What follows belongs to an exercise in optimizing a design on an open flow for small area; a production flow would make more cautious choices. At most, simulation tests tie the RTL to the original design; equivalence was not proved. The series may have gaps, and a smaller design here may also do less where the tests do not look. The RTL of runs 2 to 6 was laid out without a check of its function. Power and IR drop assume default switching activity.

### The metal 1 layer, run 1

Bar = 50 µm. Supply wires on this layer in gray.
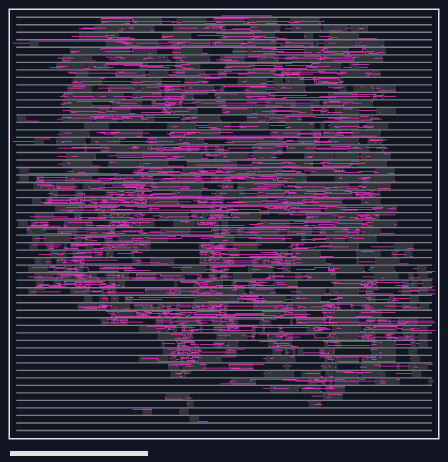
### Wiring by layer, run 1

Bar = 50 µm.
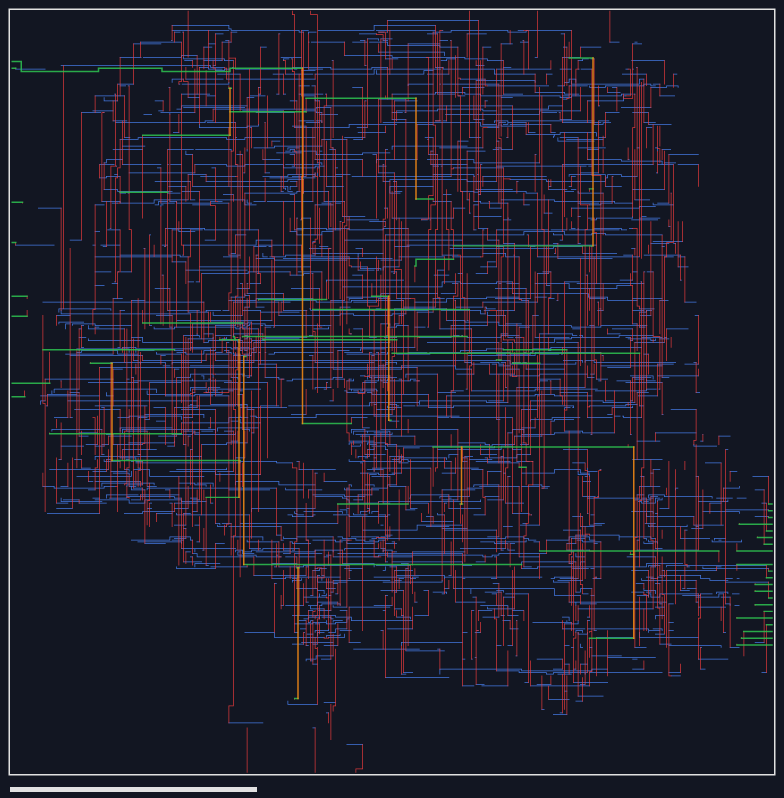
### Routing congestion, run 1

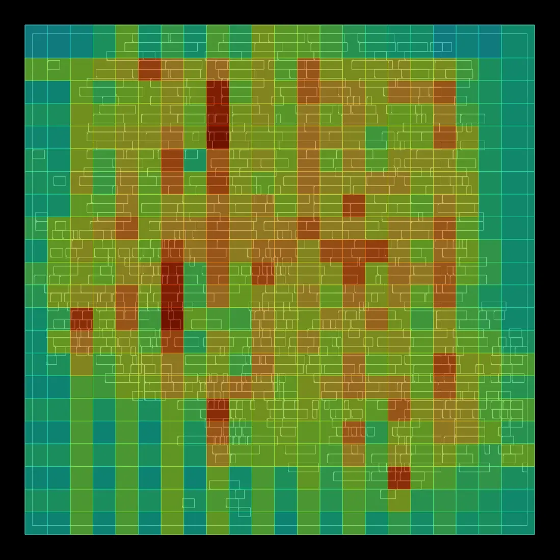
### I/O pins on the die edge, run 1

Bar = 50 µm. Pins as bars across the die edge, other pins in gray.
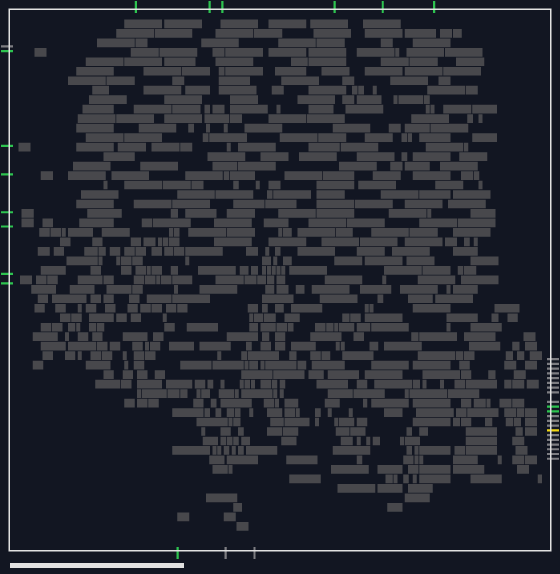
## flow/design.v

```verilog
`timescale 1ns/1ns
module frame_top (
    input         clk,
    input         rst_n,
    input  [15:0] data_in,
    output        crc_err,
    output        fifo_full,
    output        fifo_empty,
    output        crc_valid_o,
    output        data_out_ch1,
    output        data_out_ch2,
    output        data_out_ch3,
    output        data_out_ch4,
    output        data_out_ch5,
    output        data_out_ch6,
    output        data_out_ch7,
    output        data_out_ch8,
    output        data_vld_ch1,
    output        data_vld_ch2,
    output        data_vld_ch3,
    output        data_vld_ch4,
    output        data_vld_ch5,
    output        data_vld_ch6,
    output        data_vld_ch7,
    output        data_vld_ch8
);
    localparam [15:0] CRC_OK = 16'h7b9a;
    function [15:0] crc_step;
        input [15:0] d;
        input [15:0] q;
        reg   [15:0] x;
        begin
            x = d ^ q;
            crc_step[0]  = x[0] ^ x[4] ^ x[8] ^ x[11] ^ x[12];
            crc_step[1]  = x[1] ^ x[5] ^ x[9] ^ x[12] ^ x[13];
            crc_step[2]  = x[2] ^ x[6] ^ x[10] ^ x[13] ^ x[14];
            crc_step[3]  = x[3] ^ x[7] ^ x[11] ^ x[14] ^ x[15];
            crc_step[4]  = x[4] ^ x[8] ^ x[12] ^ x[15];
            crc_step[5]  = x[0] ^ x[4] ^ x[5] ^ x[8] ^ x[9] ^ x[11] ^ x[12] ^ x[13];
            crc_step[6]  = x[1] ^ x[5] ^ x[6] ^ x[9] ^ x[10] ^ x[12] ^ x[13] ^ x[14];
            crc_step[7]  = x[2] ^ x[6] ^ x[7] ^ x[10] ^ x[11] ^ x[13] ^ x[14] ^ x[15];
            crc_step[8]  = x[3] ^ x[7] ^ x[8] ^ x[11] ^ x[12] ^ x[14] ^ x[15];
            crc_step[9]  = x[4] ^ x[8] ^ x[9] ^ x[12] ^ x[13] ^ x[15];
            crc_step[10] = x[5] ^ x[9] ^ x[10] ^ x[13] ^ x[14];
            crc_step[11] = x[6] ^ x[10] ^ x[11] ^ x[14] ^ x[15];
            crc_step[12] = x[0] ^ x[4] ^ x[7] ^ x[8] ^ x[15];
            crc_step[13] = x[1] ^ x[5] ^ x[8] ^ x[9];
            crc_step[14] = x[2] ^ x[6] ^ x[9] ^ x[10];
            crc_step[15] = x[3] ^ x[7] ^ x[10] ^ x[11];
        end
    endfunction
    reg        e1, e2;           
    reg        t1, t2;           
    reg  [3:0] st;               
    reg [15:0] crc;              
    reg  [7:0] ch_sel;
    reg  [7:0] ch_pend;          
    reg        crc_err_r;
    reg        p0, p1, p2, p3;   
    reg  [3:0] fs;               
    reg  [3:0] wp;               
    reg [15:0] mem [0:7];
    reg  [7:0] vld;              
    reg [15:0] ow;               
    reg        pb;               
    reg  [3:0] bc;               
    reg  [2:0] wr;               
    reg  [3:0] rp;               
    wire hdr     = e1 & e2;
    wire trl     = t1 & t2;
    wire in_data = st[3] | st[2];
    wire active  = |vld;
    wire at_trl  = in_data & trl;
    wire good    = (st != 4'd4) & (crc == CRC_OK);
    wire last_w  = (wr == 3'd0);
    wire will_ld = (|ch_sel) & (~active | (last_w & bc[3] & bc[2]));
    wire [3:0] wdist = wp - rp;
    wire wr_ok   = (st != 4'd0) & ~wdist[3];
    wire load    = p3 & ~active & (|ch_pend);
    wire wend    = active & (bc == 4'd15);
    always @(posedge clk or negedge rst_n) begin
        if (!rst_n) begin
            e1 <= 1'b0; e2 <= 1'b0; t1 <= 1'b0; t2 <= 1'b0;
            st <= 4'd0;
            crc_err_r <= 1'b0;
            p0 <= 1'b0; p1 <= 1'b0; p2 <= 1'b0; p3 <= 1'b0;
            fs <= 4'd0; wp <= 4'd0; rp <= 4'd0;
            vld <= 8'd0;
        end else begin
            e1 <= (data_in == 16'he0e0);
            e2 <= e1;
            t1 <= (data_in == 16'h0e0e);
            t2 <= t1;
            case (st)
                4'd0:    if (hdr) st <= 4'd1;
                4'd1:    st <= 4'd2;
                4'd2:    st <= 4'd3;
                4'd3:    st <= 4'd4;
                4'd12:   st <= 4'd0;
                default: st <= trl ? 4'd0 : st + 4'd1;
            endcase
            crc_err_r <= at_trl & ~good;
            p0 <= at_trl & good;
            p1 <= p0;
            p2 <= p1;
            p3 <= p2;
            if (at_trl & good & will_ld)
                fs <= fs + (st - 4'd4);
            if (st == 4'd0)
                wp <= fs;
            else if (wr_ok)
                wp <= wp + 4'd1;
            if (load) begin
                vld <= ch_pend;
                rp  <= rp + 4'd1;
            end else if (wend) begin
                if (last_w)
                    vld <= 8'd0;
                else
                    rp <= rp + 4'd1;
            end
        end
    end
    always @(posedge clk) begin
        crc <= crc_step(data_in, (st[3:1] == 3'd0) ? 16'd0 : crc);
        if (st == 4'd0 && hdr)
            ch_sel <= data_in[7:0];
        if (at_trl & good)
            ch_pend <= ch_sel;
        if (wr_ok)
            mem[wp[2:0]] <= data_in;
        pb <= active & ow[15];
        if (load || (wend && !last_w))
            ow <= mem[rp[2:0]];
        else
            ow <= {ow[14:0], 1'b0};
        if (load) begin
            bc <= 4'd0;
            wr <= fs[2:0] - rp[2:0] - 3'd1;
        end else begin
            bc <= bc + 4'd1;
            if (wend && !last_w)
                wr <= wr - 3'd1;
        end
    end
    wire bit_o = ow[15] ^ pb;
    assign crc_err     = crc_err_r;
    assign fifo_full   = 1'b0;
    assign fifo_empty  = ~p3;
    assign crc_valid_o = active;
    assign data_vld_ch1 = vld[0];
    assign data_vld_ch2 = vld[1];
    assign data_vld_ch3 = vld[2];
    assign data_vld_ch4 = vld[3];
    assign data_vld_ch5 = vld[4];
    assign data_vld_ch6 = vld[5];
    assign data_vld_ch7 = vld[6];
    assign data_vld_ch8 = vld[7];
    assign data_out_ch1 = vld[0] & bit_o;
    assign data_out_ch2 = vld[1] & bit_o;
    assign data_out_ch3 = vld[2] & bit_o;
    assign data_out_ch4 = vld[3] & bit_o;
    assign data_out_ch5 = vld[4] & bit_o;
    assign data_out_ch6 = vld[5] & bit_o;
    assign data_out_ch7 = vld[6] & bit_o;
    assign data_out_ch8 = vld[7] & bit_o;
endmodule
```

## flow/run.sh

```bash
#!/bin/bash
# synth_recipe.tcl (not shown) runs the flow's synth.tcl, then flattens the netlist and writes it again
# the make line also repeats each setting of config.mk as NAME=value (left out here)
make -C /OpenROAD-flow-scripts/flow DESIGN_CONFIG=/design/flow/config.mk WORK_HOME=/design/flow/orfs CLKGATE_MAP_FILE= SYNTH_SCRIPT=/design/flow/synth_recipe.tcl finish
```

## flow/config.mk

```make
export PLATFORM = sky130hd
export DESIGN_NAME = frame_top
export DESIGN_NICKNAME = frame_top
export VERILOG_FILES = /design/flow/design.v
export SDC_FILE = /design/flow/constraint.sdc
export NUM_CORES = 4
export LEC_CHECK = 0
export CAP_MARGIN = 20
export CORE_MARGIN = 2
export CORE_UTILIZATION = 40
export PLACE_DENSITY = 0.6
export SLEW_MARGIN = 20
```

## flow/constraint.sdc

```tcl
create_clock -name core_clock -period 5.0 [get_ports {clk}]
set_input_delay 1.0000 -clock core_clock [delete_from_list [all_inputs] [get_ports {clk}]]
set_output_delay 1.0000 -clock core_clock [all_outputs]
set_load 0.01 [all_outputs]
```

==> reports/qor.txt, run 1 <==
Status = no timing/DRC/antenna violations
Fraction of area in registers = 56.69%
Gr usage total = 15.68%
Inst Count DP = 894
Peak supply drop = 229.5 µV
Multi-input gate area = 2973 µm²
Hold path startpoint = p2
Seq pwr = 0.00200 W
Sequential share of the synthesized area = 65.63%
XOR/XNOR share of the synthesized area = 9.021%
CTS sink cnt = 217
First-pass DRT Iterations = 5
Critical path buffers and inverters = 1
Busiest layer in global routing = met2
Port bufs = 36
Worst r2r dst = mem[6][15]
Seq_cells = 217
Syn nets = 619
Slew @ Worst Pin = 0.7187 ns
Compound-cell area share of the yosys netlist = 3.625%
Clock power share = 42.1%
Biggest cell delay along the critical path = 0.57 ns
Fraction of area in multi-input gates = 28.17%
Final hold viol count = 0
Worst Path Arrival = 2.06 ns
Slew HR = 51.94%
Grt ovf = 0
Post-CTS setup buffers = 0
Vias per cell = 5.158
Top Consumer = registers
Tap cells = 285
Synth top area share = 48.44%
Dpl ws = 1.859 ns
Cells after synthesis = 583
Worst Path Required = 4.00 ns
NumNets Final = 670
Initial antenna violation count = 0
Iter 0 DRT Violations = 258
Post-synth EDFFs = 147
Buffering overhead = 4.340%
Die width = 154.9 µm
Total of max-cap violations = 0
Synthesized area = 9112 µm²
Total power = 0.003817 W
Combinational share of power = 5.4%
Area Overhead vs Synth = 15.80%
-- 'The metal 1 layer' (at the start) --
longest straight run: 64.4 µm
share of all routed wire: 45%
nets with wire on the layer: 617
main direction: horizontal
Total Wirelength: 18130 µm
M1 GR Usage: 21.17%
via count: 4823

-- 'Wiring by layer' (at the start) --
legend:
  green:
    layer: metal 3
    wire_length: 741 µm
  blue:
    layer: metal 1
    wire_length: 8130 µm
  orange:
    layer: metal 4
    wire_length: 336 µm
  red:
    layer: metal 2
    wire_length: 8920 µm

-- 'Routing congestion' (at the start) --
routing usage on met2: 26.58%
routed len/inst: 19.39 µm
global routing usage on met3: 2.563%

-- 'I/O pins on the die edge' (at the start) --
legend:
  yellow:
    port: data_out_ch2
    pins: 1
    direction: output
    edge: east
  green:
    port: data_in
    pins: 16
    direction: input
    edge: 7 west, 6 north, 2 east, 1 south

==> run 2: a larger rewrite; changed files in full <==
==> flow/design.v <==
`timescale 1ns/1ns
module frame_top (
    input         clk,
    input         rst_n,
    input  [15:0] data_in,
    output        crc_err,
    output        fifo_full,
    output        fifo_empty,
    output        crc_valid_o,
    output        data_out_ch1,
    output        data_out_ch2,
    output        data_out_ch3,
    output        data_out_ch4,
    output        data_out_ch5,
    output        data_out_ch6,
    output        data_out_ch7,
    output        data_out_ch8,
    output        data_vld_ch1,
    output        data_vld_ch2,
    output        data_vld_ch3,
    output        data_vld_ch4,
    output        data_vld_ch5,
    output        data_vld_ch6,
    output        data_vld_ch7,
    output        data_vld_ch8
);
    localparam [15:0] CRC_OK = 16'h7b9a;
    reg        e1, e2;           
    reg        t1, t2;           
    reg  [3:0] st;               
    reg [15:0] crc;              
    reg  [7:0] ch_sel;
    reg  [7:0] ch_pend;          
    reg        cflag;            
    reg        crc_err_r;
    reg        p0, p1, p2, p3;   
    reg  [3:0] fs;               
    reg  [3:0] wp;               
    reg [15:0] mem [0:7];
    reg  [7:0] vld;              
    reg  [7:0] ow;               
    reg        pb;               
    reg  [3:0] bc;               
    reg  [3:0] rp;               
    wire [15:0] x = data_in ^ ((st[3:1] == 3'd0) ? 16'd0 : crc);
    wire [15:0] crc_nx;
    wire s0 = x[8] ^ x[12];
    wire s1 = x[10] ^ x[14];
    wire s2 = x[5] ^ x[9];
    wire s3 = x[7] ^ x[11];
    wire s4 = x[13] ^ s2;
    wire s5 = x[6] ^ s1;
    wire s6 = x[4] ^ s0;
    wire s7 = x[15] ^ s3;
    wire s8 = x[2] ^ s5;
    wire s9 = x[14] ^ s7;
    wire s10 = x[1] ^ s4;
    wire s11 = x[12] ^ s10;
    wire s12 = x[0] ^ s6;
    wire s13 = x[13] ^ s8;
    wire s14 = x[3] ^ s9;
    wire s15 = x[11] ^ s12;
    wire s16 = x[15] ^ s6;
    assign crc_nx[0] = s15;
    assign crc_nx[1] = s11;
    assign crc_nx[2] = s13;
    assign crc_nx[3] = s14;
    assign crc_nx[4] = s16;
    assign crc_nx[5] = s4 ^ s15;
    assign crc_nx[6] = s5 ^ s11;
    assign crc_nx[7] = s7 ^ s13;
    assign crc_nx[8] = s0 ^ s14;
    assign crc_nx[9] = x[9] ^ x[13] ^ s16;
    assign crc_nx[10] = s1 ^ s4;
    assign crc_nx[11] = x[11] ^ x[15] ^ s5;
    assign crc_nx[12] = x[0] ^ x[4] ^ x[7] ^ x[8] ^ x[15];
    assign crc_nx[13] = x[1] ^ x[8] ^ s2;
    assign crc_nx[14] = x[2] ^ x[6] ^ x[9] ^ x[10];
    assign crc_nx[15] = x[3] ^ x[10] ^ s3;
    wire hdr     = e1 & e2;
    wire trl     = t1 & t2;
    wire in_data = st[3] | st[2];
    wire active  = |vld;
    wire at_trl  = in_data & trl;
    wire good    = (st != 4'd4) & (crc == CRC_OK);
    wire rp_fs   = (rp == fs);
    wire will_ld = (|ch_sel) & (~active | (rp_fs & bc[3] & bc[2]));
    wire full    = (wp[2:0] == rp[2:0]) & (wp[3] ^ rp[3]);
    wire wr_ok   = (st != 4'd0) & ~full;
    wire load    = cflag & p3;
    wire bend    = active & (bc[2:0] == 3'd7);
    wire wend    = bend & bc[3];
    wire last_w  = rp_fs | cflag;
    wire [15:0] rword = mem[rp[2:0]];
    always @(posedge clk or negedge rst_n) begin
        if (!rst_n) begin
            e1 <= 1'b0; e2 <= 1'b0; t1 <= 1'b0; t2 <= 1'b0;
            st <= 4'd0;
            crc_err_r <= 1'b0;
            p0 <= 1'b0; p1 <= 1'b0; p2 <= 1'b0; p3 <= 1'b0;
            cflag <= 1'b0;
            fs <= 4'd0; wp <= 4'd0; rp <= 4'd0;
            vld <= 8'd0;
        end else begin
            e1 <= (data_in == 16'he0e0);
            e2 <= e1;
            t1 <= (data_in == 16'h0e0e);
            t2 <= t1;
            case (st)
                4'd0:    if (hdr) st <= 4'd1;
                4'd1:    st <= 4'd2;
                4'd2:    st <= 4'd3;
                4'd3:    st <= 4'd4;
                4'd12:   st <= 4'd0;
                default: st <= trl ? 4'd0 : st + 4'd1;
            endcase
            crc_err_r <= at_trl & ~good;
            p0 <= at_trl & good;
            p1 <= p0;
            p2 <= p1;
            p3 <= p2;
            if (at_trl & good & will_ld) begin
                fs    <= fs + (st - 4'd4);
                cflag <= 1'b1;
            end else if (load) begin
                cflag <= 1'b0;
            end
            if (st == 4'd0)
                wp <= fs;
            else if (wr_ok)
                wp <= wp + 4'd1;
            if (load)
                vld <= ch_pend;
            else if (wend && last_w)
                vld <= 8'd0;
            if (bend && !bc[3])
                rp <= rp + 4'd1;
        end
    end
    always @(posedge clk) begin
        crc <= crc_nx;
        if (st == 4'd0 && hdr)
            ch_sel <= data_in[7:0];
        if (at_trl & good)
            ch_pend <= ch_sel;
        if (wr_ok)
            mem[wp[2:0]] <= data_in;
        pb <= active & ow[7];
        if (load || (wend && !last_w))
            ow <= rword[15:8];
        else if (bend)
            ow <= rword[7:0];
        else
            ow <= {ow[6:0], 1'b0};
        if (load)
            bc <= 4'd0;
        else
            bc <= bc + 4'd1;
    end
    wire bit_o = ow[7] ^ pb;
    assign crc_err     = crc_err_r;
    assign fifo_full   = 1'b0;
    assign fifo_empty  = ~p3;
    assign crc_valid_o = active;
    assign data_vld_ch1 = vld[0];
    assign data_vld_ch2 = vld[1];
    assign data_vld_ch3 = vld[2];
    assign data_vld_ch4 = vld[3];
    assign data_vld_ch5 = vld[4];
    assign data_vld_ch6 = vld[5];
    assign data_vld_ch7 = vld[6];
    assign data_vld_ch8 = vld[7];
    assign data_out_ch1 = vld[0] & bit_o;
    assign data_out_ch2 = vld[1] & bit_o;
    assign data_out_ch3 = vld[2] & bit_o;
    assign data_out_ch4 = vld[3] & bit_o;
    assign data_out_ch5 = vld[4] & bit_o;
    assign data_out_ch6 = vld[5] & bit_o;
    assign data_out_ch7 = vld[6] & bit_o;
    assign data_out_ch8 = vld[7] & bit_o;
endmodule
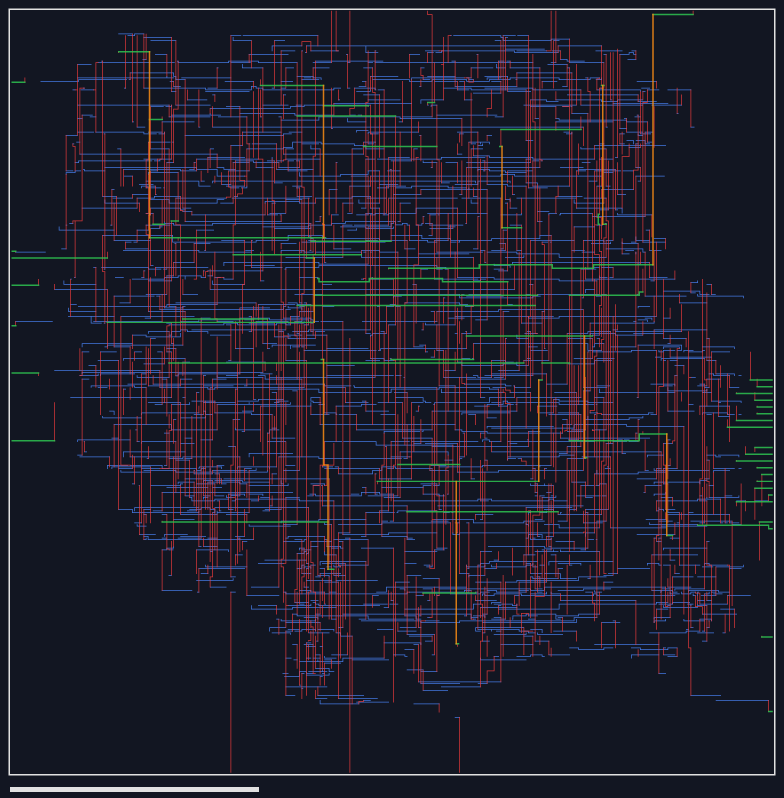
*Wiring by layer, run 2*
Bar = 50 µm.
legend:
  green:
    layer: metal 3
    wire_length: 843 µm
  orange:
    layer: metal 4
    wire_length: 316 µm
  red:
    layer: metal 2
    wire_length: 8870 µm
  blue:
    layer: metal 1
    wire_length: 8040 µm
via count: 4668
routed len/inst: 20.12 µm

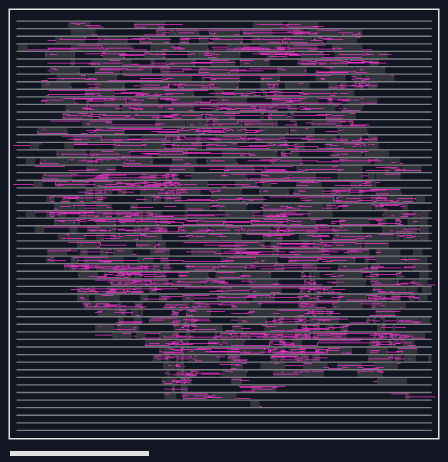
*The metal 1 layer, run 2*
Bar = 50 µm. Supply wires on this layer in gray.
longest straight run: 74.5 µm
wire length on this layer: 8040 µm
Total Wirelength: 18070 µm
M1 GR Usage: 21.51%

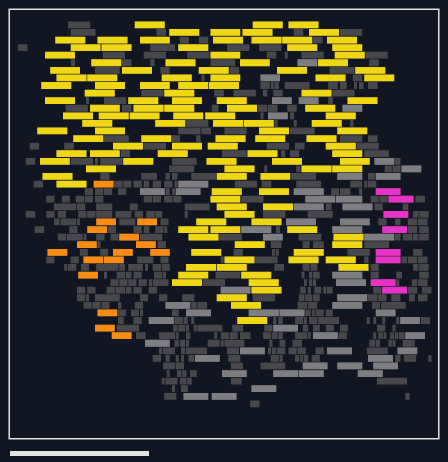
*Where the registers sit, run 2*
Bar = 50 µm.
legend:
  yellow:
    netlist_name: mem
    flops: 128
  orange:
    netlist_name: crc
    flops: 16
    where: west
  magenta:
    netlist_name: vld
    flops: 8
    where: east

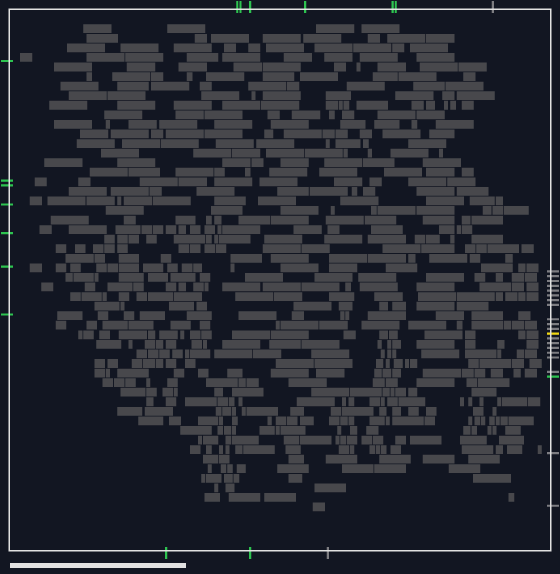
*I/O pins on the die edge, run 2*
Bar = 50 µm. Pins as bars across the die edge, other pins in gray.
legend:
  yellow:
    port: data_out_ch2
    pins: 1
    direction: output
    edge: east
  green:
    port: data_in
    pins: 16
    direction: input
    edge: 7 west, 6 north, 2 south, 1 east

==> run 2 against run 1 <==
Effect of this change: still clean on timing, DRC and antenna; sequential share of layout area decreased by 0.73 points; power decreased by 1.5%; register-to-register slack improved by 0.41 ns; cell count decreased by 4.0%; non-clock buffer count decreased by 2; routed wire length decreased by 0.32%; sequential power decreased by 3%; flip-flop and latch count decreased by 10; final area decreased by 2.5%; first-iteration DRC count increased by 17%; critical path type unchanged; largest cell class unchanged.
==> reports/qor.txt, run 2 <==
Combinational share of power = 8.0% (+2.6 points)
Crit-path cells = nor4_1, nand2_1, clkdlybuf4s50_1
Global routing usage on met3 = 2.255% (-0.31 points)
Fraction of area in multi-input gates = 29.48% (+1.3 points)
Final hold viol count = 0 (unchanged)
Multi-input gate area = 3033 µm² (+2.0%)
Slew HR = 45.10% (-6.8 points)
Busiest layer in global routing = met2
Worst Path Arrival = 2.12 ns (+0.06 ns)
Post-synth EDFFs = 144 (-2.0%)
Biggest cell delay along the critical path = 0.53 ns (-0.04 ns)
Fraction of area in registers = 55.95% (-0.73 points)
Seq_cells = 207 (-4.6%)
Dpl ws = 2.019 ns (+0.1604 ns)
XOR/XNOR share of the synthesized area = 10.77% (+1.7 points)
Total power = 0.003759 W (-1.5%)
Slew @ Worst Pin = 0.8236 ns (+0.1049 ns)
Syn nets = 586 (-5.3%)
Max Root-Sink Buffers = 3
Final Max Tran Viols = 0
Cell variety after synth = 54
Synth top area share = 48.32% (-0.12 points)
Final period util = 62.45%
Port bufs = 36 (unchanged)
Status = no timing/DRC/antenna violations
Grt ovf = 0 (unchanged)
Final cell utilization of the core = 47.00%
CP endpoint = crc_valid_o
CTS sink cnt = 207 (-4.6%)
Hold Path Depth = 0
Commonest non-fill, non-tap cell in the layout = edfxtp_1
Compound-cell area share of the yosys netlist = 2.796% (-0.83 points)
Routing usage on met2 = 26.35% (-0.23 points)
Sequential share of the synthesized area = 64.32% (-1.3 points)
Tap cells = 280 (-1.8%)
Synthesized area = 8949 µm² (-1.8%)
Peak supply drop = 229.4 µV (about the same)
Die width = 153.6 µm (-0.88%)
Iter 0 DRT Violations = 303 (+17%)
Area Overhead vs Synth = 14.97%
Clk cell area share = 6.579%
Commonest cells post-synth = 144 x edfxtp_1, 67 x xnor2_1, 37 x nor2_1, 34 x dfrtp_1, 32 x mux4_2
Critical path buffers and inverters = 1 (unchanged)
Seq pwr = 0.00193 W (-3%)
Worst r2r dst = ow[7]
CP delay by family, top = simple AND/OR/NAND/NOR gates
Placement Cell Area = 9603 µm²
Inst Count DP = 858 (-4.0%)
Initial antenna violation count = 0 (unchanged)
Worst Path Required = 4.00 ns (about the same)
Gr usage total = 15.59% (-0.085 points)
Non-clk invs = 9
Total of max-cap violations = 0 (unchanged)
Max layer used = met4
Top Consumer = registers
First-pass DRT Iterations = 7 (+2)
Clock power share = 40.7% (-1.4 points)
==> run 2 -> run 3 <==
--- a/flow/config.mk
+++ b/flow/config.mk
@@ -9,4 +9,5 @@
 export CORE_MARGIN = 2
 export CORE_UTILIZATION = 40
+export CTS_BUF_LIST = sky130_fd_sc_hd__clkbuf_4
 export PLACE_DENSITY = 0.6
 export SLEW_MARGIN = 20
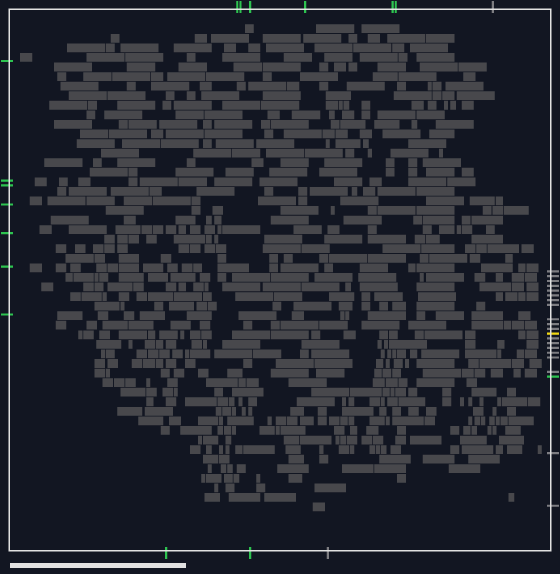
*I/O pins on the die edge, run 3*
Bar = 50 µm. Pins as bars across the die edge, other pins in gray.
legend:
  yellow:
    port: data_out_ch2
    pins: 1
    direction: output
    edge: east
  green:
    port: data_in
    pins: 16
    direction: input
    edge: 7 west, 6 north, 2 south, 1 east
all pins by edge: 21 east, 7 north, 7 west, 3 south

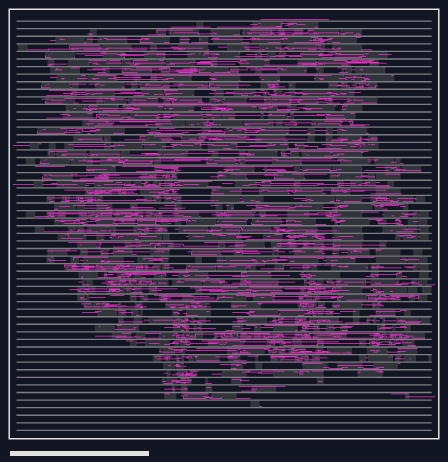
*The metal 1 layer, run 3*
Bar = 50 µm. Supply wires on this layer in gray.
via count: 4860
Total Wirelength: 18230 µm
M1 GR Usage: 20.89%

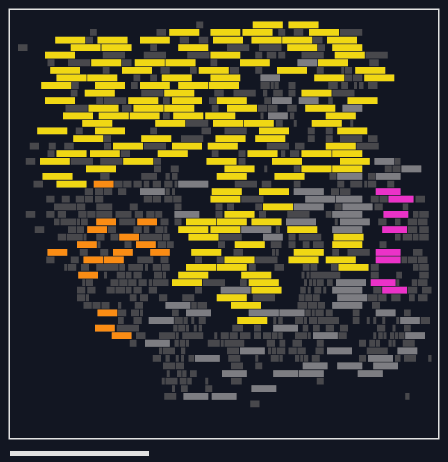
*Where the registers sit, run 3*
Bar = 50 µm.
legend:
  yellow:
    netlist_name: mem
    flops: 128
  orange:
    netlist_name: crc
    flops: 16
    where: west
  magenta:
    netlist_name: vld
    flops: 8
    where: east
not colored: 55
final cell utilization of the core: 47.29%
seq pwr: 0.00193 W

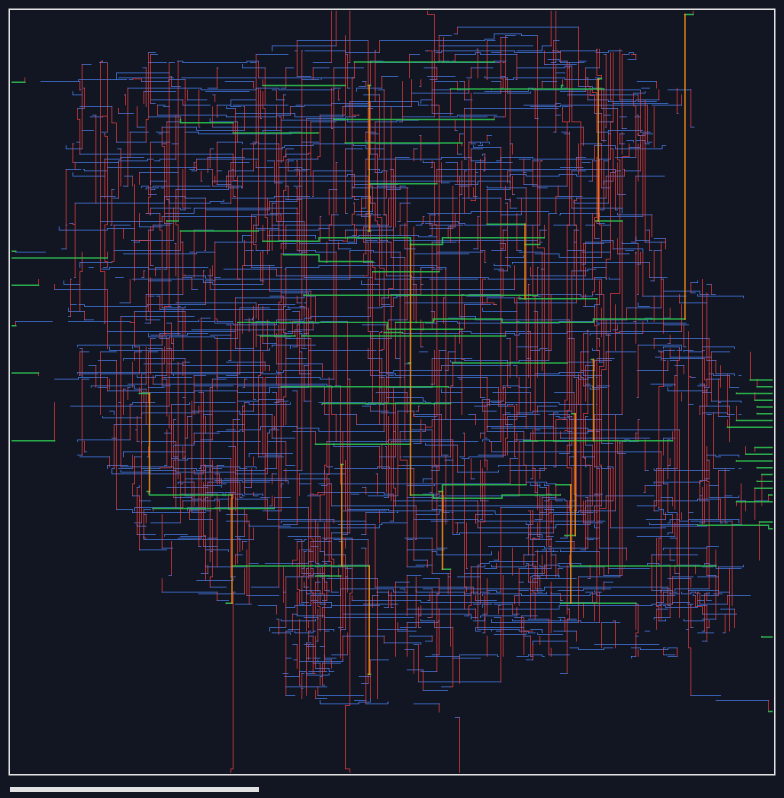
*Wiring by layer, run 3*
Bar = 50 µm.
legend:
  orange:
    layer: metal 4
    wire_length: 348 µm
  blue:
    layer: metal 1
    wire_length: 7990 µm
  red:
    layer: metal 2
    wire_length: 8920 µm
  green:
    layer: metal 3
    wire_length: 974 µm
routed len/inst: 19.03 µm
gr usage total: 15.95%

==> run 3 against run 2 <==
Effect of this change: still clean; power fell by 0.57%; critical path depth did not move; synthesized cell count did not move; register-to-register slack barely moved; flip-flop and latch count did not move; clock skew rose by 0.034 ns; clock power barely moved; critical path type unchanged; largest cell class unchanged.
==> reports/qor.txt, run 3 <==
Commonest non-fill, non-tap cell in the layout = edfxtp_1
Top Consumer = registers
CTS sink cnt = 207 (unchanged)
Syn nets = 586 (unchanged)
Fraction of area in multi-input gates = 29.30% (-0.18 points)
Inst Count DP = 858 (unchanged)
Fraction of area in registers = 55.61% (-0.34 points)
Final Max Tran Viols = 0 (unchanged)
Cell variety after synth = 54 (unchanged)
Grt ovf = 0 (unchanged)
Peak supply drop = 151.3 µV (-34%)
Busiest layer in global routing = met2
Clock power share = 40.4% (-0.3 points)
Global routing usage on met3 = 3.890% (+1.6 points)
Worst Path Arrival = 2.29 ns (+0.17 ns)
Slew HR = 45.35% (+0.26 points)
Commonest cells post-synth = 144 x edfxtp_1, 67 x xnor2_1, 37 x nor2_1, 34 x dfrtp_1, 32 x mux4_2
Seq_cells = 207 (unchanged)
Synthesized area = 8949 µm² (unchanged)
Port bufs = 36 (unchanged)
Area Overhead vs Synth = 15.69%
Max Root-Sink Buffers = 3 (unchanged)
Multi-input gate area = 3033 µm² (unchanged)
R2r startpoint = rp[0]
Synth top area share = 48.32% (unchanged)
Post-synth EDFFs = 144 (unchanged)
Compound-cell area share of the yosys netlist = 2.796% (unchanged)
Sequential cell area = 5757 µm²
Crit-path cells = nor4_1, nand2_1, clkdlybuf4s50_1
Dpl ws = 2.019 ns (unchanged)
Status = no timing/DRC/antenna violations
First-pass DRT Iterations = 4 (-3)
CP endpoint = crc_valid_o
Combinational share of power = 8.0% (about the same)
Iter 0 DRT Violations = 244 (-19%)
Clock latency (worst-skew pair) = 0.67 ns
Vias per cell = 5.073
Sequential share of the synthesized area = 64.32% (unchanged)
XOR/XNOR share of the synthesized area = 10.77% (unchanged)
Clk cell area share = 7.107% (+0.53 points)
Tap cells = 280 (unchanged)
Slew @ Worst Pin = 0.8197 ns (-0.003845 ns)
Critical path buffers and inverters = 1 (unchanged)
Initial antenna violation count = 1 (+1)
Final hold viol count = 0 (unchanged)
Worst r2r dst = ow[7]
CP delay by family, top = simple AND/OR/NAND/NOR gates
==> run 3 -> run 4 <==
--- a/flow/config.mk
+++ b/flow/config.mk
@@ -9,5 +9,5 @@
 export CORE_MARGIN = 2
 export CORE_UTILIZATION = 40
-export CTS_BUF_LIST = sky130_fd_sc_hd__clkbuf_4
+export CTS_BUF_LIST = sky130_fd_sc_hd__clkbuf_8
 export PLACE_DENSITY = 0.6
 export SLEW_MARGIN = 20
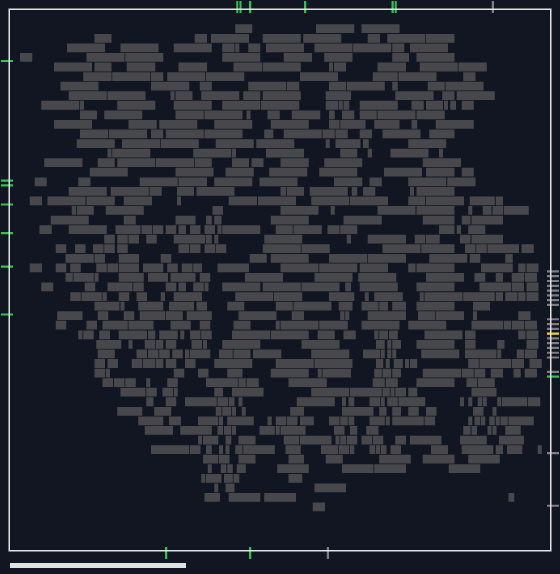
*I/O pins on the die edge, run 4*
Bar = 50 µm. Pins as bars across the die edge, other pins in gray.
port bufs: 36
Die Y: 153.6 µm
die width: 153.6 µm

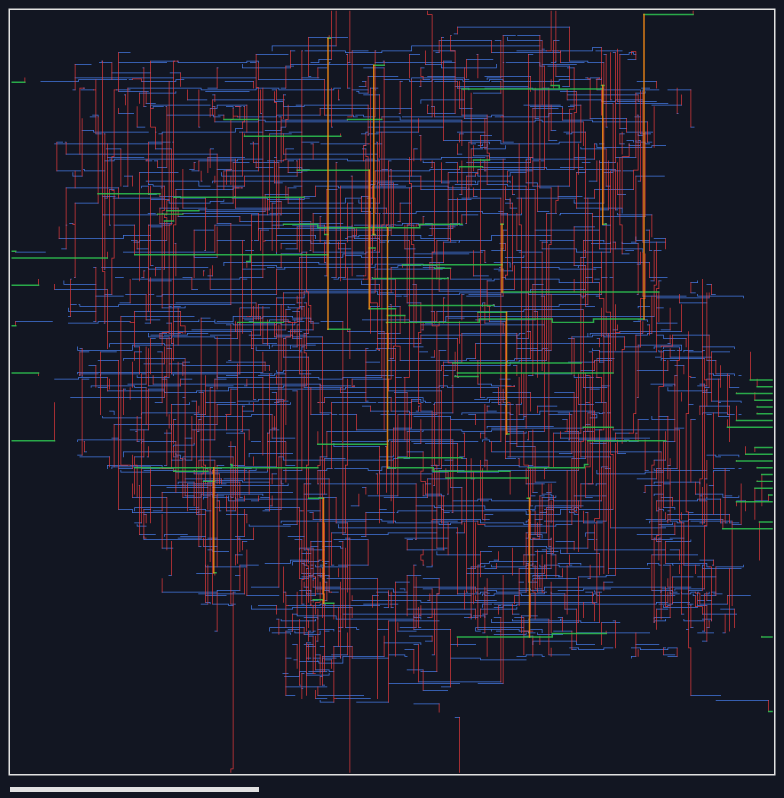
*Wiring by layer, run 4*
Bar = 50 µm.
legend:
  blue:
    layer: metal 1
    wire_length: 8320 µm
  orange:
    layer: metal 4
    wire_length: 366 µm
  green:
    layer: metal 3
    wire_length: 782 µm
  red:
    layer: metal 2
    wire_length: 8730 µm
Total Wirelength: 18200 µm
gr usage total: 15.82%
routed len/inst: 19.69 µm
via count: 4782

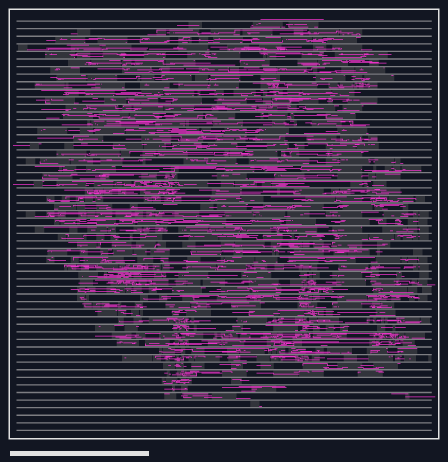
*The metal 1 layer, run 4*
Bar = 50 µm. Supply wires on this layer in gray.
M1 GR Usage: 21.86%

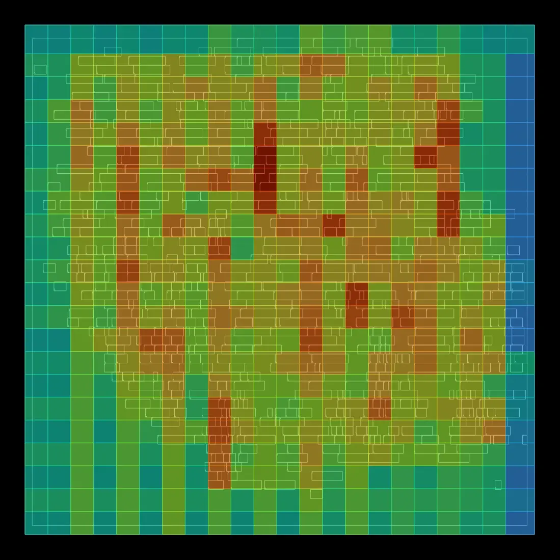
*Routing congestion, run 4*
busiest layer in global routing: met2
final cell utilization of the core: 47.12%
global routing usage on met3: 3.157%

==> run 4 against run 3 <==
Effect of this change: still clean; register-to-register slack worse by 0.03 ns; worst setup slack better by 0.14 ns; non-clock buffer count unchanged; count of clock-buffer cells in the layout down 48; clock power about the same; critical path depth unchanged; maximum frequency up 4.3%; synthesized area unchanged; die area unchanged; combinational power about the same; synthesized cell count unchanged; clock skew down 0.021 ns; critical endpoint unchanged; largest cell class unchanged.
==> reports/qor.txt, run 4 <==
# fillers = 1920
Area Overhead vs Synth = 15.27%
Sequential share of the synthesized area = 64.32% (unchanged)
Clock power share = 39.8% (-0.6 points)
Seq_cells = 207 (unchanged)
CP delay by family, top = simple AND/OR/NAND/NOR gates
Synthesized area = 8949 µm² (unchanged)
Initial antenna violation count = 0 (-1)
Cell variety after synth = 54 (unchanged)
R2r startpoint = rp[0]
Peak supply drop = 145.8 µV (-3.7%)
Multi-input gate area = 3033 µm² (unchanged)
Compound-cell area share of the yosys netlist = 2.796% (unchanged)
Worst Path Arrival = 2.15 ns (-0.14 ns)
CP endpoint = crc_valid_o
Worst r2r dst = ow[3]
Critical path buffers and inverters = 1 (unchanged)
Final hold viol count = 0 (unchanged)
Slew HR = 45.13% (-0.22 points)
Tap cells = 280 (unchanged)
Commonest non-fill, non-tap cell in the layout = edfxtp_1
Status = no timing/DRC/antenna violations
Commonest cells post-synth = 144 x edfxtp_1, 67 x xnor2_1, 37 x nor2_1, 34 x dfrtp_1, 32 x mux4_2
Iter 0 DRT Violations = 276 (+13%)
Final Max Tran Viols = 0 (unchanged)
Fraction of area in multi-input gates = 29.40% (+0.11 points)
CTS sink cnt = 207 (unchanged)
Top Consumer = registers
Inst Count DP = 858 (unchanged)
Sequential cell area = 5757 µm² (unchanged)
XOR/XNOR share of the synthesized area = 10.77% (unchanged)
Clk cell area share = 6.817% (-0.29 points)
Max Root-Sink Buffers = 3 (unchanged)
Syn nets = 586 (unchanged)
==> run 4 -> run 5 <==
--- a/flow/config.mk
+++ b/flow/config.mk
@@ -9,5 +9,7 @@
 export CORE_MARGIN = 2
 export CORE_UTILIZATION = 40
-export CTS_BUF_LIST = sky130_fd_sc_hd__clkbuf_8
+export CTS_BUF_LIST = sky130_fd_sc_hd__clkbuf_16
+export CTS_CLUSTER_DIAMETER = 200
+export CTS_CLUSTER_SIZE = 30
 export PLACE_DENSITY = 0.6
 export SLEW_MARGIN = 20
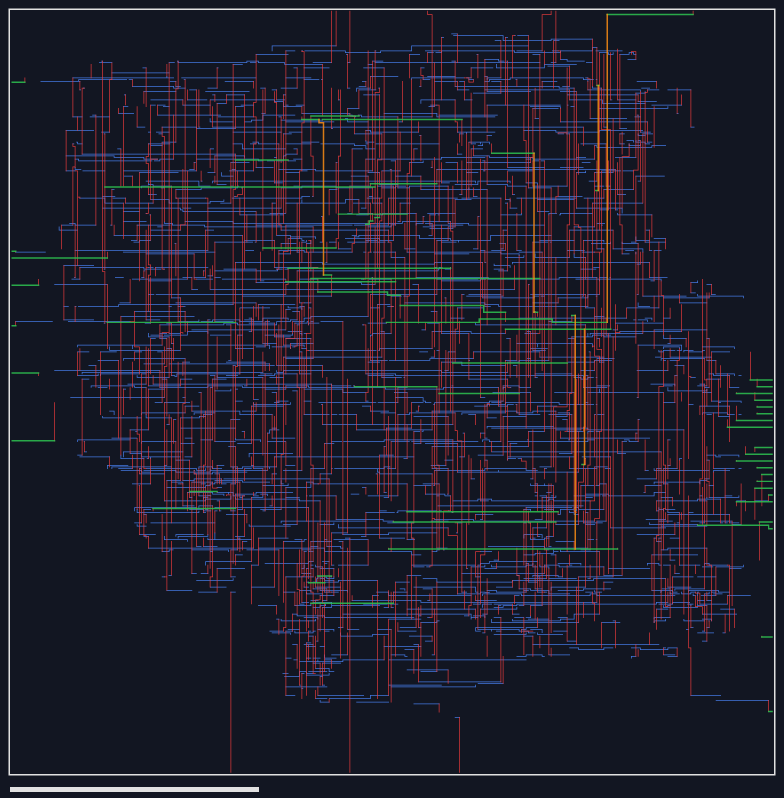
*Wiring by layer, run 5*
Bar = 50 µm.
legend:
  orange:
    layer: metal 4
    wire_length: 221 µm
  red:
    layer: metal 2
    wire_length: 8840 µm
  blue:
    layer: metal 1
    wire_length: 7760 µm
  green:
    layer: metal 3
    wire_length: 761 µm

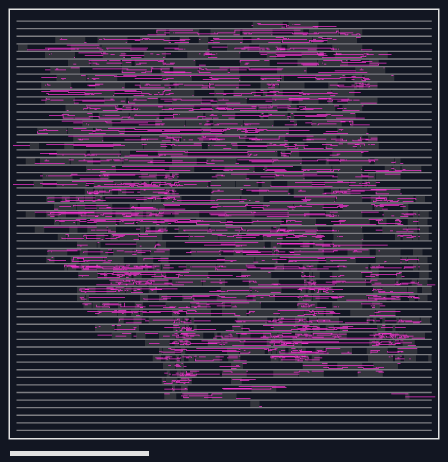
*The metal 1 layer, run 5*
Bar = 50 µm. Supply wires on this layer in gray.
share of all routed wire: 44%
main direction: horizontal
nets with wire on the layer: 568
wire length on this layer: 7760 µm
longest straight run: 74.5 µm

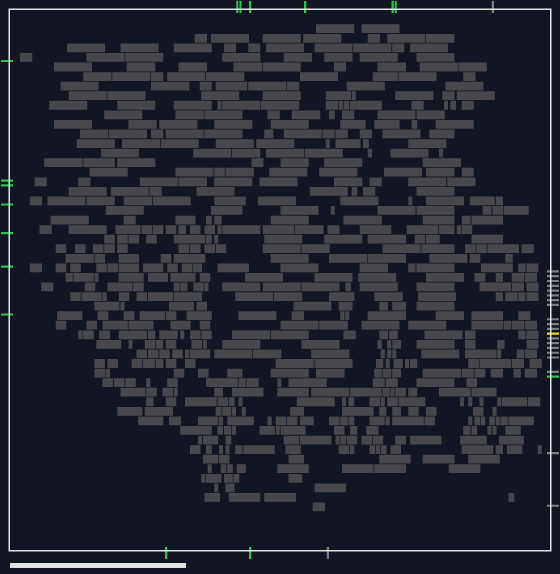
*I/O pins on the die edge, run 5*
Bar = 50 µm. Pins as bars across the die edge, other pins in gray.
legend:
  yellow:
    port: data_out_ch2
    pins: 1
    direction: output
    edge: east
  green:
    port: data_in
    pins: 16
    direction: input
    edge: 7 west, 6 north, 2 south, 1 east
all pins by edge: 21 east, 7 north, 7 west, 3 south

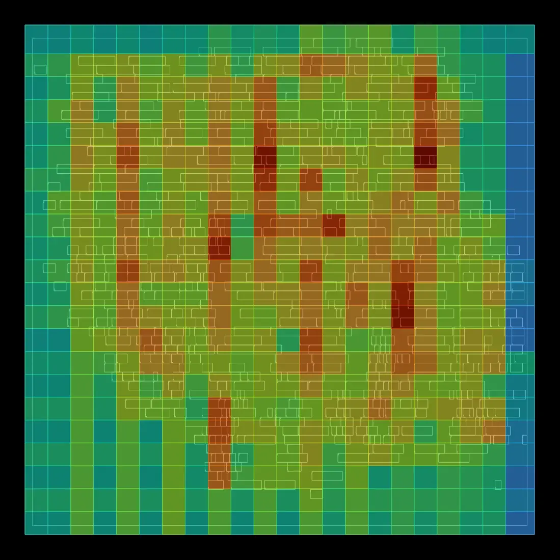
*Routing congestion, run 5*
gr usage total: 15.19%
M1 GR Usage: 21.21%
global routing usage on met3: 1.945%
final cell utilization of the core: 45.26%

==> run 5 against run 4 <==
Effect of this change: count of clock-buffer cells in the layout is 30 lower; register-to-register slack better by 0.03 ns; worst setup slack improved by 0.044 ns; flip-flop and latch count stayed put; hold slack gained 0.012 ns; critical endpoint unchanged.
==> reports/qor.txt, run 5 <==
Status = no timing/DRC/antenna violations
Peak supply drop = 189.7 µV (+30%)
Max reg flops = 128
Cell variety after synth = 54 (unchanged)
Yosys top cell by area = edfxtp_1
Port bufs = 36 (unchanged)
Busiest layer in global routing = met2
Final instance area = 9907 µm²
Sequential share of the synthesized area = 64.32% (unchanged)
Initial antenna violation count = 0 (unchanged)
Top Consumer = registers
Syn nets = 586 (unchanged)
Worst path slowest cell = clkdlybuf4s50_1
Commonest cells post-synth = 144 x edfxtp_1, 67 x xnor2_1, 37 x nor2_1, 34 x dfrtp_1, 32 x mux4_2
Area Overhead vs Synth = 10.71%
Worst Path Arrival = 2.11 ns (-0.04 ns)
Max Root-Sink Buffers = 3 (unchanged)
Fraction of area in multi-input gates = 30.61% (+1.2 points)
Cells after synthesis = 555
Sw frac = 21.75%
Max-area cell class = sequential cells
Clock power share = 28.7% (-11 points)
Fmax = 321.5 MHz
Die Y = 153.6 µm (unchanged)
Die width = 153.6 µm (unchanged)
CP endpoint = crc_valid_o
Combinational power = 0.000300 W
# fillers = 1933 (+0.68%)
Final hold slack = 0.3571 ns
Iter 0 DRT Violations = 300 (+8.7%)
CP delay by family, top = simple AND/OR/NAND/NOR gates
R2r startpoint = rp[0]
Combinational share of power = 9.6%
Commonest non-fill, non-tap cell in the layout = edfxtp_1
Seq_cells = 207 (unchanged)
Multi-input gate area = 3033 µm² (unchanged)
Synthesized area = 8949 µm² (unchanged)
Final hold viol count = 0 (unchanged)
Inst Count DP = 858 (unchanged)
Synth async-reset ratio = 16.43%
Die area = 23580 µm²
Routed len/inst = 20.12 µm (+2.2%)
Final period util = 62.22%
Via count = 4555 (-4.7%)
Hold path startpoint = p1
Tap cells = 280 (unchanged)
Slew HR = 45.69% (+0.56 points)
Clk cell area share = 2.981% (-3.8 points)
Critical path buffers and inverters = 1 (unchanged)
Sequential cell area = 5757 µm² (unchanged)
Worst r2r dst = ow[7]
Placement Cell Area = 9603 µm²
Compound-cell area share of the yosys netlist = 2.796% (unchanged)
Non-clk invs = 9
Final Max Tran Viols = 0 (unchanged)
XOR/XNOR share of the synthesized area = 10.77% (unchanged)
==> run 5 -> run 6 <==
--- a/flow/design.v
+++ b/flow/design.v
@@ -45,37 +45,20 @@
     wire [15:0] x = data_in ^ ((st[3:1] == 3'd0) ? 16'd0 : crc);
     wire [15:0] crc_nx;
-    wire s0 = x[8] ^ x[12];
-    wire s1 = x[10] ^ x[14];
-    wire s2 = x[5] ^ x[9];
-    wire s3 = x[7] ^ x[11];
-    wire s4 = x[13] ^ s2;
-    wire s5 = x[6] ^ s1;
-    wire s6 = x[4] ^ s0;
-    wire s7 = x[15] ^ s3;
-    wire s8 = x[2] ^ s5;
-    wire s9 = x[14] ^ s7;
-    wire s10 = x[1] ^ s4;
-    wire s11 = x[12] ^ s10;
-    wire s12 = x[0] ^ s6;
-    wire s13 = x[13] ^ s8;
-    wire s14 = x[3] ^ s9;
-    wire s15 = x[11] ^ s12;
-    wire s16 = x[15] ^ s6;
-    assign crc_nx[0] = s15;
-    assign crc_nx[1] = s11;
-    assign crc_nx[2] = s13;
-    assign crc_nx[3] = s14;
-    assign crc_nx[4] = s16;
-    assign crc_nx[5] = s4 ^ s15;
-    assign crc_nx[6] = s5 ^ s11;
-    assign crc_nx[7] = s7 ^ s13;
-    assign crc_nx[8] = s0 ^ s14;
-    assign crc_nx[9] = x[9] ^ x[13] ^ s16;
-    assign crc_nx[10] = s1 ^ s4;
-    assign crc_nx[11] = x[11] ^ x[15] ^ s5;
+    assign crc_nx[0]  = x[0] ^ x[4] ^ x[8] ^ x[11] ^ x[12];
+    assign crc_nx[1]  = x[1] ^ x[5] ^ x[9] ^ x[12] ^ x[13];
+    assign crc_nx[2]  = x[2] ^ x[6] ^ x[10] ^ x[13] ^ x[14];
+    assign crc_nx[3]  = x[3] ^ x[7] ^ x[11] ^ x[14] ^ x[15];
+    assign crc_nx[4]  = x[4] ^ x[8] ^ x[12] ^ x[15];
+    assign crc_nx[5]  = x[0] ^ x[4] ^ x[5] ^ x[8] ^ x[9] ^ x[11] ^ x[12] ^ x[13];
+    assign crc_nx[6]  = x[1] ^ x[5] ^ x[6] ^ x[9] ^ x[10] ^ x[12] ^ x[13] ^ x[14];
+    assign crc_nx[7]  = x[2] ^ x[6] ^ x[7] ^ x[10] ^ x[11] ^ x[13] ^ x[14] ^ x[15];
+    assign crc_nx[8]  = x[3] ^ x[7] ^ x[8] ^ x[11] ^ x[12] ^ x[14] ^ x[15];
+    assign crc_nx[9]  = x[4] ^ x[8] ^ x[9] ^ x[12] ^ x[13] ^ x[15];
+    assign crc_nx[10] = x[5] ^ x[9] ^ x[10] ^ x[13] ^ x[14];
+    assign crc_nx[11] = x[6] ^ x[10] ^ x[11] ^ x[14] ^ x[15];
     assign crc_nx[12] = x[0] ^ x[4] ^ x[7] ^ x[8] ^ x[15];
-    assign crc_nx[13] = x[1] ^ x[8] ^ s2;
+    assign crc_nx[13] = x[1] ^ x[5] ^ x[8] ^ x[9];
     assign crc_nx[14] = x[2] ^ x[6] ^ x[9] ^ x[10];
-    assign crc_nx[15] = x[3] ^ x[10] ^ s3;
+    assign crc_nx[15] = x[3] ^ x[7] ^ x[10] ^ x[11];
     wire hdr     = e1 & e2;
     wire trl     = t1 & t2;
--- a/flow/config.mk
+++ b/flow/config.mk
@@ -9,7 +9,7 @@
 export CORE_MARGIN = 2
 export CORE_UTILIZATION = 40
-export CTS_BUF_LIST = sky130_fd_sc_hd__clkbuf_16
-export CTS_CLUSTER_DIAMETER = 200
-export CTS_CLUSTER_SIZE = 30
+export CTS_BUF_LIST = sky130_fd_sc_hd__clkbuf_8
+export CTS_CLUSTER_DIAMETER = 150
+export CTS_CLUSTER_SIZE = 16
 export PLACE_DENSITY = 0.6
 export SLEW_MARGIN = 20
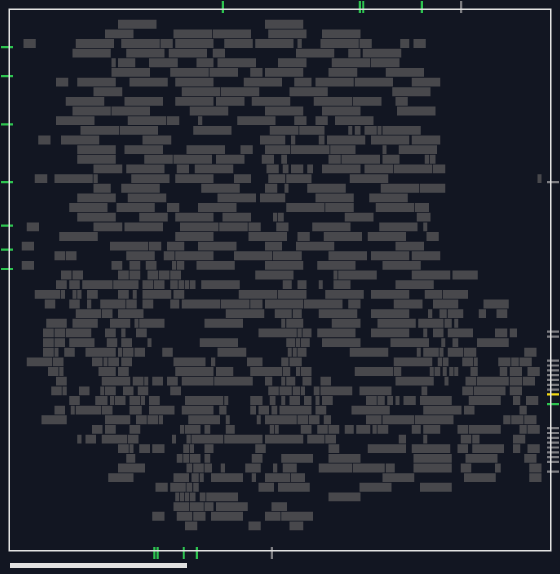
*I/O pins on the die edge, run 6*
Bar = 50 µm. Pins as bars across the die edge, other pins in gray.
legend:
  green:
    port: data_in
    pins: 16
    direction: input
    edge: 7 west, 4 south, 4 north, 1 east
  yellow:
    port: data_out_ch2
    pins: 1
    direction: output
    edge: east
all pins by edge: 21 east, 7 west, 5 north, 5 south

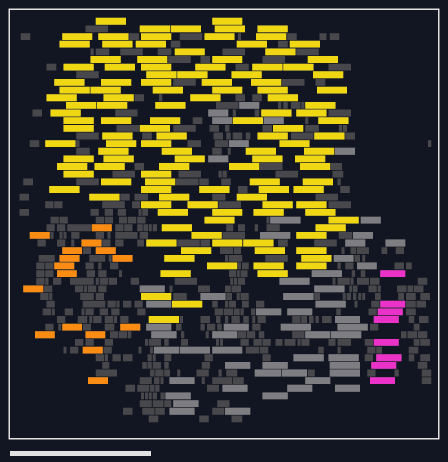
*Where the registers sit, run 6*
Bar = 50 µm.
fraction of area in registers: 58.89%
sequential cell area: 5757 µm²
seq pwr: 0.00192 W
final cell utilization of the core: 45.07%

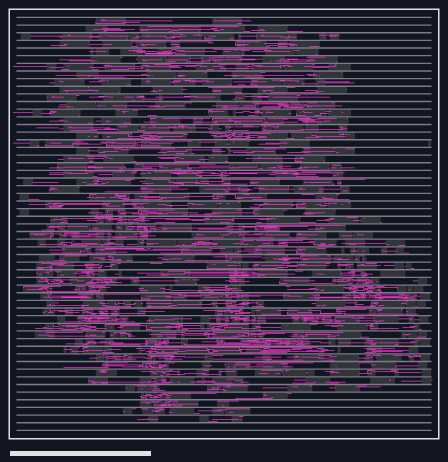
*The metal 1 layer, run 6*
Bar = 50 µm. Supply wires on this layer in gray.
main direction: horizontal
nets with wire on the layer: 584
share of all routed wire: 44%
via count: 4573
M1 GR Usage: 20.48%
Total Wirelength: 17500 µm

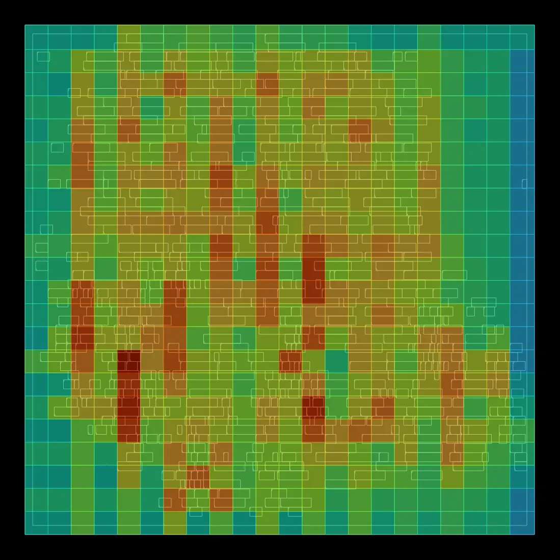
*Routing congestion, run 6*
routed len/inst: 19.77 µm
routing usage on met2: 27.28%
gr usage total: 15.40%
global routing usage on met3: 2.019%

==> run 6 against run 5 <==
Effect of this change: global-route usage rose by 0.21 points; non-clock buffer count is 2 higher; combinational power down 32%; via count increased by 0.40%; sequential share of layout area grew 0.78 points; first-iteration DRC count up 17%; cell count up 1.3%; flip-flop and latch count unchanged; clock power shrank 7.2%; critical endpoint unchanged; largest cell class unchanged; highest routed layer unchanged.
==> reports/qor.txt, run 6 <==
Status = no timing/DRC/antenna violations
Final instance area = 9776 µm² (-1.3%)
Placement Cell Area = 9504 µm² (-1.0%)
Critical path class = reg -> out
Critical path buffers and inverters = 1 (unchanged)
Max Root-Sink Buffers = 3 (unchanged)
Yosys top cell by area = edfxtp_1
Cells after synthesis = 550 (-0.90%)
Seq_cells = 207 (unchanged)
Compound-cell area share of the yosys netlist = 2.690% (-0.11 points)
Slew HR = 28.02% (-18 points)
XOR/XNOR share of the synthesized area = 9.949% (-0.82 points)
CP endpoint = crc_valid_o
Fraction of area in multi-input gates = 29.77% (-0.84 points)
Clock power share = 28.2% (-0.5 points)
Clk cell area share = 2.777% (-0.20 points)
Port bufs = 36 (unchanged)
Worst r2r dst = crc[8]
Busiest layer in global routing = met2
Initial antenna violation count = 0 (unchanged)
Non-clk invs = 9 (unchanged)
Final period util = 60.65% (-1.6 points)
# fillers = 1919 (-0.72%)
Final hold slack = 0.3546 ns (-0.002529 ns)
CTS Root Buffer Type = clkbuf_8
R2r startpoint = st[3]
Hold path startpoint = p1
Max-area cell class = sequential cells
Cell variety after synth = 51 (-5.6%)
Final Max Tran Viols = 0 (unchanged)
Sw frac = 22.26% (+0.51 points)
Syn nets = 581 (-0.85%)
Final hold viol count = 0 (unchanged)
CP delay by family, top = simple AND/OR/NAND/NOR gates
Multi-input gate area = 2910 µm² (-4.0%)
Synthesized area = 8791 µm² (-1.8%)
Die area = 23180 µm² (-1.7%)
Peak supply drop = 153.7 µV (-19%)
Worst Path Arrival = 2.03 ns (-0.08 ns)
Worst setup EP type = primary output
Sequential share of the synthesized area = 65.47% (+1.2 points)
# rows = 54
Max reg flops = 128 (unchanged)
NetSw = 0.0006577 W
CLK BUF = 17
Die width = 152.2 µm (-0.86%)
Top Consumer = registers
Area Overhead vs Synth = 11.20%
Fmax = 329.8 MHz (+2.6%)
Tap cells = 280 (unchanged)
==> run 6 -> run 7 <==
--- a/flow/design.v
+++ b/flow/design.v
@@ -1,2 +1,9 @@
+module crc_xor2 (
+    input  a,
+    input  b,
+    output y
+);
+    assign y = a ^ b;
+endmodule
 `timescale 1ns/1ns
 module frame_top (
@@ -45,20 +52,47 @@
     wire [15:0] x = data_in ^ ((st[3:1] == 3'd0) ? 16'd0 : crc);
     wire [15:0] crc_nx;
-    assign crc_nx[0]  = x[0] ^ x[4] ^ x[8] ^ x[11] ^ x[12];
-    assign crc_nx[1]  = x[1] ^ x[5] ^ x[9] ^ x[12] ^ x[13];
-    assign crc_nx[2]  = x[2] ^ x[6] ^ x[10] ^ x[13] ^ x[14];
-    assign crc_nx[3]  = x[3] ^ x[7] ^ x[11] ^ x[14] ^ x[15];
-    assign crc_nx[4]  = x[4] ^ x[8] ^ x[12] ^ x[15];
-    assign crc_nx[5]  = x[0] ^ x[4] ^ x[5] ^ x[8] ^ x[9] ^ x[11] ^ x[12] ^ x[13];
-    assign crc_nx[6]  = x[1] ^ x[5] ^ x[6] ^ x[9] ^ x[10] ^ x[12] ^ x[13] ^ x[14];
-    assign crc_nx[7]  = x[2] ^ x[6] ^ x[7] ^ x[10] ^ x[11] ^ x[13] ^ x[14] ^ x[15];
-    assign crc_nx[8]  = x[3] ^ x[7] ^ x[8] ^ x[11] ^ x[12] ^ x[14] ^ x[15];
-    assign crc_nx[9]  = x[4] ^ x[8] ^ x[9] ^ x[12] ^ x[13] ^ x[15];
-    assign crc_nx[10] = x[5] ^ x[9] ^ x[10] ^ x[13] ^ x[14];
-    assign crc_nx[11] = x[6] ^ x[10] ^ x[11] ^ x[14] ^ x[15];
-    assign crc_nx[12] = x[0] ^ x[4] ^ x[7] ^ x[8] ^ x[15];
-    assign crc_nx[13] = x[1] ^ x[5] ^ x[8] ^ x[9];
-    assign crc_nx[14] = x[2] ^ x[6] ^ x[9] ^ x[10];
-    assign crc_nx[15] = x[3] ^ x[7] ^ x[10] ^ x[11];
+    wire [25:0] s;
+    crc_xor2 u_x0 (.a(x[8]), .b(x[12]), .y(s[0]));
+    crc_xor2 u_x1 (.a(x[10]), .b(x[14]), .y(s[1]));
+    crc_xor2 u_x2 (.a(x[5]), .b(x[9]), .y(s[2]));
+    crc_xor2 u_x3 (.a(x[7]), .b(x[11]), .y(s[3]));
+    crc_xor2 u_x4 (.a(x[13]), .b(s[2]), .y(s[4]));
+    crc_xor2 u_x5 (.a(x[6]), .b(s[1]), .y(s[5]));
+    crc_xor2 u_x6 (.a(x[4]), .b(s[0]), .y(s[6]));
+    crc_xor2 u_x7 (.a(x[15]), .b(s[3]), .y(s[7]));
+    crc_xor2 u_x8 (.a(x[2]), .b(s[5]), .y(s[8]));
+    crc_xor2 u_x9 (.a(x[14]), .b(s[7]), .y(s[9]));
+    crc_xor2 u_x10 (.a(x[1]), .b(s[4]), .y(s[10]));
+    crc_xor2 u_x11 (.a(x[12]), .b(s[10]), .y(s[11]));
+    crc_xor2 u_x12 (.a(x[0]), .b(s[6]), .y(s[12]));
+    crc_xor2 u_x13 (.a(x[13]), .b(s[8]), .y(s[13]));
+    crc_xor2 u_x14 (.a(x[3]), .b(s[9]), .y(s[14]));
+    crc_xor2 u_x15 (.a(x[11]), .b(s[12]), .y(s[15]));
+    crc_xor2 u_x16 (.a(x[15]), .b(s[6]), .y(s[16]));
+    crc_xor2 u_x17 (.a(s[4]), .b(s[15]), .y(crc_nx[5]));
+    crc_xor2 u_x18 (.a(s[5]), .b(s[11]), .y(crc_nx[6]));
+    crc_xor2 u_x19 (.a(s[7]), .b(s[13]), .y(crc_nx[7]));
+    crc_xor2 u_x20 (.a(s[0]), .b(s[14]), .y(crc_nx[8]));
+    crc_xor2 u_x21 (.a(x[9]), .b(x[13]), .y(s[17]));
+    crc_xor2 u_x22 (.a(s[17]), .b(s[16]), .y(crc_nx[9]));
+    crc_xor2 u_x23 (.a(s[1]), .b(s[4]), .y(crc_nx[10]));
+    crc_xor2 u_x24 (.a(x[11]), .b(x[15]), .y(s[18]));
+    crc_xor2 u_x25 (.a(s[18]), .b(s[5]), .y(crc_nx[11]));
+    crc_xor2 u_x26 (.a(x[0]), .b(x[4]), .y(s[19]));
+    crc_xor2 u_x27 (.a(s[19]), .b(x[7]), .y(s[20]));
+    crc_xor2 u_x28 (.a(s[20]), .b(x[8]), .y(s[21]));
+    crc_xor2 u_x29 (.a(s[21]), .b(x[15]), .y(crc_nx[12]));
+    crc_xor2 u_x30 (.a(x[1]), .b(x[8]), .y(s[22]));
+    crc_xor2 u_x31 (.a(s[22]), .b(s[2]), .y(crc_nx[13]));
+    crc_xor2 u_x32 (.a(x[2]), .b(x[6]), .y(s[23]));
+    crc_xor2 u_x33 (.a(s[23]), .b(x[9]), .y(s[24]));
+    crc_xor2 u_x34 (.a(s[24]), .b(x[10]), .y(crc_nx[14]));
+    crc_xor2 u_x35 (.a(x[3]), .b(x[10]), .y(s[25]));
+    crc_xor2 u_x36 (.a(s[25]), .b(s[3]), .y(crc_nx[15]));
+    assign crc_nx[0] = s[15];
+    assign crc_nx[1] = s[11];
+    assign crc_nx[2] = s[13];
+    assign crc_nx[3] = s[14];
+    assign crc_nx[4] = s[16];
     wire hdr     = e1 & e2;
     wire trl     = t1 & t2;
--- a/flow/config.mk
+++ b/flow/config.mk
@@ -14,2 +14,3 @@
 export PLACE_DENSITY = 0.6
 export SLEW_MARGIN = 20
+export SYNTH_HIERARCHICAL = 1
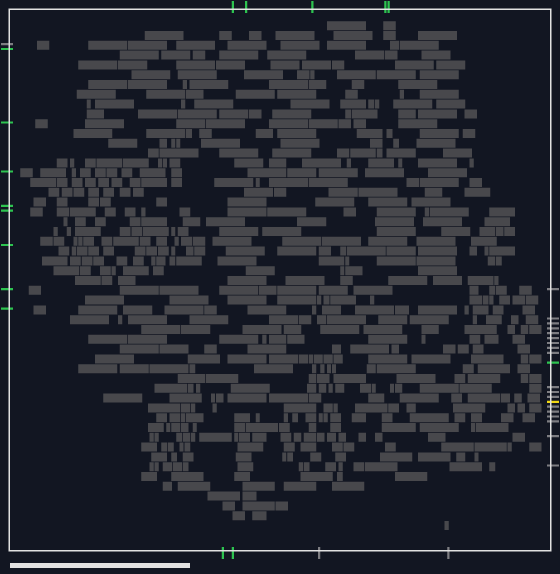
*I/O pins on the die edge, run 7*
Bar = 50 µm. Pins as bars across the die edge, other pins in gray.
legend:
  green:
    port: data_in
    pins: 16
    direction: input
    edge: 8 west, 5 north, 2 south, 1 east
  yellow:
    port: data_out_ch2
    pins: 1
    direction: output
    edge: east
all pins by edge: 20 east, 9 west, 5 north, 4 south
Die Y: 149.9 µm
die width: 149.9 µm

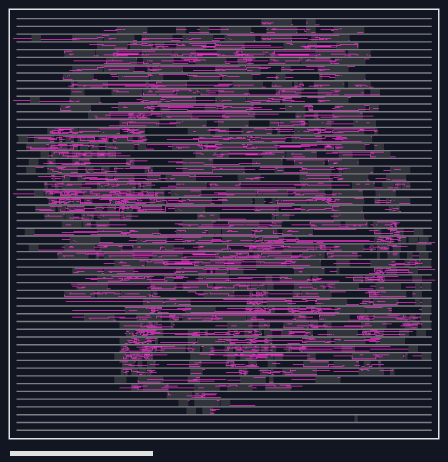
*The metal 1 layer, run 7*
Bar = 50 µm. Supply wires on this layer in gray.
longest straight run: 50.1 µm
main direction: horizontal
share of all routed wire: 46%

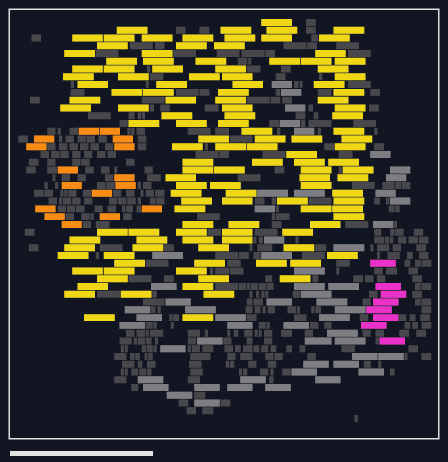
*Where the registers sit, run 7*
Bar = 50 µm.
legend:
  magenta:
    netlist_name: vld
    flops: 8
  orange:
    netlist_name: crc
    flops: 16
    where: west
  yellow:
    netlist_name: mem
    flops: 128
not colored: 55
seq pwr: 0.00189 W
final cell utilization of the core: 45.41%

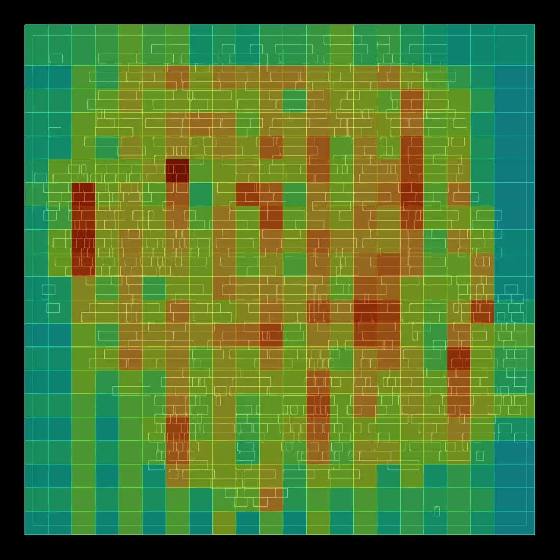
*Routing congestion, run 7*
routed len/inst: 20.08 µm
global routing usage on met3: 2.195%
M1 GR Usage: 21.65%
routing usage on met2: 26.69%
gr usage total: 15.87%

==> run 7 against run 6 <==
Effect of this change: non-clock buffer count unchanged; critical path depth is the same; global-route usage up 0.47 points; critical endpoint unchanged; worst setup slack worse by 0.21 ns; maximum frequency shrank 6.6%; largest cell class unchanged; still clean on timing, DRC and antenna; clock power decreased by 0.5%; sequential share of layout area is 1.6 points higher; count of clock-buffer cells in the layout is the same; first-iteration DRC count increased by 9.7%; power shrank 3.9%; flip-flop and latch count is the same.
==> reports/qor.txt, run 7 <==
Status = no timing/DRC/antenna violations
Total Wirelength = 17210 µm (-1.6%)
Synth Area in Adders = 1.999%
Fin cells = 857
Crit-path max FO = 4
Max reg flops = 128 (unchanged)
CP endpoint = crc_valid_o
Clock power share = 29.2% (+1.0 points)
Compound-cell area share of the yosys netlist = 2.822% (+0.13 points)
Worst setup EP type = primary output
Vias in the first global route = 4605
Worst Path Arrival = 2.25 ns (+0.22 ns)
Sequential cell area = 5757 µm² (unchanged)
Final Max Tran Viols = 0 (unchanged)
Max-area cell class = sequential cells
Fraction of area in registers = 60.49% (+1.6 points)
Critical path class = reg -> out
Sequential share of the synthesized area = 67.61% (+2.1 points)
Multi-input gate area = 2658 µm² (-8.7%)
Final period util = 64.90% (+4.3 points)
CP delay by family, top = simple AND/OR/NAND/NOR gates
Clk cell area share = 2.892% (+0.12 points)
First-pass GRT wire length = 26510 µm
Placement Cell Area = 9241 µm² (-2.8%)
RSZ-0062 raised after global routing = no
Hold path startpoint = p2
CTS Root Buffer Type = clkbuf_8
Worst r2r dst = crc[6]
Max layer used = met4
CLK BUF = 17 (unchanged)
Die area = 22470 µm² (-3.1%)
R2r startpoint = st[3]
Final hold slack = 0.3563 ns (+0.001655 ns)
Slew @ Worst Pin = 0.8793 ns
Max Root-Sink Buffers = 3 (unchanged)
NumNets Final = 603
Cells after synthesis = 523 (-4.9%)
Fraction of area in multi-input gates = 27.93% (-1.8 points)
Non-clk invs = 8 (-1)
Synthesized area = 8513 µm² (-3.2%)
Seq_cells = 207 (unchanged)
Fmax = 308.2 MHz (-6.6%)
Initial antenna violation count = 0 (unchanged)
Area Overhead vs Synth = 11.79%
Yosys top cell by area = edfxtp_1
NetSw = 0.0006068 W (-7.7%)
Synthesis Warnings = 7
Cell variety after synth = 51 (unchanged)
Port bufs = 36 (unchanged)
Busiest layer in global routing = met2
Final hold viol count = 0 (unchanged)
# fillers = 1845 (-3.9%)
Syn nets = 554 (-4.6%)
Top Consumer = registers
Peak supply drop = 178.4 µV (+16%)
XOR/XNOR share of the synthesized area = 7.510% (-2.4 points)
Via count = 4481 (-2.0%)
# rows = 53 (-1.9%)
==> run 7 -> run 8 <==
==> flow/flow/run.sh (new file) <==
#!/bin/bash
# The standard layout (standard.sh, standard synthesis unchanged), with two
# changes: the port buffers are buf_1 cells, and clock tree synthesis uses
# clkbuf_8 in clusters of up to 16 sinks without dummy loads.
set -euo pipefail
export BUFFER_PORTS_ARGS="-buffer_cell sky130_fd_sc_hd__buf_1"
export CTS_ARGS="-sink_clustering_enable -repair_clock_nets -sink_clustering_size 16 -sink_clustering_max_diameter 150 -buf_list sky130_fd_sc_hd__clkbuf_8 -dont_use_dummy_load"
bash standard.sh > standard.log 2>&1
==> flow/standard.sh (new file) <==
#!/bin/bash
# synth_recipe.tcl (not shown) runs the flow's synth.tcl, then flattens the netlist and writes it again
# the make line also repeats each setting of config.mk as NAME=value (left out here)
make -C /OpenROAD-flow-scripts/flow DESIGN_CONFIG=/design/flow/config.mk WORK_HOME=/design/flow/orfs CLKGATE_MAP_FILE= SYNTH_SCRIPT=/design/flow/synth_recipe.tcl "${@:-finish}"
removed: flow/run.sh
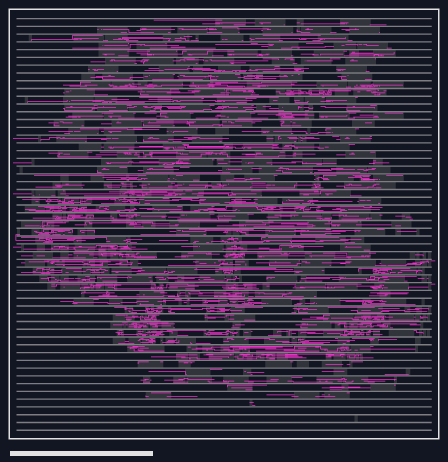
*The metal 1 layer, run 8*
Bar = 50 µm. Supply wires on this layer in gray.
Total Wirelength: 17260 µm
M1 GR Usage: 22.56%
via count: 4396

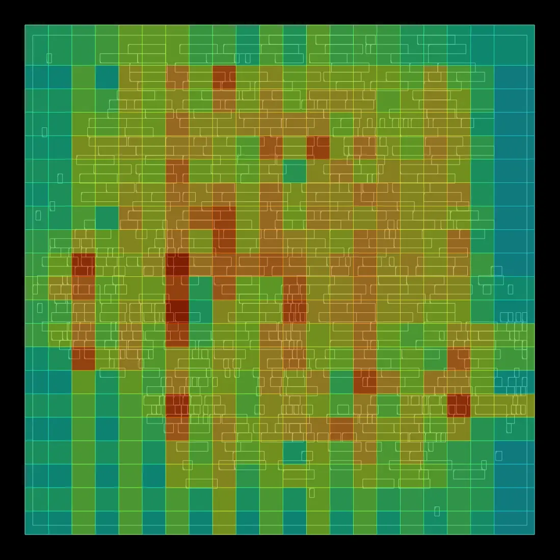
*Routing congestion, run 8*
global routing usage on met3: 2.409%
gr usage total: 15.98%

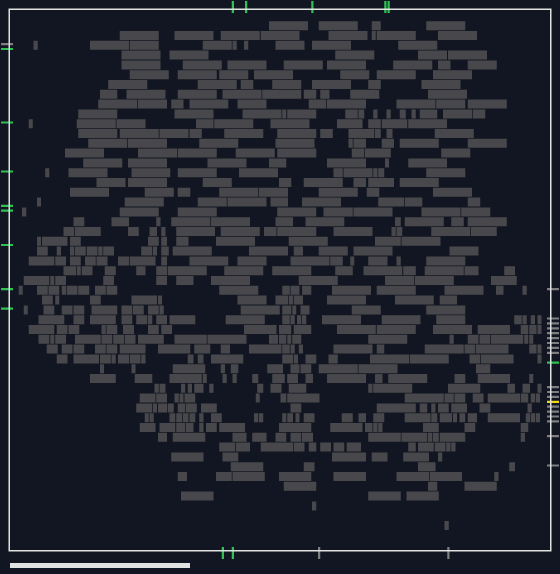
*I/O pins on the die edge, run 8*
Bar = 50 µm. Pins as bars across the die edge, other pins in gray.
legend:
  yellow:
    port: data_out_ch2
    pins: 1
    direction: output
    edge: east
  green:
    port: data_in
    pins: 16
    direction: input
    edge: 8 west, 5 north, 2 south, 1 east

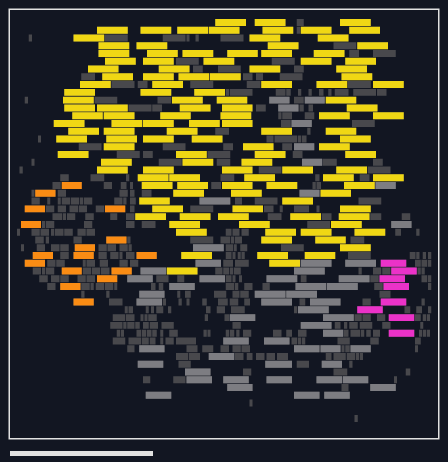
*Where the registers sit, run 8*
Bar = 50 µm.
legend:
  magenta:
    netlist_name: vld
    flops: 8
  orange:
    netlist_name: crc
    flops: 16
    where: west
  yellow:
    netlist_name: mem
    flops: 128

==> run 8 against run 7 <==
Effect of this change: critical path type is now reg -> reg; combinational power shrank 8%; largest power group unchanged; clock skew grew 0.0073 ns; highest routed layer unchanged; maximum frequency grew 12%.
==> reports/qor.txt, run 8 <==
Crit-path max FO = 16 (+12)
Worst setup EP type = flop
Placement Cell Area = 9021 µm² (-2.4%)
Cell variety after synth = 51 (unchanged)
Max Root-Sink Buffers = 3 (unchanged)
Clk cell area share = 2.383% (-0.51 points)
NetSw = 0.0006017 W (-0.84%)
Vias in the first global route = 4584 (-0.46%)
Routing usage on met2 = 26.74% (+0.046 points)
Die area = 22470 µm² (unchanged)
Die Y = 149.9 µm (unchanged)
NumNets Final = 604 (+0.17%)
Final hold viol count = 0 (unchanged)
Synth Area in Adders = 1.999% (unchanged)
CLK BUF = 16 (-1)
Final hold slack = 0.3574 ns (+0.001128 ns)
Status = no timing/DRC/antenna violations
RSZ-0062 raised after global routing = no
Synthesized area = 8513 µm² (unchanged)
Multi-input gate area = 2649 µm² (-0.33%)
Slew @ Worst Pin = 0.9507 ns (+0.07138 ns)
CP endpoint = crc[6]
Max reg flops = 128 (unchanged)
Cells after synthesis = 523 (unchanged)
# fillers = 1864 (+1.0%)
Synthesis Warnings = 7 (unchanged)
Seq pwr = 0.00189 W (about the same)
Final period util = 57.88% (-7.0 points)
Initial antenna violation count = 1 (+1)
Worst r2r dst = crc[6]
Critical path class = reg -> reg
Seq_cells = 207 (unchanged)
Fraction of area in registers = 62.29% (+1.8 points)
Yosys top cell by area = edfxtp_1
Max layer used = met4
Final cell utilization of the core = 44.10% (-1.3 points)
Port bufs = 36 (unchanged)
First-pass GRT wire length = 26850 µm (+1.3%)
Syn nets = 554 (unchanged)
==> run 8 -> run 9 <==
--- a/flow/design.v
+++ b/flow/design.v
@@ -33,10 +33,10 @@
 );
     localparam [15:0] CRC_OK = 16'h7b9a;
-    reg        e1, e2;           
-    reg        t1, t2;           
+    reg        e1;               
+    reg        t1;               
+    reg        dup;              
     reg  [3:0] st;               
     reg [15:0] crc;              
-    reg  [7:0] ch_sel;
-    reg  [7:0] ch_pend;          
+    reg  [7:0] ch_sel;           
     reg        cflag;            
     reg        crc_err_r;
@@ -95,6 +95,8 @@
     assign crc_nx[3] = s[14];
     assign crc_nx[4] = s[16];
-    wire hdr     = e1 & e2;
-    wire trl     = t1 & t2;
+    wire is_e    = (data_in == 16'he0e0);
+    wire is_t    = (data_in == 16'h0e0e);
+    wire hdr     = e1 & dup;
+    wire trl     = t1 & dup;
     wire in_data = st[3] | st[2];
     wire active  = |vld;
@@ -112,16 +114,15 @@
     always @(posedge clk or negedge rst_n) begin
         if (!rst_n) begin
-            e1 <= 1'b0; e2 <= 1'b0; t1 <= 1'b0; t2 <= 1'b0;
+            e1 <= 1'b0; t1 <= 1'b0; dup <= 1'b0;
             st <= 4'd0;
             crc_err_r <= 1'b0;
             p0 <= 1'b0; p1 <= 1'b0; p2 <= 1'b0; p3 <= 1'b0;
             cflag <= 1'b0;
-            fs <= 4'd0; wp <= 4'd0; rp <= 4'd0;
+            fs <= 4'd0; rp <= 4'd0;
             vld <= 8'd0;
         end else begin
-            e1 <= (data_in == 16'he0e0);
-            e2 <= e1;
-            t1 <= (data_in == 16'h0e0e);
-            t2 <= t1;
+            e1  <= is_e;
+            t1  <= is_t;
+            dup <= (is_e & e1) | (is_t & t1);
             case (st)
                 4'd0:    if (hdr) st <= 4'd1;
@@ -143,10 +144,6 @@
                 cflag <= 1'b0;
             end
-            if (st == 4'd0)
-                wp <= fs;
-            else if (wr_ok)
-                wp <= wp + 4'd1;
             if (load)
-                vld <= ch_pend;
+                vld <= ch_sel;
             else if (wend && last_w)
                 vld <= 8'd0;
@@ -157,8 +154,10 @@
     always @(posedge clk) begin
         crc <= crc_nx;
-        if (st == 4'd0 && hdr)
+        if (st == 4'd0 && hdr && !cflag)
             ch_sel <= data_in[7:0];
-        if (at_trl & good)
-            ch_pend <= ch_sel;
+        if (st == 4'd0)
+            wp <= fs;
+        else if (wr_ok)
+            wp <= wp + 4'd1;
         if (wr_ok)
             mem[wp[2:0]] <= data_in;
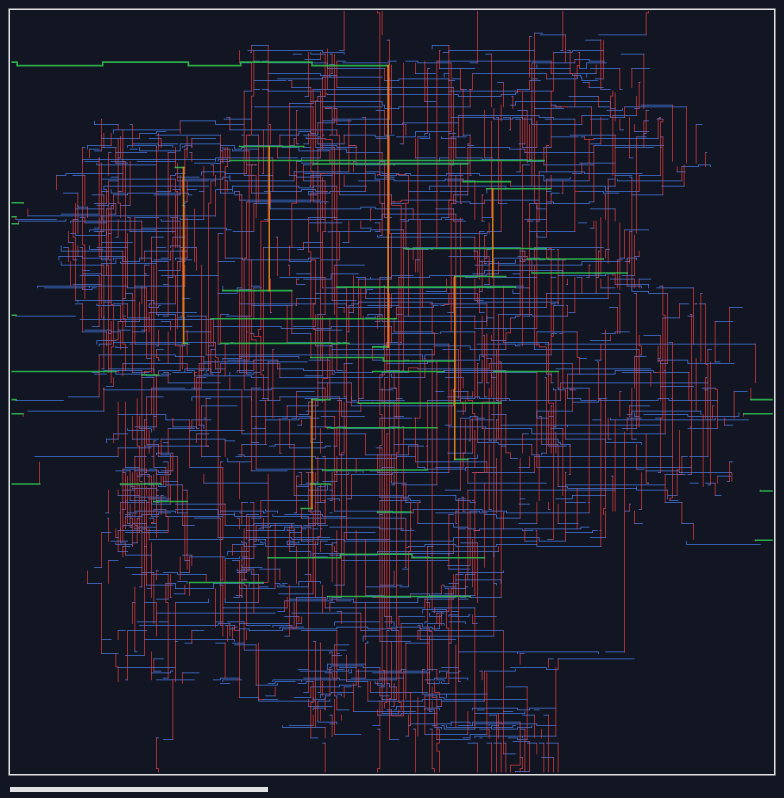
*Wiring by layer, run 9*
Bar = 50 µm.
via count: 4376
Total Wirelength: 16280 µm

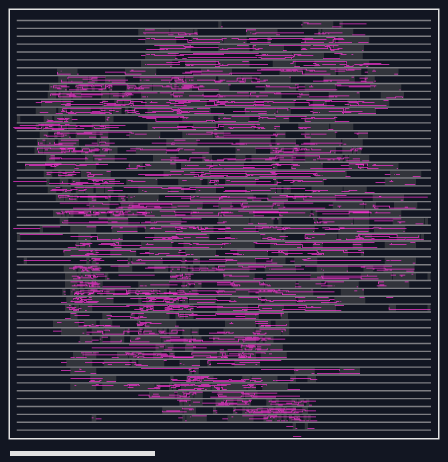
*The metal 1 layer, run 9*
Bar = 50 µm. Supply wires on this layer in gray.
wire length on this layer: 7470 µm
main direction: horizontal
M1 GR Usage: 21.15%

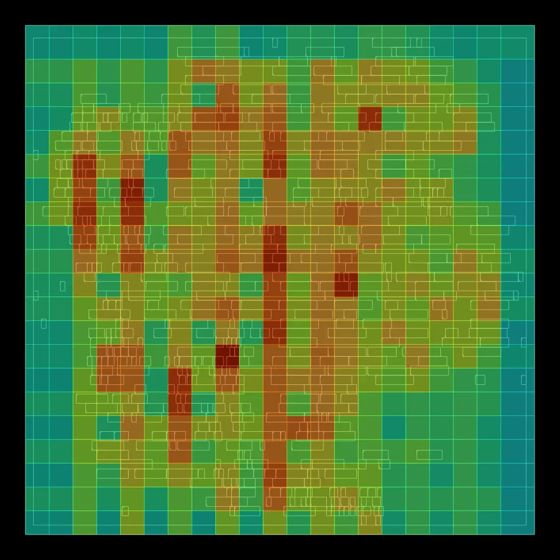
*Routing congestion, run 9*
gr usage total: 15.60%
final cell utilization of the core: 44.50%
routing usage on met2: 25.53%

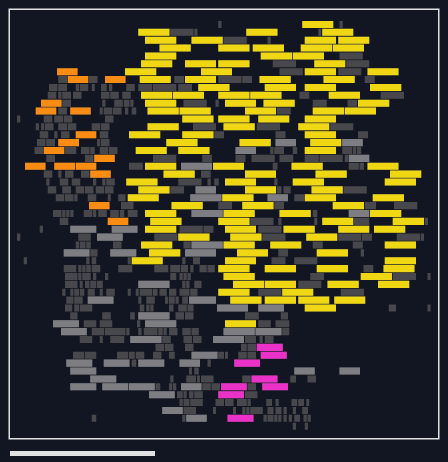
*Where the registers sit, run 9*
Bar = 50 µm.
legend:
  magenta:
    netlist_name: vld
    flops: 8
    where: south
  orange:
    netlist_name: crc
    flops: 16
  yellow:
    netlist_name: mem
    flops: 128
not colored: 46

==> run 9 against run 8 <==
Effect of this change: final area fell by 2.6%; worst setup slack got worse by 0.091 ns; cell count fell by 1.4%; critical path type unchanged.
==> reports/qor.txt, run 9 <==
Max layer used = met4
Multi-input gate area = 2649 µm² (unchanged)
Port bufs = 36 (unchanged)
Number of antenna-violating nets in the routed design = 0
Final hold viol count = 0 (unchanged)
Worst setup EP type = flop
Status = no timing/DRC/antenna violations
Layout cells sized above 1 = 14.18%
Final period util = 59.71% (+1.8 points)
NumNets Final = 597 (-1.2%)
Critical path class = reg -> reg
Synthesized area = 8269 µm² (-2.9%)
Largest family of logic cells by synthesized area = multiplexers
RSZ-0062 raised after global routing = no
Worst r2r dst = crc[7]
Cell variety after synth = 48 (-5.9%)
R2r startpoint = st[3]
Synth Area in Adders = 2.058% (+0.059 points)
Hold Path Depth = 0
Met3 WL post-DR = 677 µm
Main synth FF type = edfxtp_1
Pint = 0.002132 W
Seq_cells = 198 (-4.3%)
# fillers = 1762 (-5.5%)
Seq pwr = 0.00182 W (-4%)
Initial antenna violation count = 0 (-1)
Vias in the first global route = 4423 (-3.5%)
Fraction of area in registers = 61.21% (-1.1 points)
Final hold slack = 0.3313 ns (-0.02610 ns)
Syn nets = 545 (-1.6%)
Cell with the most instances after synthesis = edfxtp_1
Die area = 21840 µm² (-2.8%)
Combinational power = 0.000106 W
Clk cell area share = 2.599% (+0.22 points)
Synthesis Warnings = 7 (unchanged)
Placement Cell Area = 8770 µm² (-2.8%)
Yosys top cell by area = edfxtp_1
Die Y = 147.8 µm (-1.4%)
Crit-path max FO = 16 (unchanged)
First-pass GRT wire length = 25180 µm (-6.2%)
Slew @ Worst Pin = 0.9236 ns (-0.02707 ns)
Max reg flops = 128 (unchanged)
Cells after synthesis = 514 (-1.7%)
Grt ovf = 0
Post-cts resize count = 0
Commonest non-fill, non-tap cell in the layout = edfxtp_1
Buffering overhead = 2.682%
Max Root-Sink Buffers = 2 (-1)
CLK BUF = 17 (+1)
CP endpoint = crc[7]
Commonest cells post-synth = 140 x edfxtp_1, 47 x xor2_1, 35 x nand2_1, 32 x mux4_2
Detailed placer's ending HPWL = 10650 µm
==> run 9 -> run 10 <==
==> flow/run.sh (new file) <==
#!/bin/bash
# synth_recipe.tcl (not shown) runs the flow's synth.tcl, then flattens the netlist and writes it again
# the make line also repeats each setting of config.mk as NAME=value (left out here)
make -C /OpenROAD-flow-scripts/flow DESIGN_CONFIG=/design/flow/config.mk WORK_HOME=/design/flow/orfs CLKGATE_MAP_FILE= SYNTH_SCRIPT=/design/flow/synth_recipe.tcl finish
removed: flow/flow/run.sh
removed: flow/standard.sh
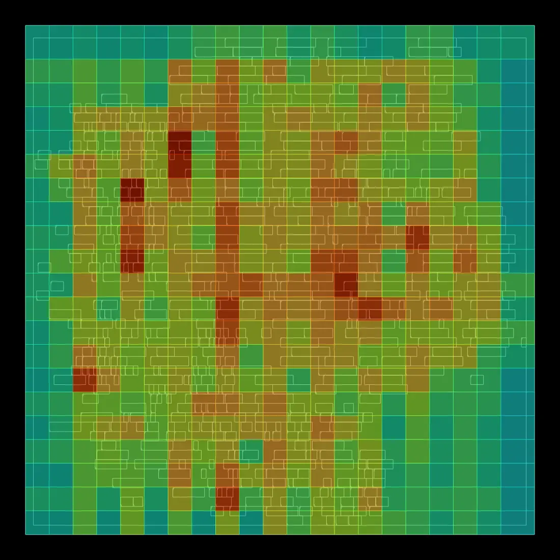
*Routing congestion, run 10*
final cell utilization of the core: 46.54%
routing usage on met2: 27.67%

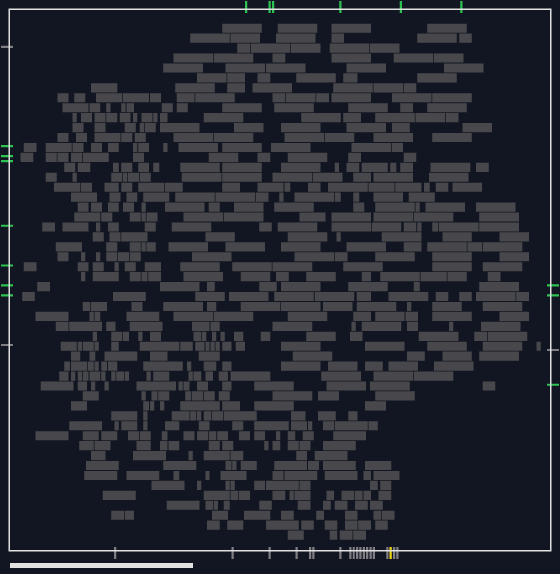
*I/O pins on the die edge, run 10*
Bar = 50 µm. Pins as bars across the die edge, other pins in gray.
legend:
  yellow:
    port: data_out_ch2
    pins: 1
    direction: output
    edge: south
  green:
    port: data_in
    pins: 16
    direction: input
    edge: 7 west, 6 north, 3 east
all pins by edge: 19 south, 9 west, 6 north, 4 east

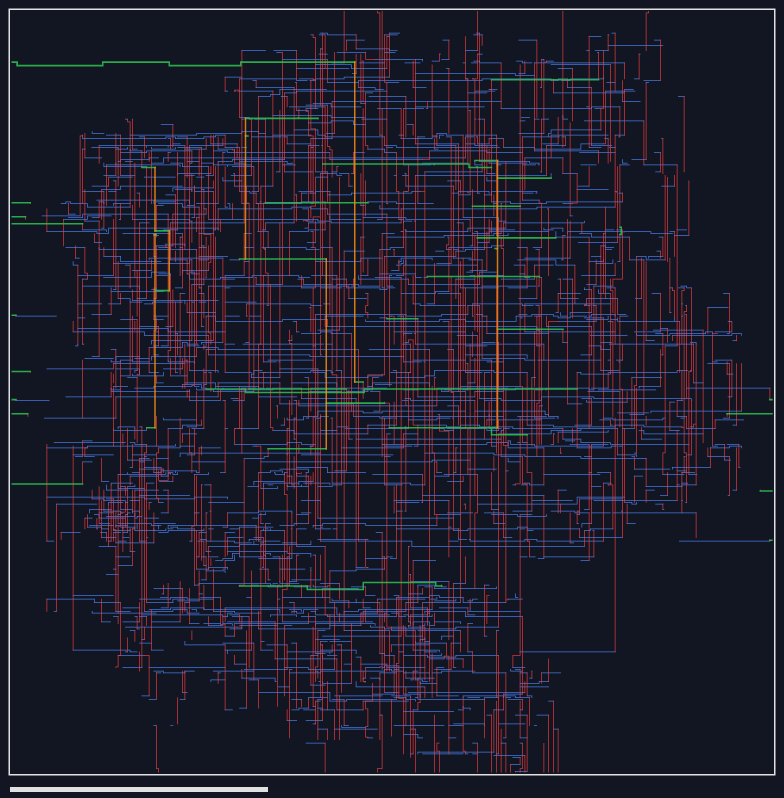
*Wiring by layer, run 10*
Bar = 50 µm.
legend:
  blue:
    layer: metal 1
    wire_length: 7460 µm
  green:
    layer: metal 3
    wire_length: 505 µm
  orange:
    layer: metal 4
    wire_length: 239 µm
  red:
    layer: metal 2
    wire_length: 8550 µm
routed len/inst: 19.73 µm
via count: 4345
Total Wirelength: 16750 µm
gr usage total: 16.32%

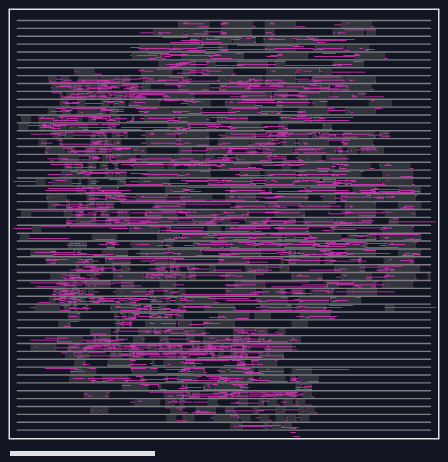
*The metal 1 layer, run 10*
Bar = 50 µm. Supply wires on this layer in gray.
wire length on this layer: 7460 µm
longest straight run: 58.4 µm
nets with wire on the layer: 557
share of all routed wire: 45%

==> run 10 against run 9 <==
Effect of this change: maximum frequency grew 0.27%; sequential share of layout area down 2.7 points; non-clock buffer count unchanged; via count down 0.71%; critical path type is now in -> reg.
==> reports/qor.txt, run 10 <==
Yosys top cell by area = edfxtp_1
Status = no timing/DRC/antenna violations
Worst r2r dst = crc[6]
First-pass GRT wire length = 26370 µm (+4.7%)
Seq pwr = 0.00182 W (about the same)
Detailed placer's ending HPWL = 10910 µm (+2.4%)
CLK BUF = 18 (+1)
CP endpoint = crc[6]
NumNets Final = 597 (unchanged)
Combinational power = 0.000115 W (+8%)
Final period util = 59.55% (-0.16 points)
Cells after synthesis = 514 (unchanged)
Max reg flops = 128 (unchanged)
Commonest non-fill, non-tap cell in the layout = edfxtp_1
Crit-path max FO = 11 (-5)
Multi-input gate area = 2651 µm² (about the same)
Main synth FF type = edfxtp_1
# fillers = 1797 (+2.0%)
M1 GR Usage = 21.32% (+0.17 points)
RSZ-0062 raised after global routing = no
Critical path class = in -> reg
Initial antenna violation count = 0 (unchanged)
Cell variety after synth = 48 (unchanged)
Die area = 21840 µm² (unchanged)
Max Root-Sink Buffers = 2 (unchanged)
Port bufs = 36 (unchanged)
Max layer used = met4
Worst setup EP type = flop
Seq_cells = 198 (unchanged)
Placement Cell Area = 8994 µm² (+2.6%)
Syn nets = 545 (unchanged)
Largest family of logic cells by synthesized area = multiplexers
Cell with the most instances after synthesis = edfxtp_1
==> run 10 -> run 11 <==
--- a/flow/design.v
+++ b/flow/design.v
@@ -5,4 +5,11 @@
 );
     assign y = a ^ b;
+endmodule
+module rd_andor8 (
+    input  [7:0] s,
+    input  [7:0] d,
+    output       y
+);
+    assign y = |(s & d);
 endmodule
 `timescale 1ns/1ns
@@ -111,5 +118,20 @@
     wire wend    = bend & bc[3];
     wire last_w  = rp_fs | cflag;
-    wire [15:0] rword = mem[rp[2:0]];
+    wire  [7:0] rsel;
+    wire [15:0] rword;
+    genvar gj;
+    generate
+        for (gj = 0; gj < 8; gj = gj + 1) begin : g_rsel
+            assign rsel[gj] = (rp[2:0] == gj);
+        end
+        for (gj = 0; gj < 16; gj = gj + 1) begin : g_rd
+            rd_andor8 u_rd (
+                .s(rsel),
+                .d({mem[7][gj], mem[6][gj], mem[5][gj], mem[4][gj],
+                    mem[3][gj], mem[2][gj], mem[1][gj], mem[0][gj]}),
+                .y(rword[gj])
+            );
+        end
+    endgenerate
     always @(posedge clk or negedge rst_n) begin
         if (!rst_n) begin
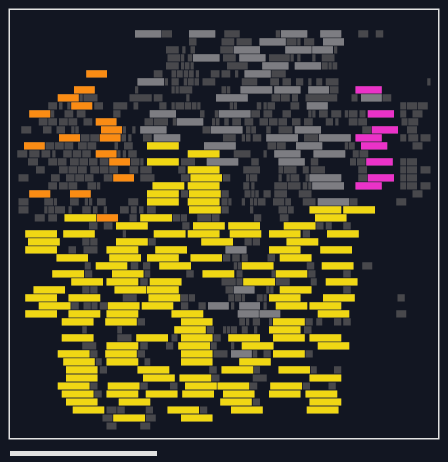
*Where the registers sit, run 11*
Bar = 50 µm.
legend:
  yellow:
    netlist_name: mem
    flops: 128
  orange:
    netlist_name: crc
    flops: 16
  magenta:
    netlist_name: vld
    flops: 8
not colored: 46
final cell utilization of the core: 46.79%
seq pwr: 0.00181 W
sequential cell area: 5510 µm²

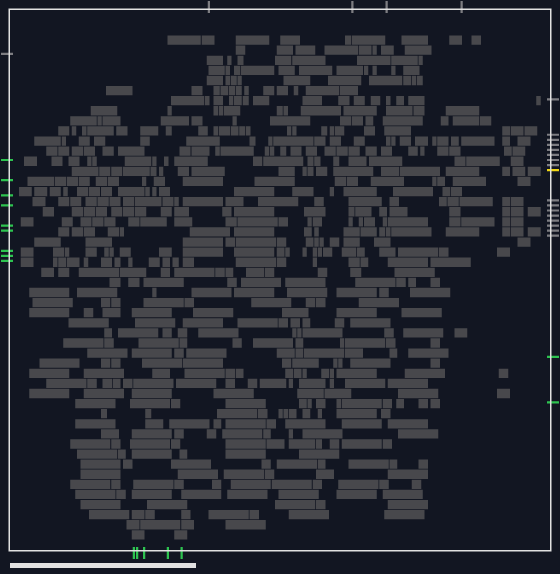
*I/O pins on the die edge, run 11*
Bar = 50 µm. Pins as bars across the die edge, other pins in gray.
legend:
  yellow:
    port: data_out_ch2
    pins: 1
    direction: output
    edge: east
  green:
    port: data_in
    pins: 16
    direction: input
    edge: 9 west, 5 south, 2 east
Die Y: 145.5 µm
die width: 145.5 µm

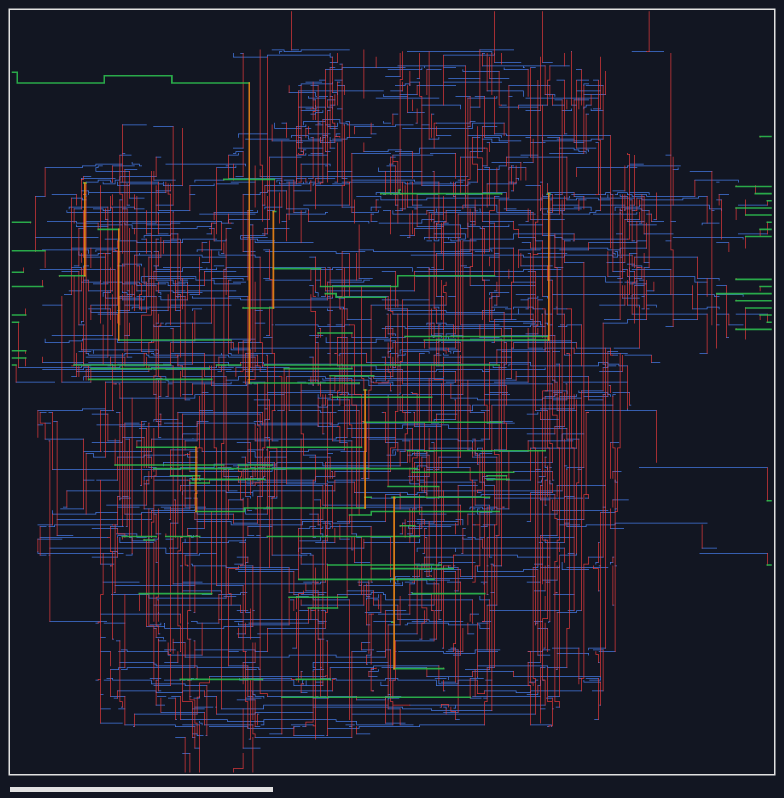
*Wiring by layer, run 11*
Bar = 50 µm.
legend:
  red:
    layer: metal 2
    wire_length: 8710 µm
  blue:
    layer: metal 1
    wire_length: 8020 µm
  green:
    layer: metal 3
    wire_length: 1030 µm
  orange:
    layer: metal 4
    wire_length: 209 µm

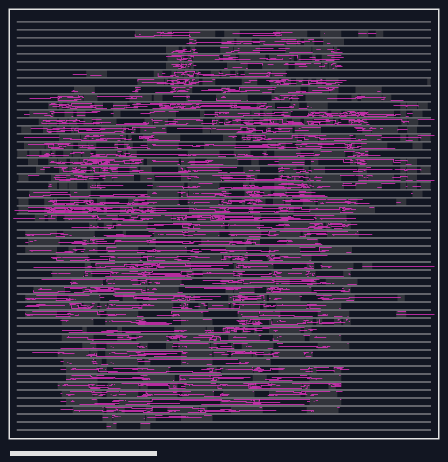
*The metal 1 layer, run 11*
Bar = 50 µm. Supply wires on this layer in gray.
via count: 4846
Total Wirelength: 17970 µm
M1 GR Usage: 23.09%

==> run 11 against run 10 <==
Effect of this change: critical path depth down 4; combinational power increased by 4%; clock power fell by about 10%; count of clock-buffer cells in the layout fell by 1; global-route usage up 0.86 points; sequential power barely moved; largest power group unchanged; clock skew shrank 0.0015 ns; sequential share of layout area rose by 1.8 points; worst setup slack lost 0.052 ns; via count grew 12%; maximum frequency down 1.7%; highest routed layer unchanged.
==> reports/qor.txt, run 11 <==
Routing usage on met2 = 27.77% (+0.098 points)
Slew @ Worst Pin = 1.066 ns
Synth Area in Adders = 2.907%
Final WS setup = 1.971 ns
Yosys top cell by area = edfxtp_1
Core area = 19530 µm²
Clock power share = 32.8%
Seq_cells = 198 (unchanged)
# rows = 51
Final period util = 60.58% (+1.0 points)
Final Max Tran Viols = 0
Fraction of area in registers = 60.31%
CP endpoint = crc_valid_o
Initial antenna violation count = 0 (unchanged)
Crit-path max FO = 4 (-7)
First-pass DRT Iterations = 5
Cell variety after synth = 45 (-6.3%)
Cells after synthesis = 557 (+8.4%)
Detailed placer's ending HPWL = 11540 µm (+5.7%)
Pint = 0.002235 W
Synth Area in Simple Gates = 9.300%
Multi-input gate area = 2446 µm² (-7.7%)
# fillers = 1737 (-3.3%)
Vias per cell = 5.427
Port bufs = 36 (unchanged)
Cell with the most instances after synthesis = edfxtp_1
Max layer used = met4
Status = no timing/DRC/antenna violations
RSZ-0062 raised after global routing = no
Post-cts resize count = 0
Syn nets = 593 (+8.8%)
Met1 Routed Length = 8020 µm
Commonest non-fill, non-tap cell in the layout = edfxtp_1
Die area = 21160 µm² (-3.1%)
Vias in the first global route = 4665
Busiest layer in global routing = met2
Max reg flops = 128 (unchanged)
Worst setup EP type = primary output
Max Root-Sink Buffers = 2 (unchanged)
Dpl ws = 1.641 ns
Largest family of logic cells by synthesized area = compound AO/OA/AOI/OAI gates
Total of max-cap violations = 0
Fin cells = 893
First-pass GRT wire length = 27210 µm (+3.2%)
Worst hold path type = reg -> reg
Placement Cell Area = 8772 µm² (-2.5%)
Routed len/inst = 20.13 µm (+2.0%)
Hold path startpoint = p1
Final hold slack = 0.3556 ns
==> run 11 -> run 12 <==
==> flow/flow/run.sh (new file) <==
#!/bin/bash
# The standard layout (standard.sh, standard synthesis unchanged), with two
# changes: the port buffers are buf_1 cells, and clock tree synthesis uses
# clkbuf_8 in clusters of up to 16 sinks without dummy loads.
set -euo pipefail
export BUFFER_PORTS_ARGS="-buffer_cell sky130_fd_sc_hd__buf_1"
export CTS_ARGS="-sink_clustering_enable -repair_clock_nets -sink_clustering_size 16 -sink_clustering_max_diameter 150 -buf_list sky130_fd_sc_hd__clkbuf_8 -dont_use_dummy_load"
bash standard.sh > standard.log 2>&1
==> flow/standard.sh (new file) <==
#!/bin/bash
# synth_recipe.tcl (not shown) runs the flow's synth.tcl, then flattens the netlist and writes it again
# the make line also repeats each setting of config.mk as NAME=value (left out here)
make -C /OpenROAD-flow-scripts/flow DESIGN_CONFIG=/design/flow/config.mk WORK_HOME=/design/flow/orfs CLKGATE_MAP_FILE= SYNTH_SCRIPT=/design/flow/synth_recipe.tcl "${@:-finish}"
removed: flow/run.sh
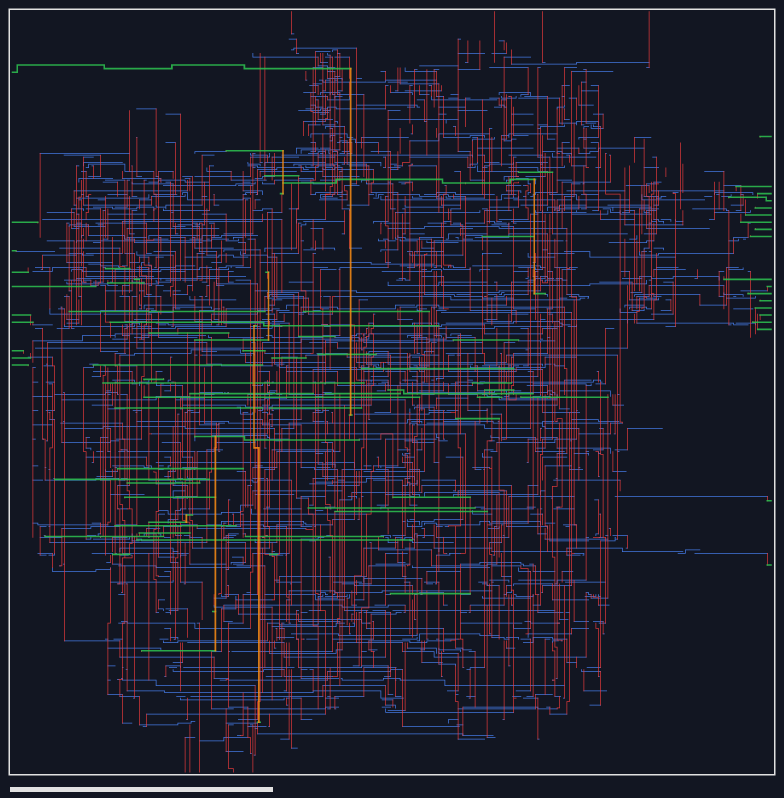
*Wiring by layer, run 12*
Bar = 50 µm.
gr usage total: 17.62%
via count: 4808
Total Wirelength: 18160 µm
routed len/inst: 20.71 µm

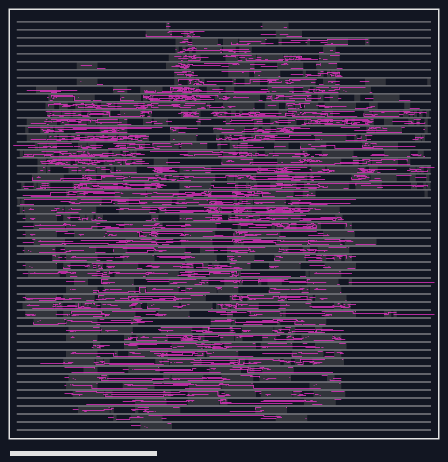
*The metal 1 layer, run 12*
Bar = 50 µm. Supply wires on this layer in gray.
share of all routed wire: 44%
main direction: horizontal
nets with wire on the layer: 596
wire length on this layer: 8030 µm
longest straight run: 55.2 µm
M1 GR Usage: 23.58%

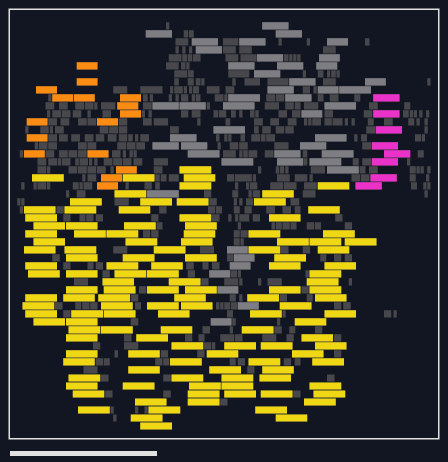
*Where the registers sit, run 12*
Bar = 50 µm.
legend:
  yellow:
    netlist_name: mem
    flops: 128
  orange:
    netlist_name: crc
    flops: 16
    where: north-west
  magenta:
    netlist_name: vld
    flops: 8

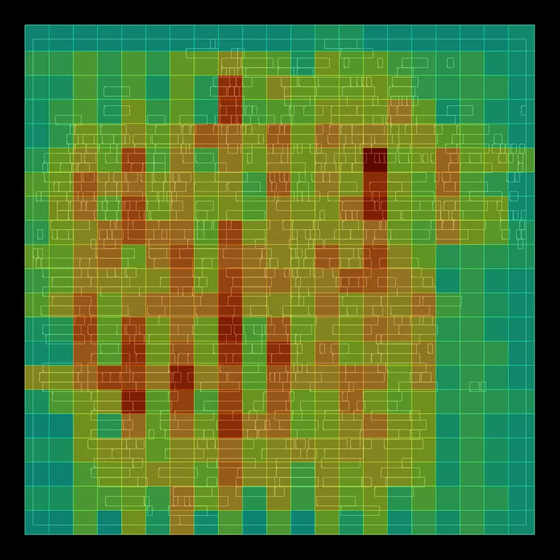
*Routing congestion, run 12*
global routing usage on met3: 3.793%
final cell utilization of the core: 44.91%

==> run 12 against run 11 <==
Effect of this change: sequential power about the same; global-route usage increased by 0.44 points; synthesized area stayed put; hold slack got worse by 0.0026 ns; maximum frequency increased by 2.1%; die area is the same; synthesized cell count stayed put; flip-flop and latch count is the same; critical path depth increased by 6; non-clock buffer count fell by 1; largest cell class unchanged.
==> reports/qor.txt, run 12 <==
Status = no timing/DRC/antenna violations
Post-cts resize count = 0 (unchanged)
Die area = 21160 µm² (unchanged)
Total of max-cap violations = 0 (unchanged)
Initial antenna violation count = 0 (unchanged)
Final WS setup = 2.035 ns (+0.06367 ns)
Worst hold path type = reg -> reg
Final Max Tran Viols = 0 (unchanged)
Clock power share = 28.2% (-4.6 points)
Die width = 145.5 µm (unchanged)
Vias per cell = 5.482 (+1.0%)
Vias in the first global route = 5036 (+8.0%)
Max Root-Sink Buffers = 2 (unchanged)
Routing usage on met2 = 28.89% (+1.1 points)
Seq_cells = 198 (unchanged)
Multi-input gate area = 2440 µm² (-0.26%)
Syn nets = 593 (unchanged)
Detailed placer's ending HPWL = 11660 µm (+1.1%)
# rows = 51 (unchanged)
Yosys top cell by area = edfxtp_1
First-pass DRT Iterations = 5 (unchanged)
First-pass GRT wire length = 28110 µm (+3.3%)
CP endpoint = crc[6]
Final period util = 59.31% (-1.3 points)
Fin cells = 877 (-1.8%)
Crit-path max FO = 16 (+12)
==> run 12 -> run 13 <==
==> flow/config.mk (replaced) <==
export PLATFORM = sky130hd
export DESIGN_NAME = frame_top
export DESIGN_NICKNAME = frame_top
export VERILOG_FILES = /design/flow/design.v
export SDC_FILE = /design/flow/constraint.sdc
export NUM_CORES = 4
export LEC_CHECK = 0
export CAP_MARGIN = 0
export CORE_MARGIN = 2
export CORE_UTILIZATION = 40
export PLACE_DENSITY = 0.6
export SLEW_MARGIN = 0
export SYNTH_HIERARCHICAL = 1
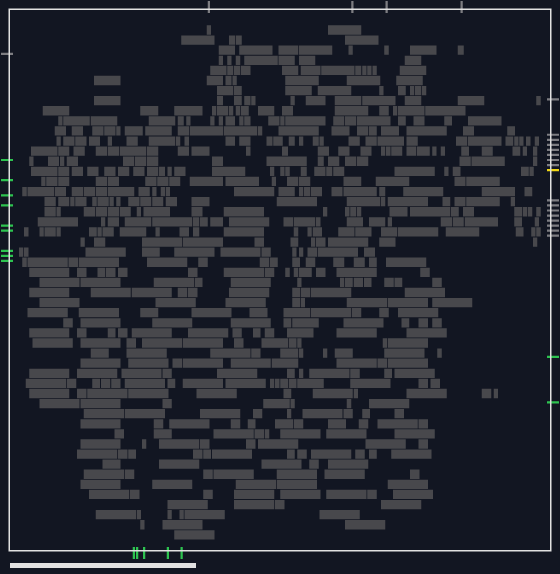
*I/O pins on the die edge, run 13*
Bar = 50 µm. Pins as bars across the die edge, other pins in gray.

==> run 13 against run 12 <==
Effect of this change: non-clock buffer count is the same; maximum frequency is the same; power is the same; hold slack is the same; clock skew is the same; critical path depth is the same; via count is the same; sequential power is essentially flat; global-route usage is the same; count of clock-buffer cells in the layout is the same; cell count is the same; critical path type unchanged; highest routed layer unchanged.
==> reports/qor.txt, run 13 <==
Status = no timing/DRC/antenna violations
Die width = 145.5 µm (unchanged)
Die area = 21160 µm² (unchanged)
Crit-path max FO = 16 (unchanged)
Max Root-Sink Buffers = 2 (unchanged)
Final period util = 59.31% (unchanged)
Worst hold path type = reg -> reg
Final cell utilization of the core = 44.91% (unchanged)
Multi-input gate area = 2440 µm² (unchanged)
Via count = 4808 (unchanged)
Post-cts resize count = 0 (unchanged)
Final Max Tran Viols = 0 (unchanged)
Clock power share = 28.2% (about the same)
Initial antenna violation count = 0 (unchanged)
Routing usage on met2 = 28.89% (unchanged)
Yosys top cell by area = edfxtp_1
Vias per cell = 5.482 (unchanged)
Detailed placer's ending HPWL = 11660 µm (unchanged)
Post-synth EDFFs = 140
Vias in the first global route = 5036 (unchanged)
First-pass GRT wire length = 28110 µm (unchanged)
Total Wirelength = 18160 µm (unchanged)
Global routing usage on met3 = 3.793% (unchanged)
Seq_cells = 198 (unchanged)
Routed len/inst = 20.71 µm (unchanged)
Post-synthesis register bit count = 198
Syn nets = 593 (unchanged)
Placement Cell Area = 8534 µm²
# rows = 51 (unchanged)
Met2 wire len = 8747 µm
CP endpoint = crc[6]
Total power = 0.002684 W
Final WS setup = 2.035 ns (unchanged)
==> run 13 -> run 14 <==
--- a/flow/config.mk
+++ b/flow/config.mk
@@ -8,6 +8,6 @@
 export CAP_MARGIN = 0
 export CORE_MARGIN = 2
-export CORE_UTILIZATION = 40
-export PLACE_DENSITY = 0.6
+export CORE_UTILIZATION = 60
+export PLACE_DENSITY = 0.8
 export SLEW_MARGIN = 0
 export SYNTH_HIERARCHICAL = 1
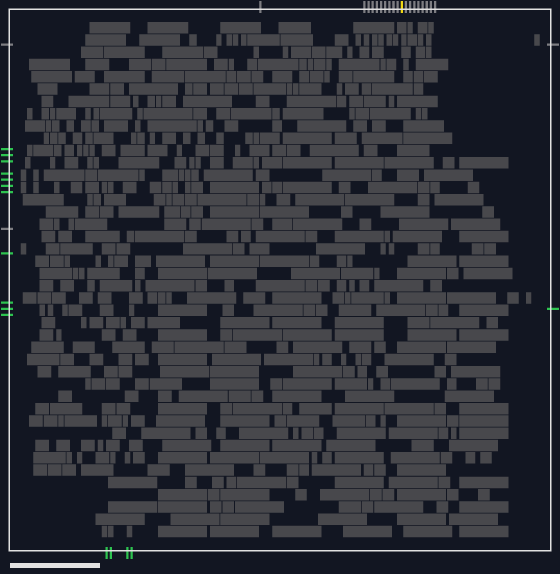
*I/O pins on the die edge, run 14*
Bar = 20 µm. Pins as bars across the die edge, other pins in gray.
legend:
  green:
    port: data_in
    pins: 16
    direction: input
    edge: 11 west, 4 south, 1 east
  yellow:
    port: data_out_ch2
    pins: 1
    direction: output
    edge: north

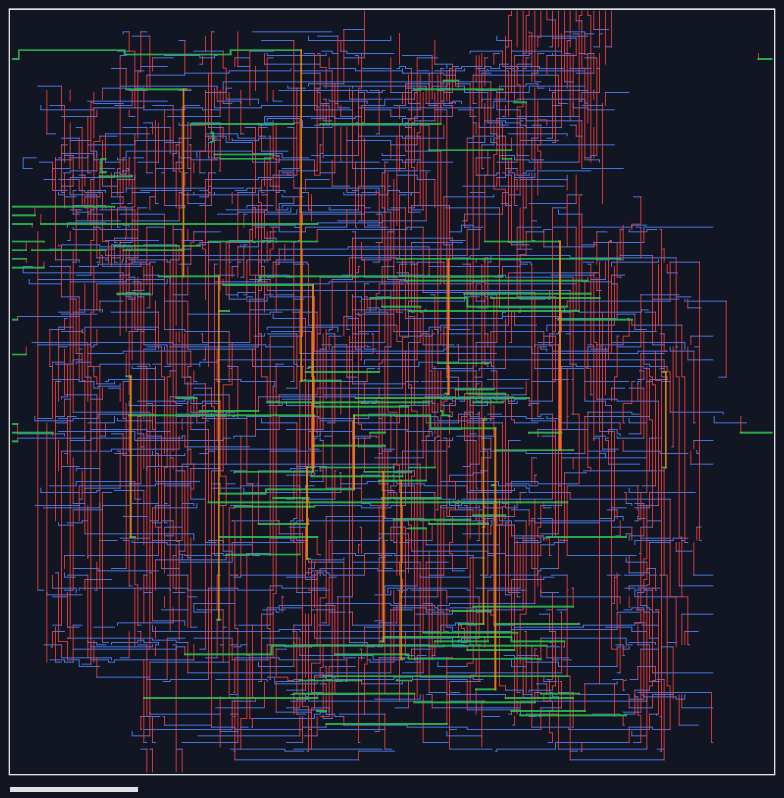
*Wiring by layer, run 14*
Bar = 20 µm.
via count: 4899
routed len/inst: 22.52 µm

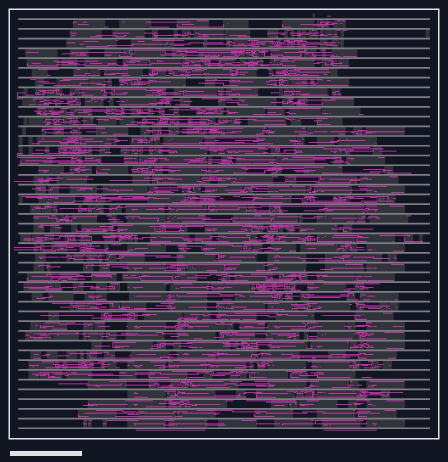
*The metal 1 layer, run 14*
Bar = 20 µm. Supply wires on this layer in gray.
share of all routed wire: 40%
main direction: horizontal
nets with wire on the layer: 597
wire length on this layer: 7110 µm
longest straight run: 56.6 µm

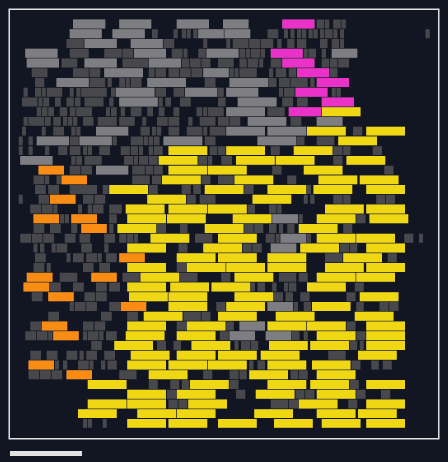
*Where the registers sit, run 14*
Bar = 20 µm.
seq pwr: 0.00182 W
fraction of area in registers: 63.65%
final cell utilization of the core: 65.90%

==> run 14 against run 13 <==
Effect of this change: critical endpoint is now crc[5]; critical path type unchanged; cell count is 10% lower; final area is 1.3% lower; via count is 1.9% higher; sequential share of layout area is 0.81 points higher; count of clock-buffer cells in the layout stayed put; non-clock buffer count is 1 higher; first-iteration DRC count is 40% higher; clock power hardly changed; largest cell class unchanged.
==> reports/qor.txt, run 14 <==
Detailed placer's ending HPWL = 11370 µm (-2.5%)
Max-area cell class = sequential cells
Setup Viol. Count Final = 0
Post-synth EDFFs = 140 (unchanged)
Syn nets = 593 (unchanged)
# rows = 42 (-18%)
Gpl congestion = 0.8639
Total Wirelength = 17770 µm (-2.2%)
Tap cells = 176
Initial antenna violation count = 0 (unchanged)
Seq_cells = 198 (unchanged)
Met2 wire len = 8864 µm (+1.3%)
Residual DRC = 0
Critical Path Start = st[3]
Worst Path Arrival = 3.26 ns
Cts hold-fix bufs = 0
Max reg flops = 128
Sequential cell area = 5510 µm²
Synth top area share = 52.52%
Die width = 119.5 µm (-18%)
Max Root-Sink Buffers = 2 (unchanged)
Vias in the first global route = 4941 (-1.9%)
Sw frac = 20.72%
Routing usage on met2 = 43.50% (+15 points)
Synthesized area = 8005 µm²
Multi-input gate area = 2434 µm² (-0.26%)
Iter 0 DRT Violations = 519
Final period util = 58.55% (-0.76 points)
Final Max Tran Viols = 0 (unchanged)
R2r startpoint = st[3]
Port bufs = 36
Clock power share = 28.2% (about the same)
Status = no timing/DRC/antenna violations
Gr usage total = 26.20%
CLK BUF = 17
Placement Cell Area = 8423 µm² (-1.3%)
Stages on worst setup path = 9
Final WS setup = 2.073 ns (+0.03800 ns)
Die area = 14280 µm² (-33%)
XOR/XNOR share of the synthesized area = 7.768%
Vias per cell = 6.209 (+13%)
Crit-path max FO = 16 (unchanged)
Power Dens Cells = 310.5 nW/µm²
First-pass GRT wire length = 27450 µm (-2.4%)
Post-cts resize count = 0 (unchanged)
Yosys top cell by area = edfxtp_1
Biggest cell delay along the critical path = 0.50 ns
Synth Area in Simple Gates = 9.300%
Total power = 0.002688 W (+0.13%)
Mean cell area of the mapped netlist = 14.37 µm²
Setup_tns = 0 ns
Fin cells = 789
Worst hold path type = reg -> reg
CP endpoint = crc[5]
Peak supply drop = 199.5 µV
Post-CTS setup buffers = 0
Global routing usage on met3 = 4.183% (+0.39 points)
Post-synthesis register bit count = 198 (unchanged)

==> layout pictures side by side <==
Where the registers sit.
Bar = 50 µm.
(a)
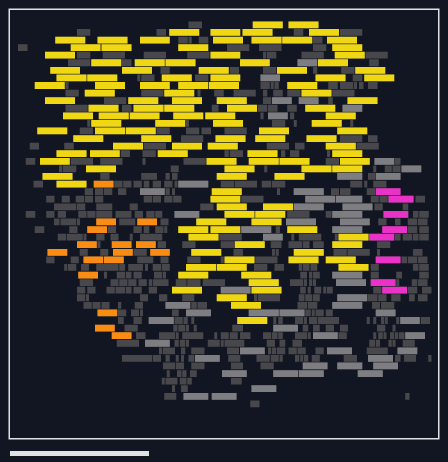
(b)
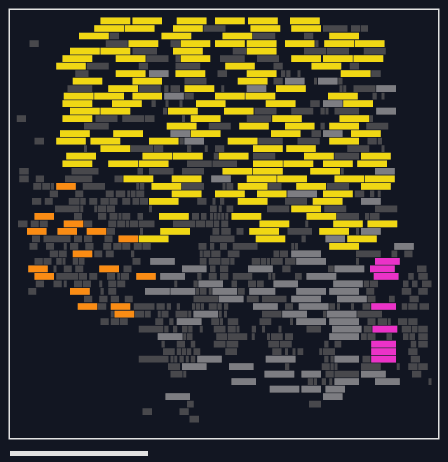
(c)
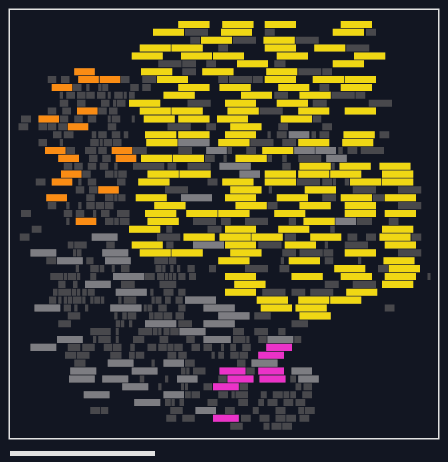
(c): run 10
(b): run 1
(a): run 4


==> layout pictures side by side <==
Routing congestion.
image #1
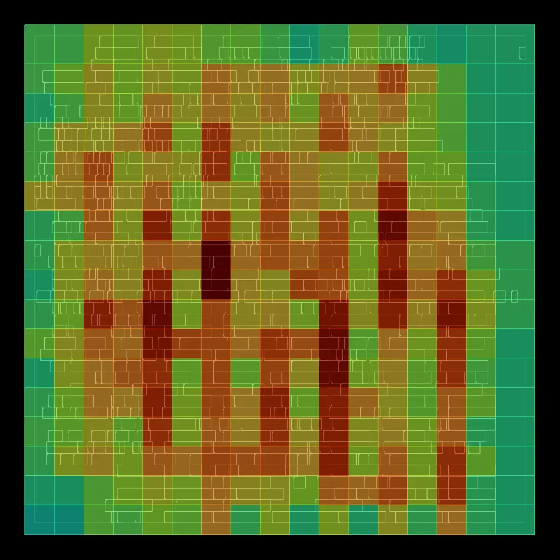
image #2
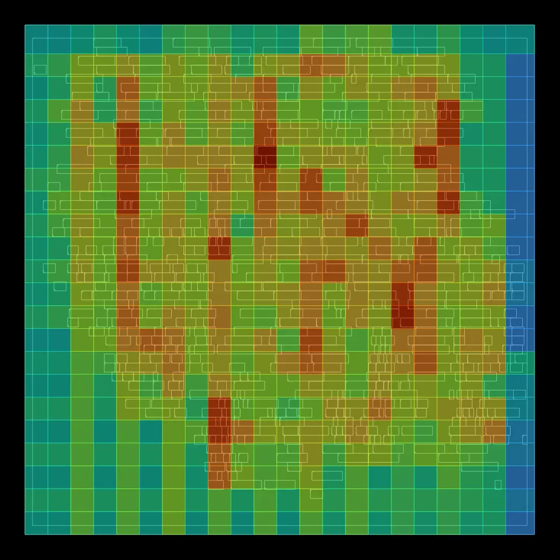
image #3
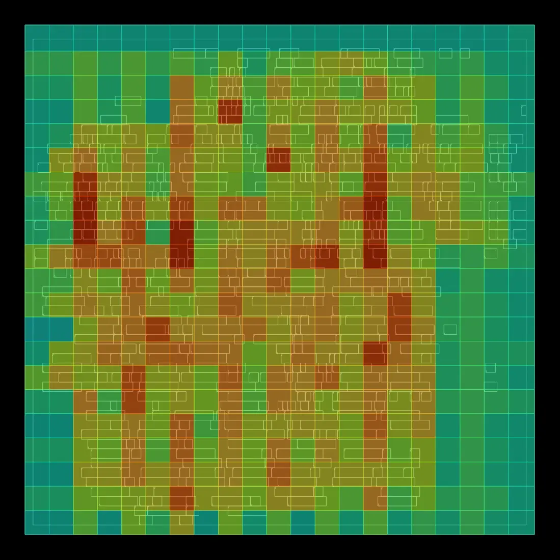
The one with the highest utilization is image #1.
The one with the highest track usage is image #1.
run 11 -> image #3
run 14 -> image #1
run 2 -> image #2

==> re-timing with driven ports <==
How much do the figures lean on ideal ports? The routed layouts below were timed once more, with nothing changed but the port constraints.
Step 1, drivers: a clkbuf_16 drives clk and a buf_2 each remaining input, both assumed.
Step 2 moves the port delays by t, midway between the first and last clock arrival at a register: inputs arrive t later, outputs are due t later. That takes back most of the time a late clock gives input paths.
a / b / c = no drivers / after step 1 / after step 2; a / b = the first two.
run	t, ns	slack for setup (ns)	hold WS [ns]	worst setup path at the end	worst slew at a driven data input, ns
run 1	0.550	1.941 / 1.892 / 1.786	0.347 / 0.347 / 0.347	input to register	0.04
run 2	0.527	1.877 / 1.837 / 1.997	0.346 / 0.346 / 0.346	input to register	0.05
run 3	0.684	1.710 / 1.672 / 2.012	0.346 / 0.346 / 0.346	input to register	0.05
run 4	0.553	1.845 / 1.805 / 1.975	0.345 / 0.345 / 0.345	input to register	0.05
run 5	0.499	1.889 / 1.846 / 1.984	0.357 / 0.357 / 0.357	input to register	0.05
run 6	0.530	1.968 / 1.930 / 1.826	0.355 / 0.355 / 0.355	input to register	0.06
run 7	0.530	1.755 / 1.715 / 1.571	0.356 / 0.356 / 0.356	input to register	0.04
run 8	0.532	2.106 / 2.072 / 2.008	0.357 / 0.357 / 0.357	input to register	0.05
run 9	0.482	2.015 / 2.015 / 1.968	0.331 / 0.331 / 0.331	input to register	0.04
run 10	0.503	2.022 / 2.001 / 1.534	0.359 / 0.359 / 0.359	input to register	0.04
run 11	0.491	1.971 / 1.931 / 1.640	0.356 / 0.356 / 0.356	input to register	0.04
run 12	0.485	2.035 / 2.035 / 2.002	0.353 / 0.353 / 0.353	input to register	0.04
run 13	0.485	2.035 / 2.035 / 2.002	0.353 / 0.353 / 0.353	input to register	0.04
run 14	0.489	2.073 / 2.073 / 1.968	0.337 / 0.337 / 0.337	input to register	0.03
After both steps setup and hold are still met in every run listed. For run 10, which loses most, drivers alone change the setup slack by -0.021 ns; drivers and shift together by -0.488 ns.
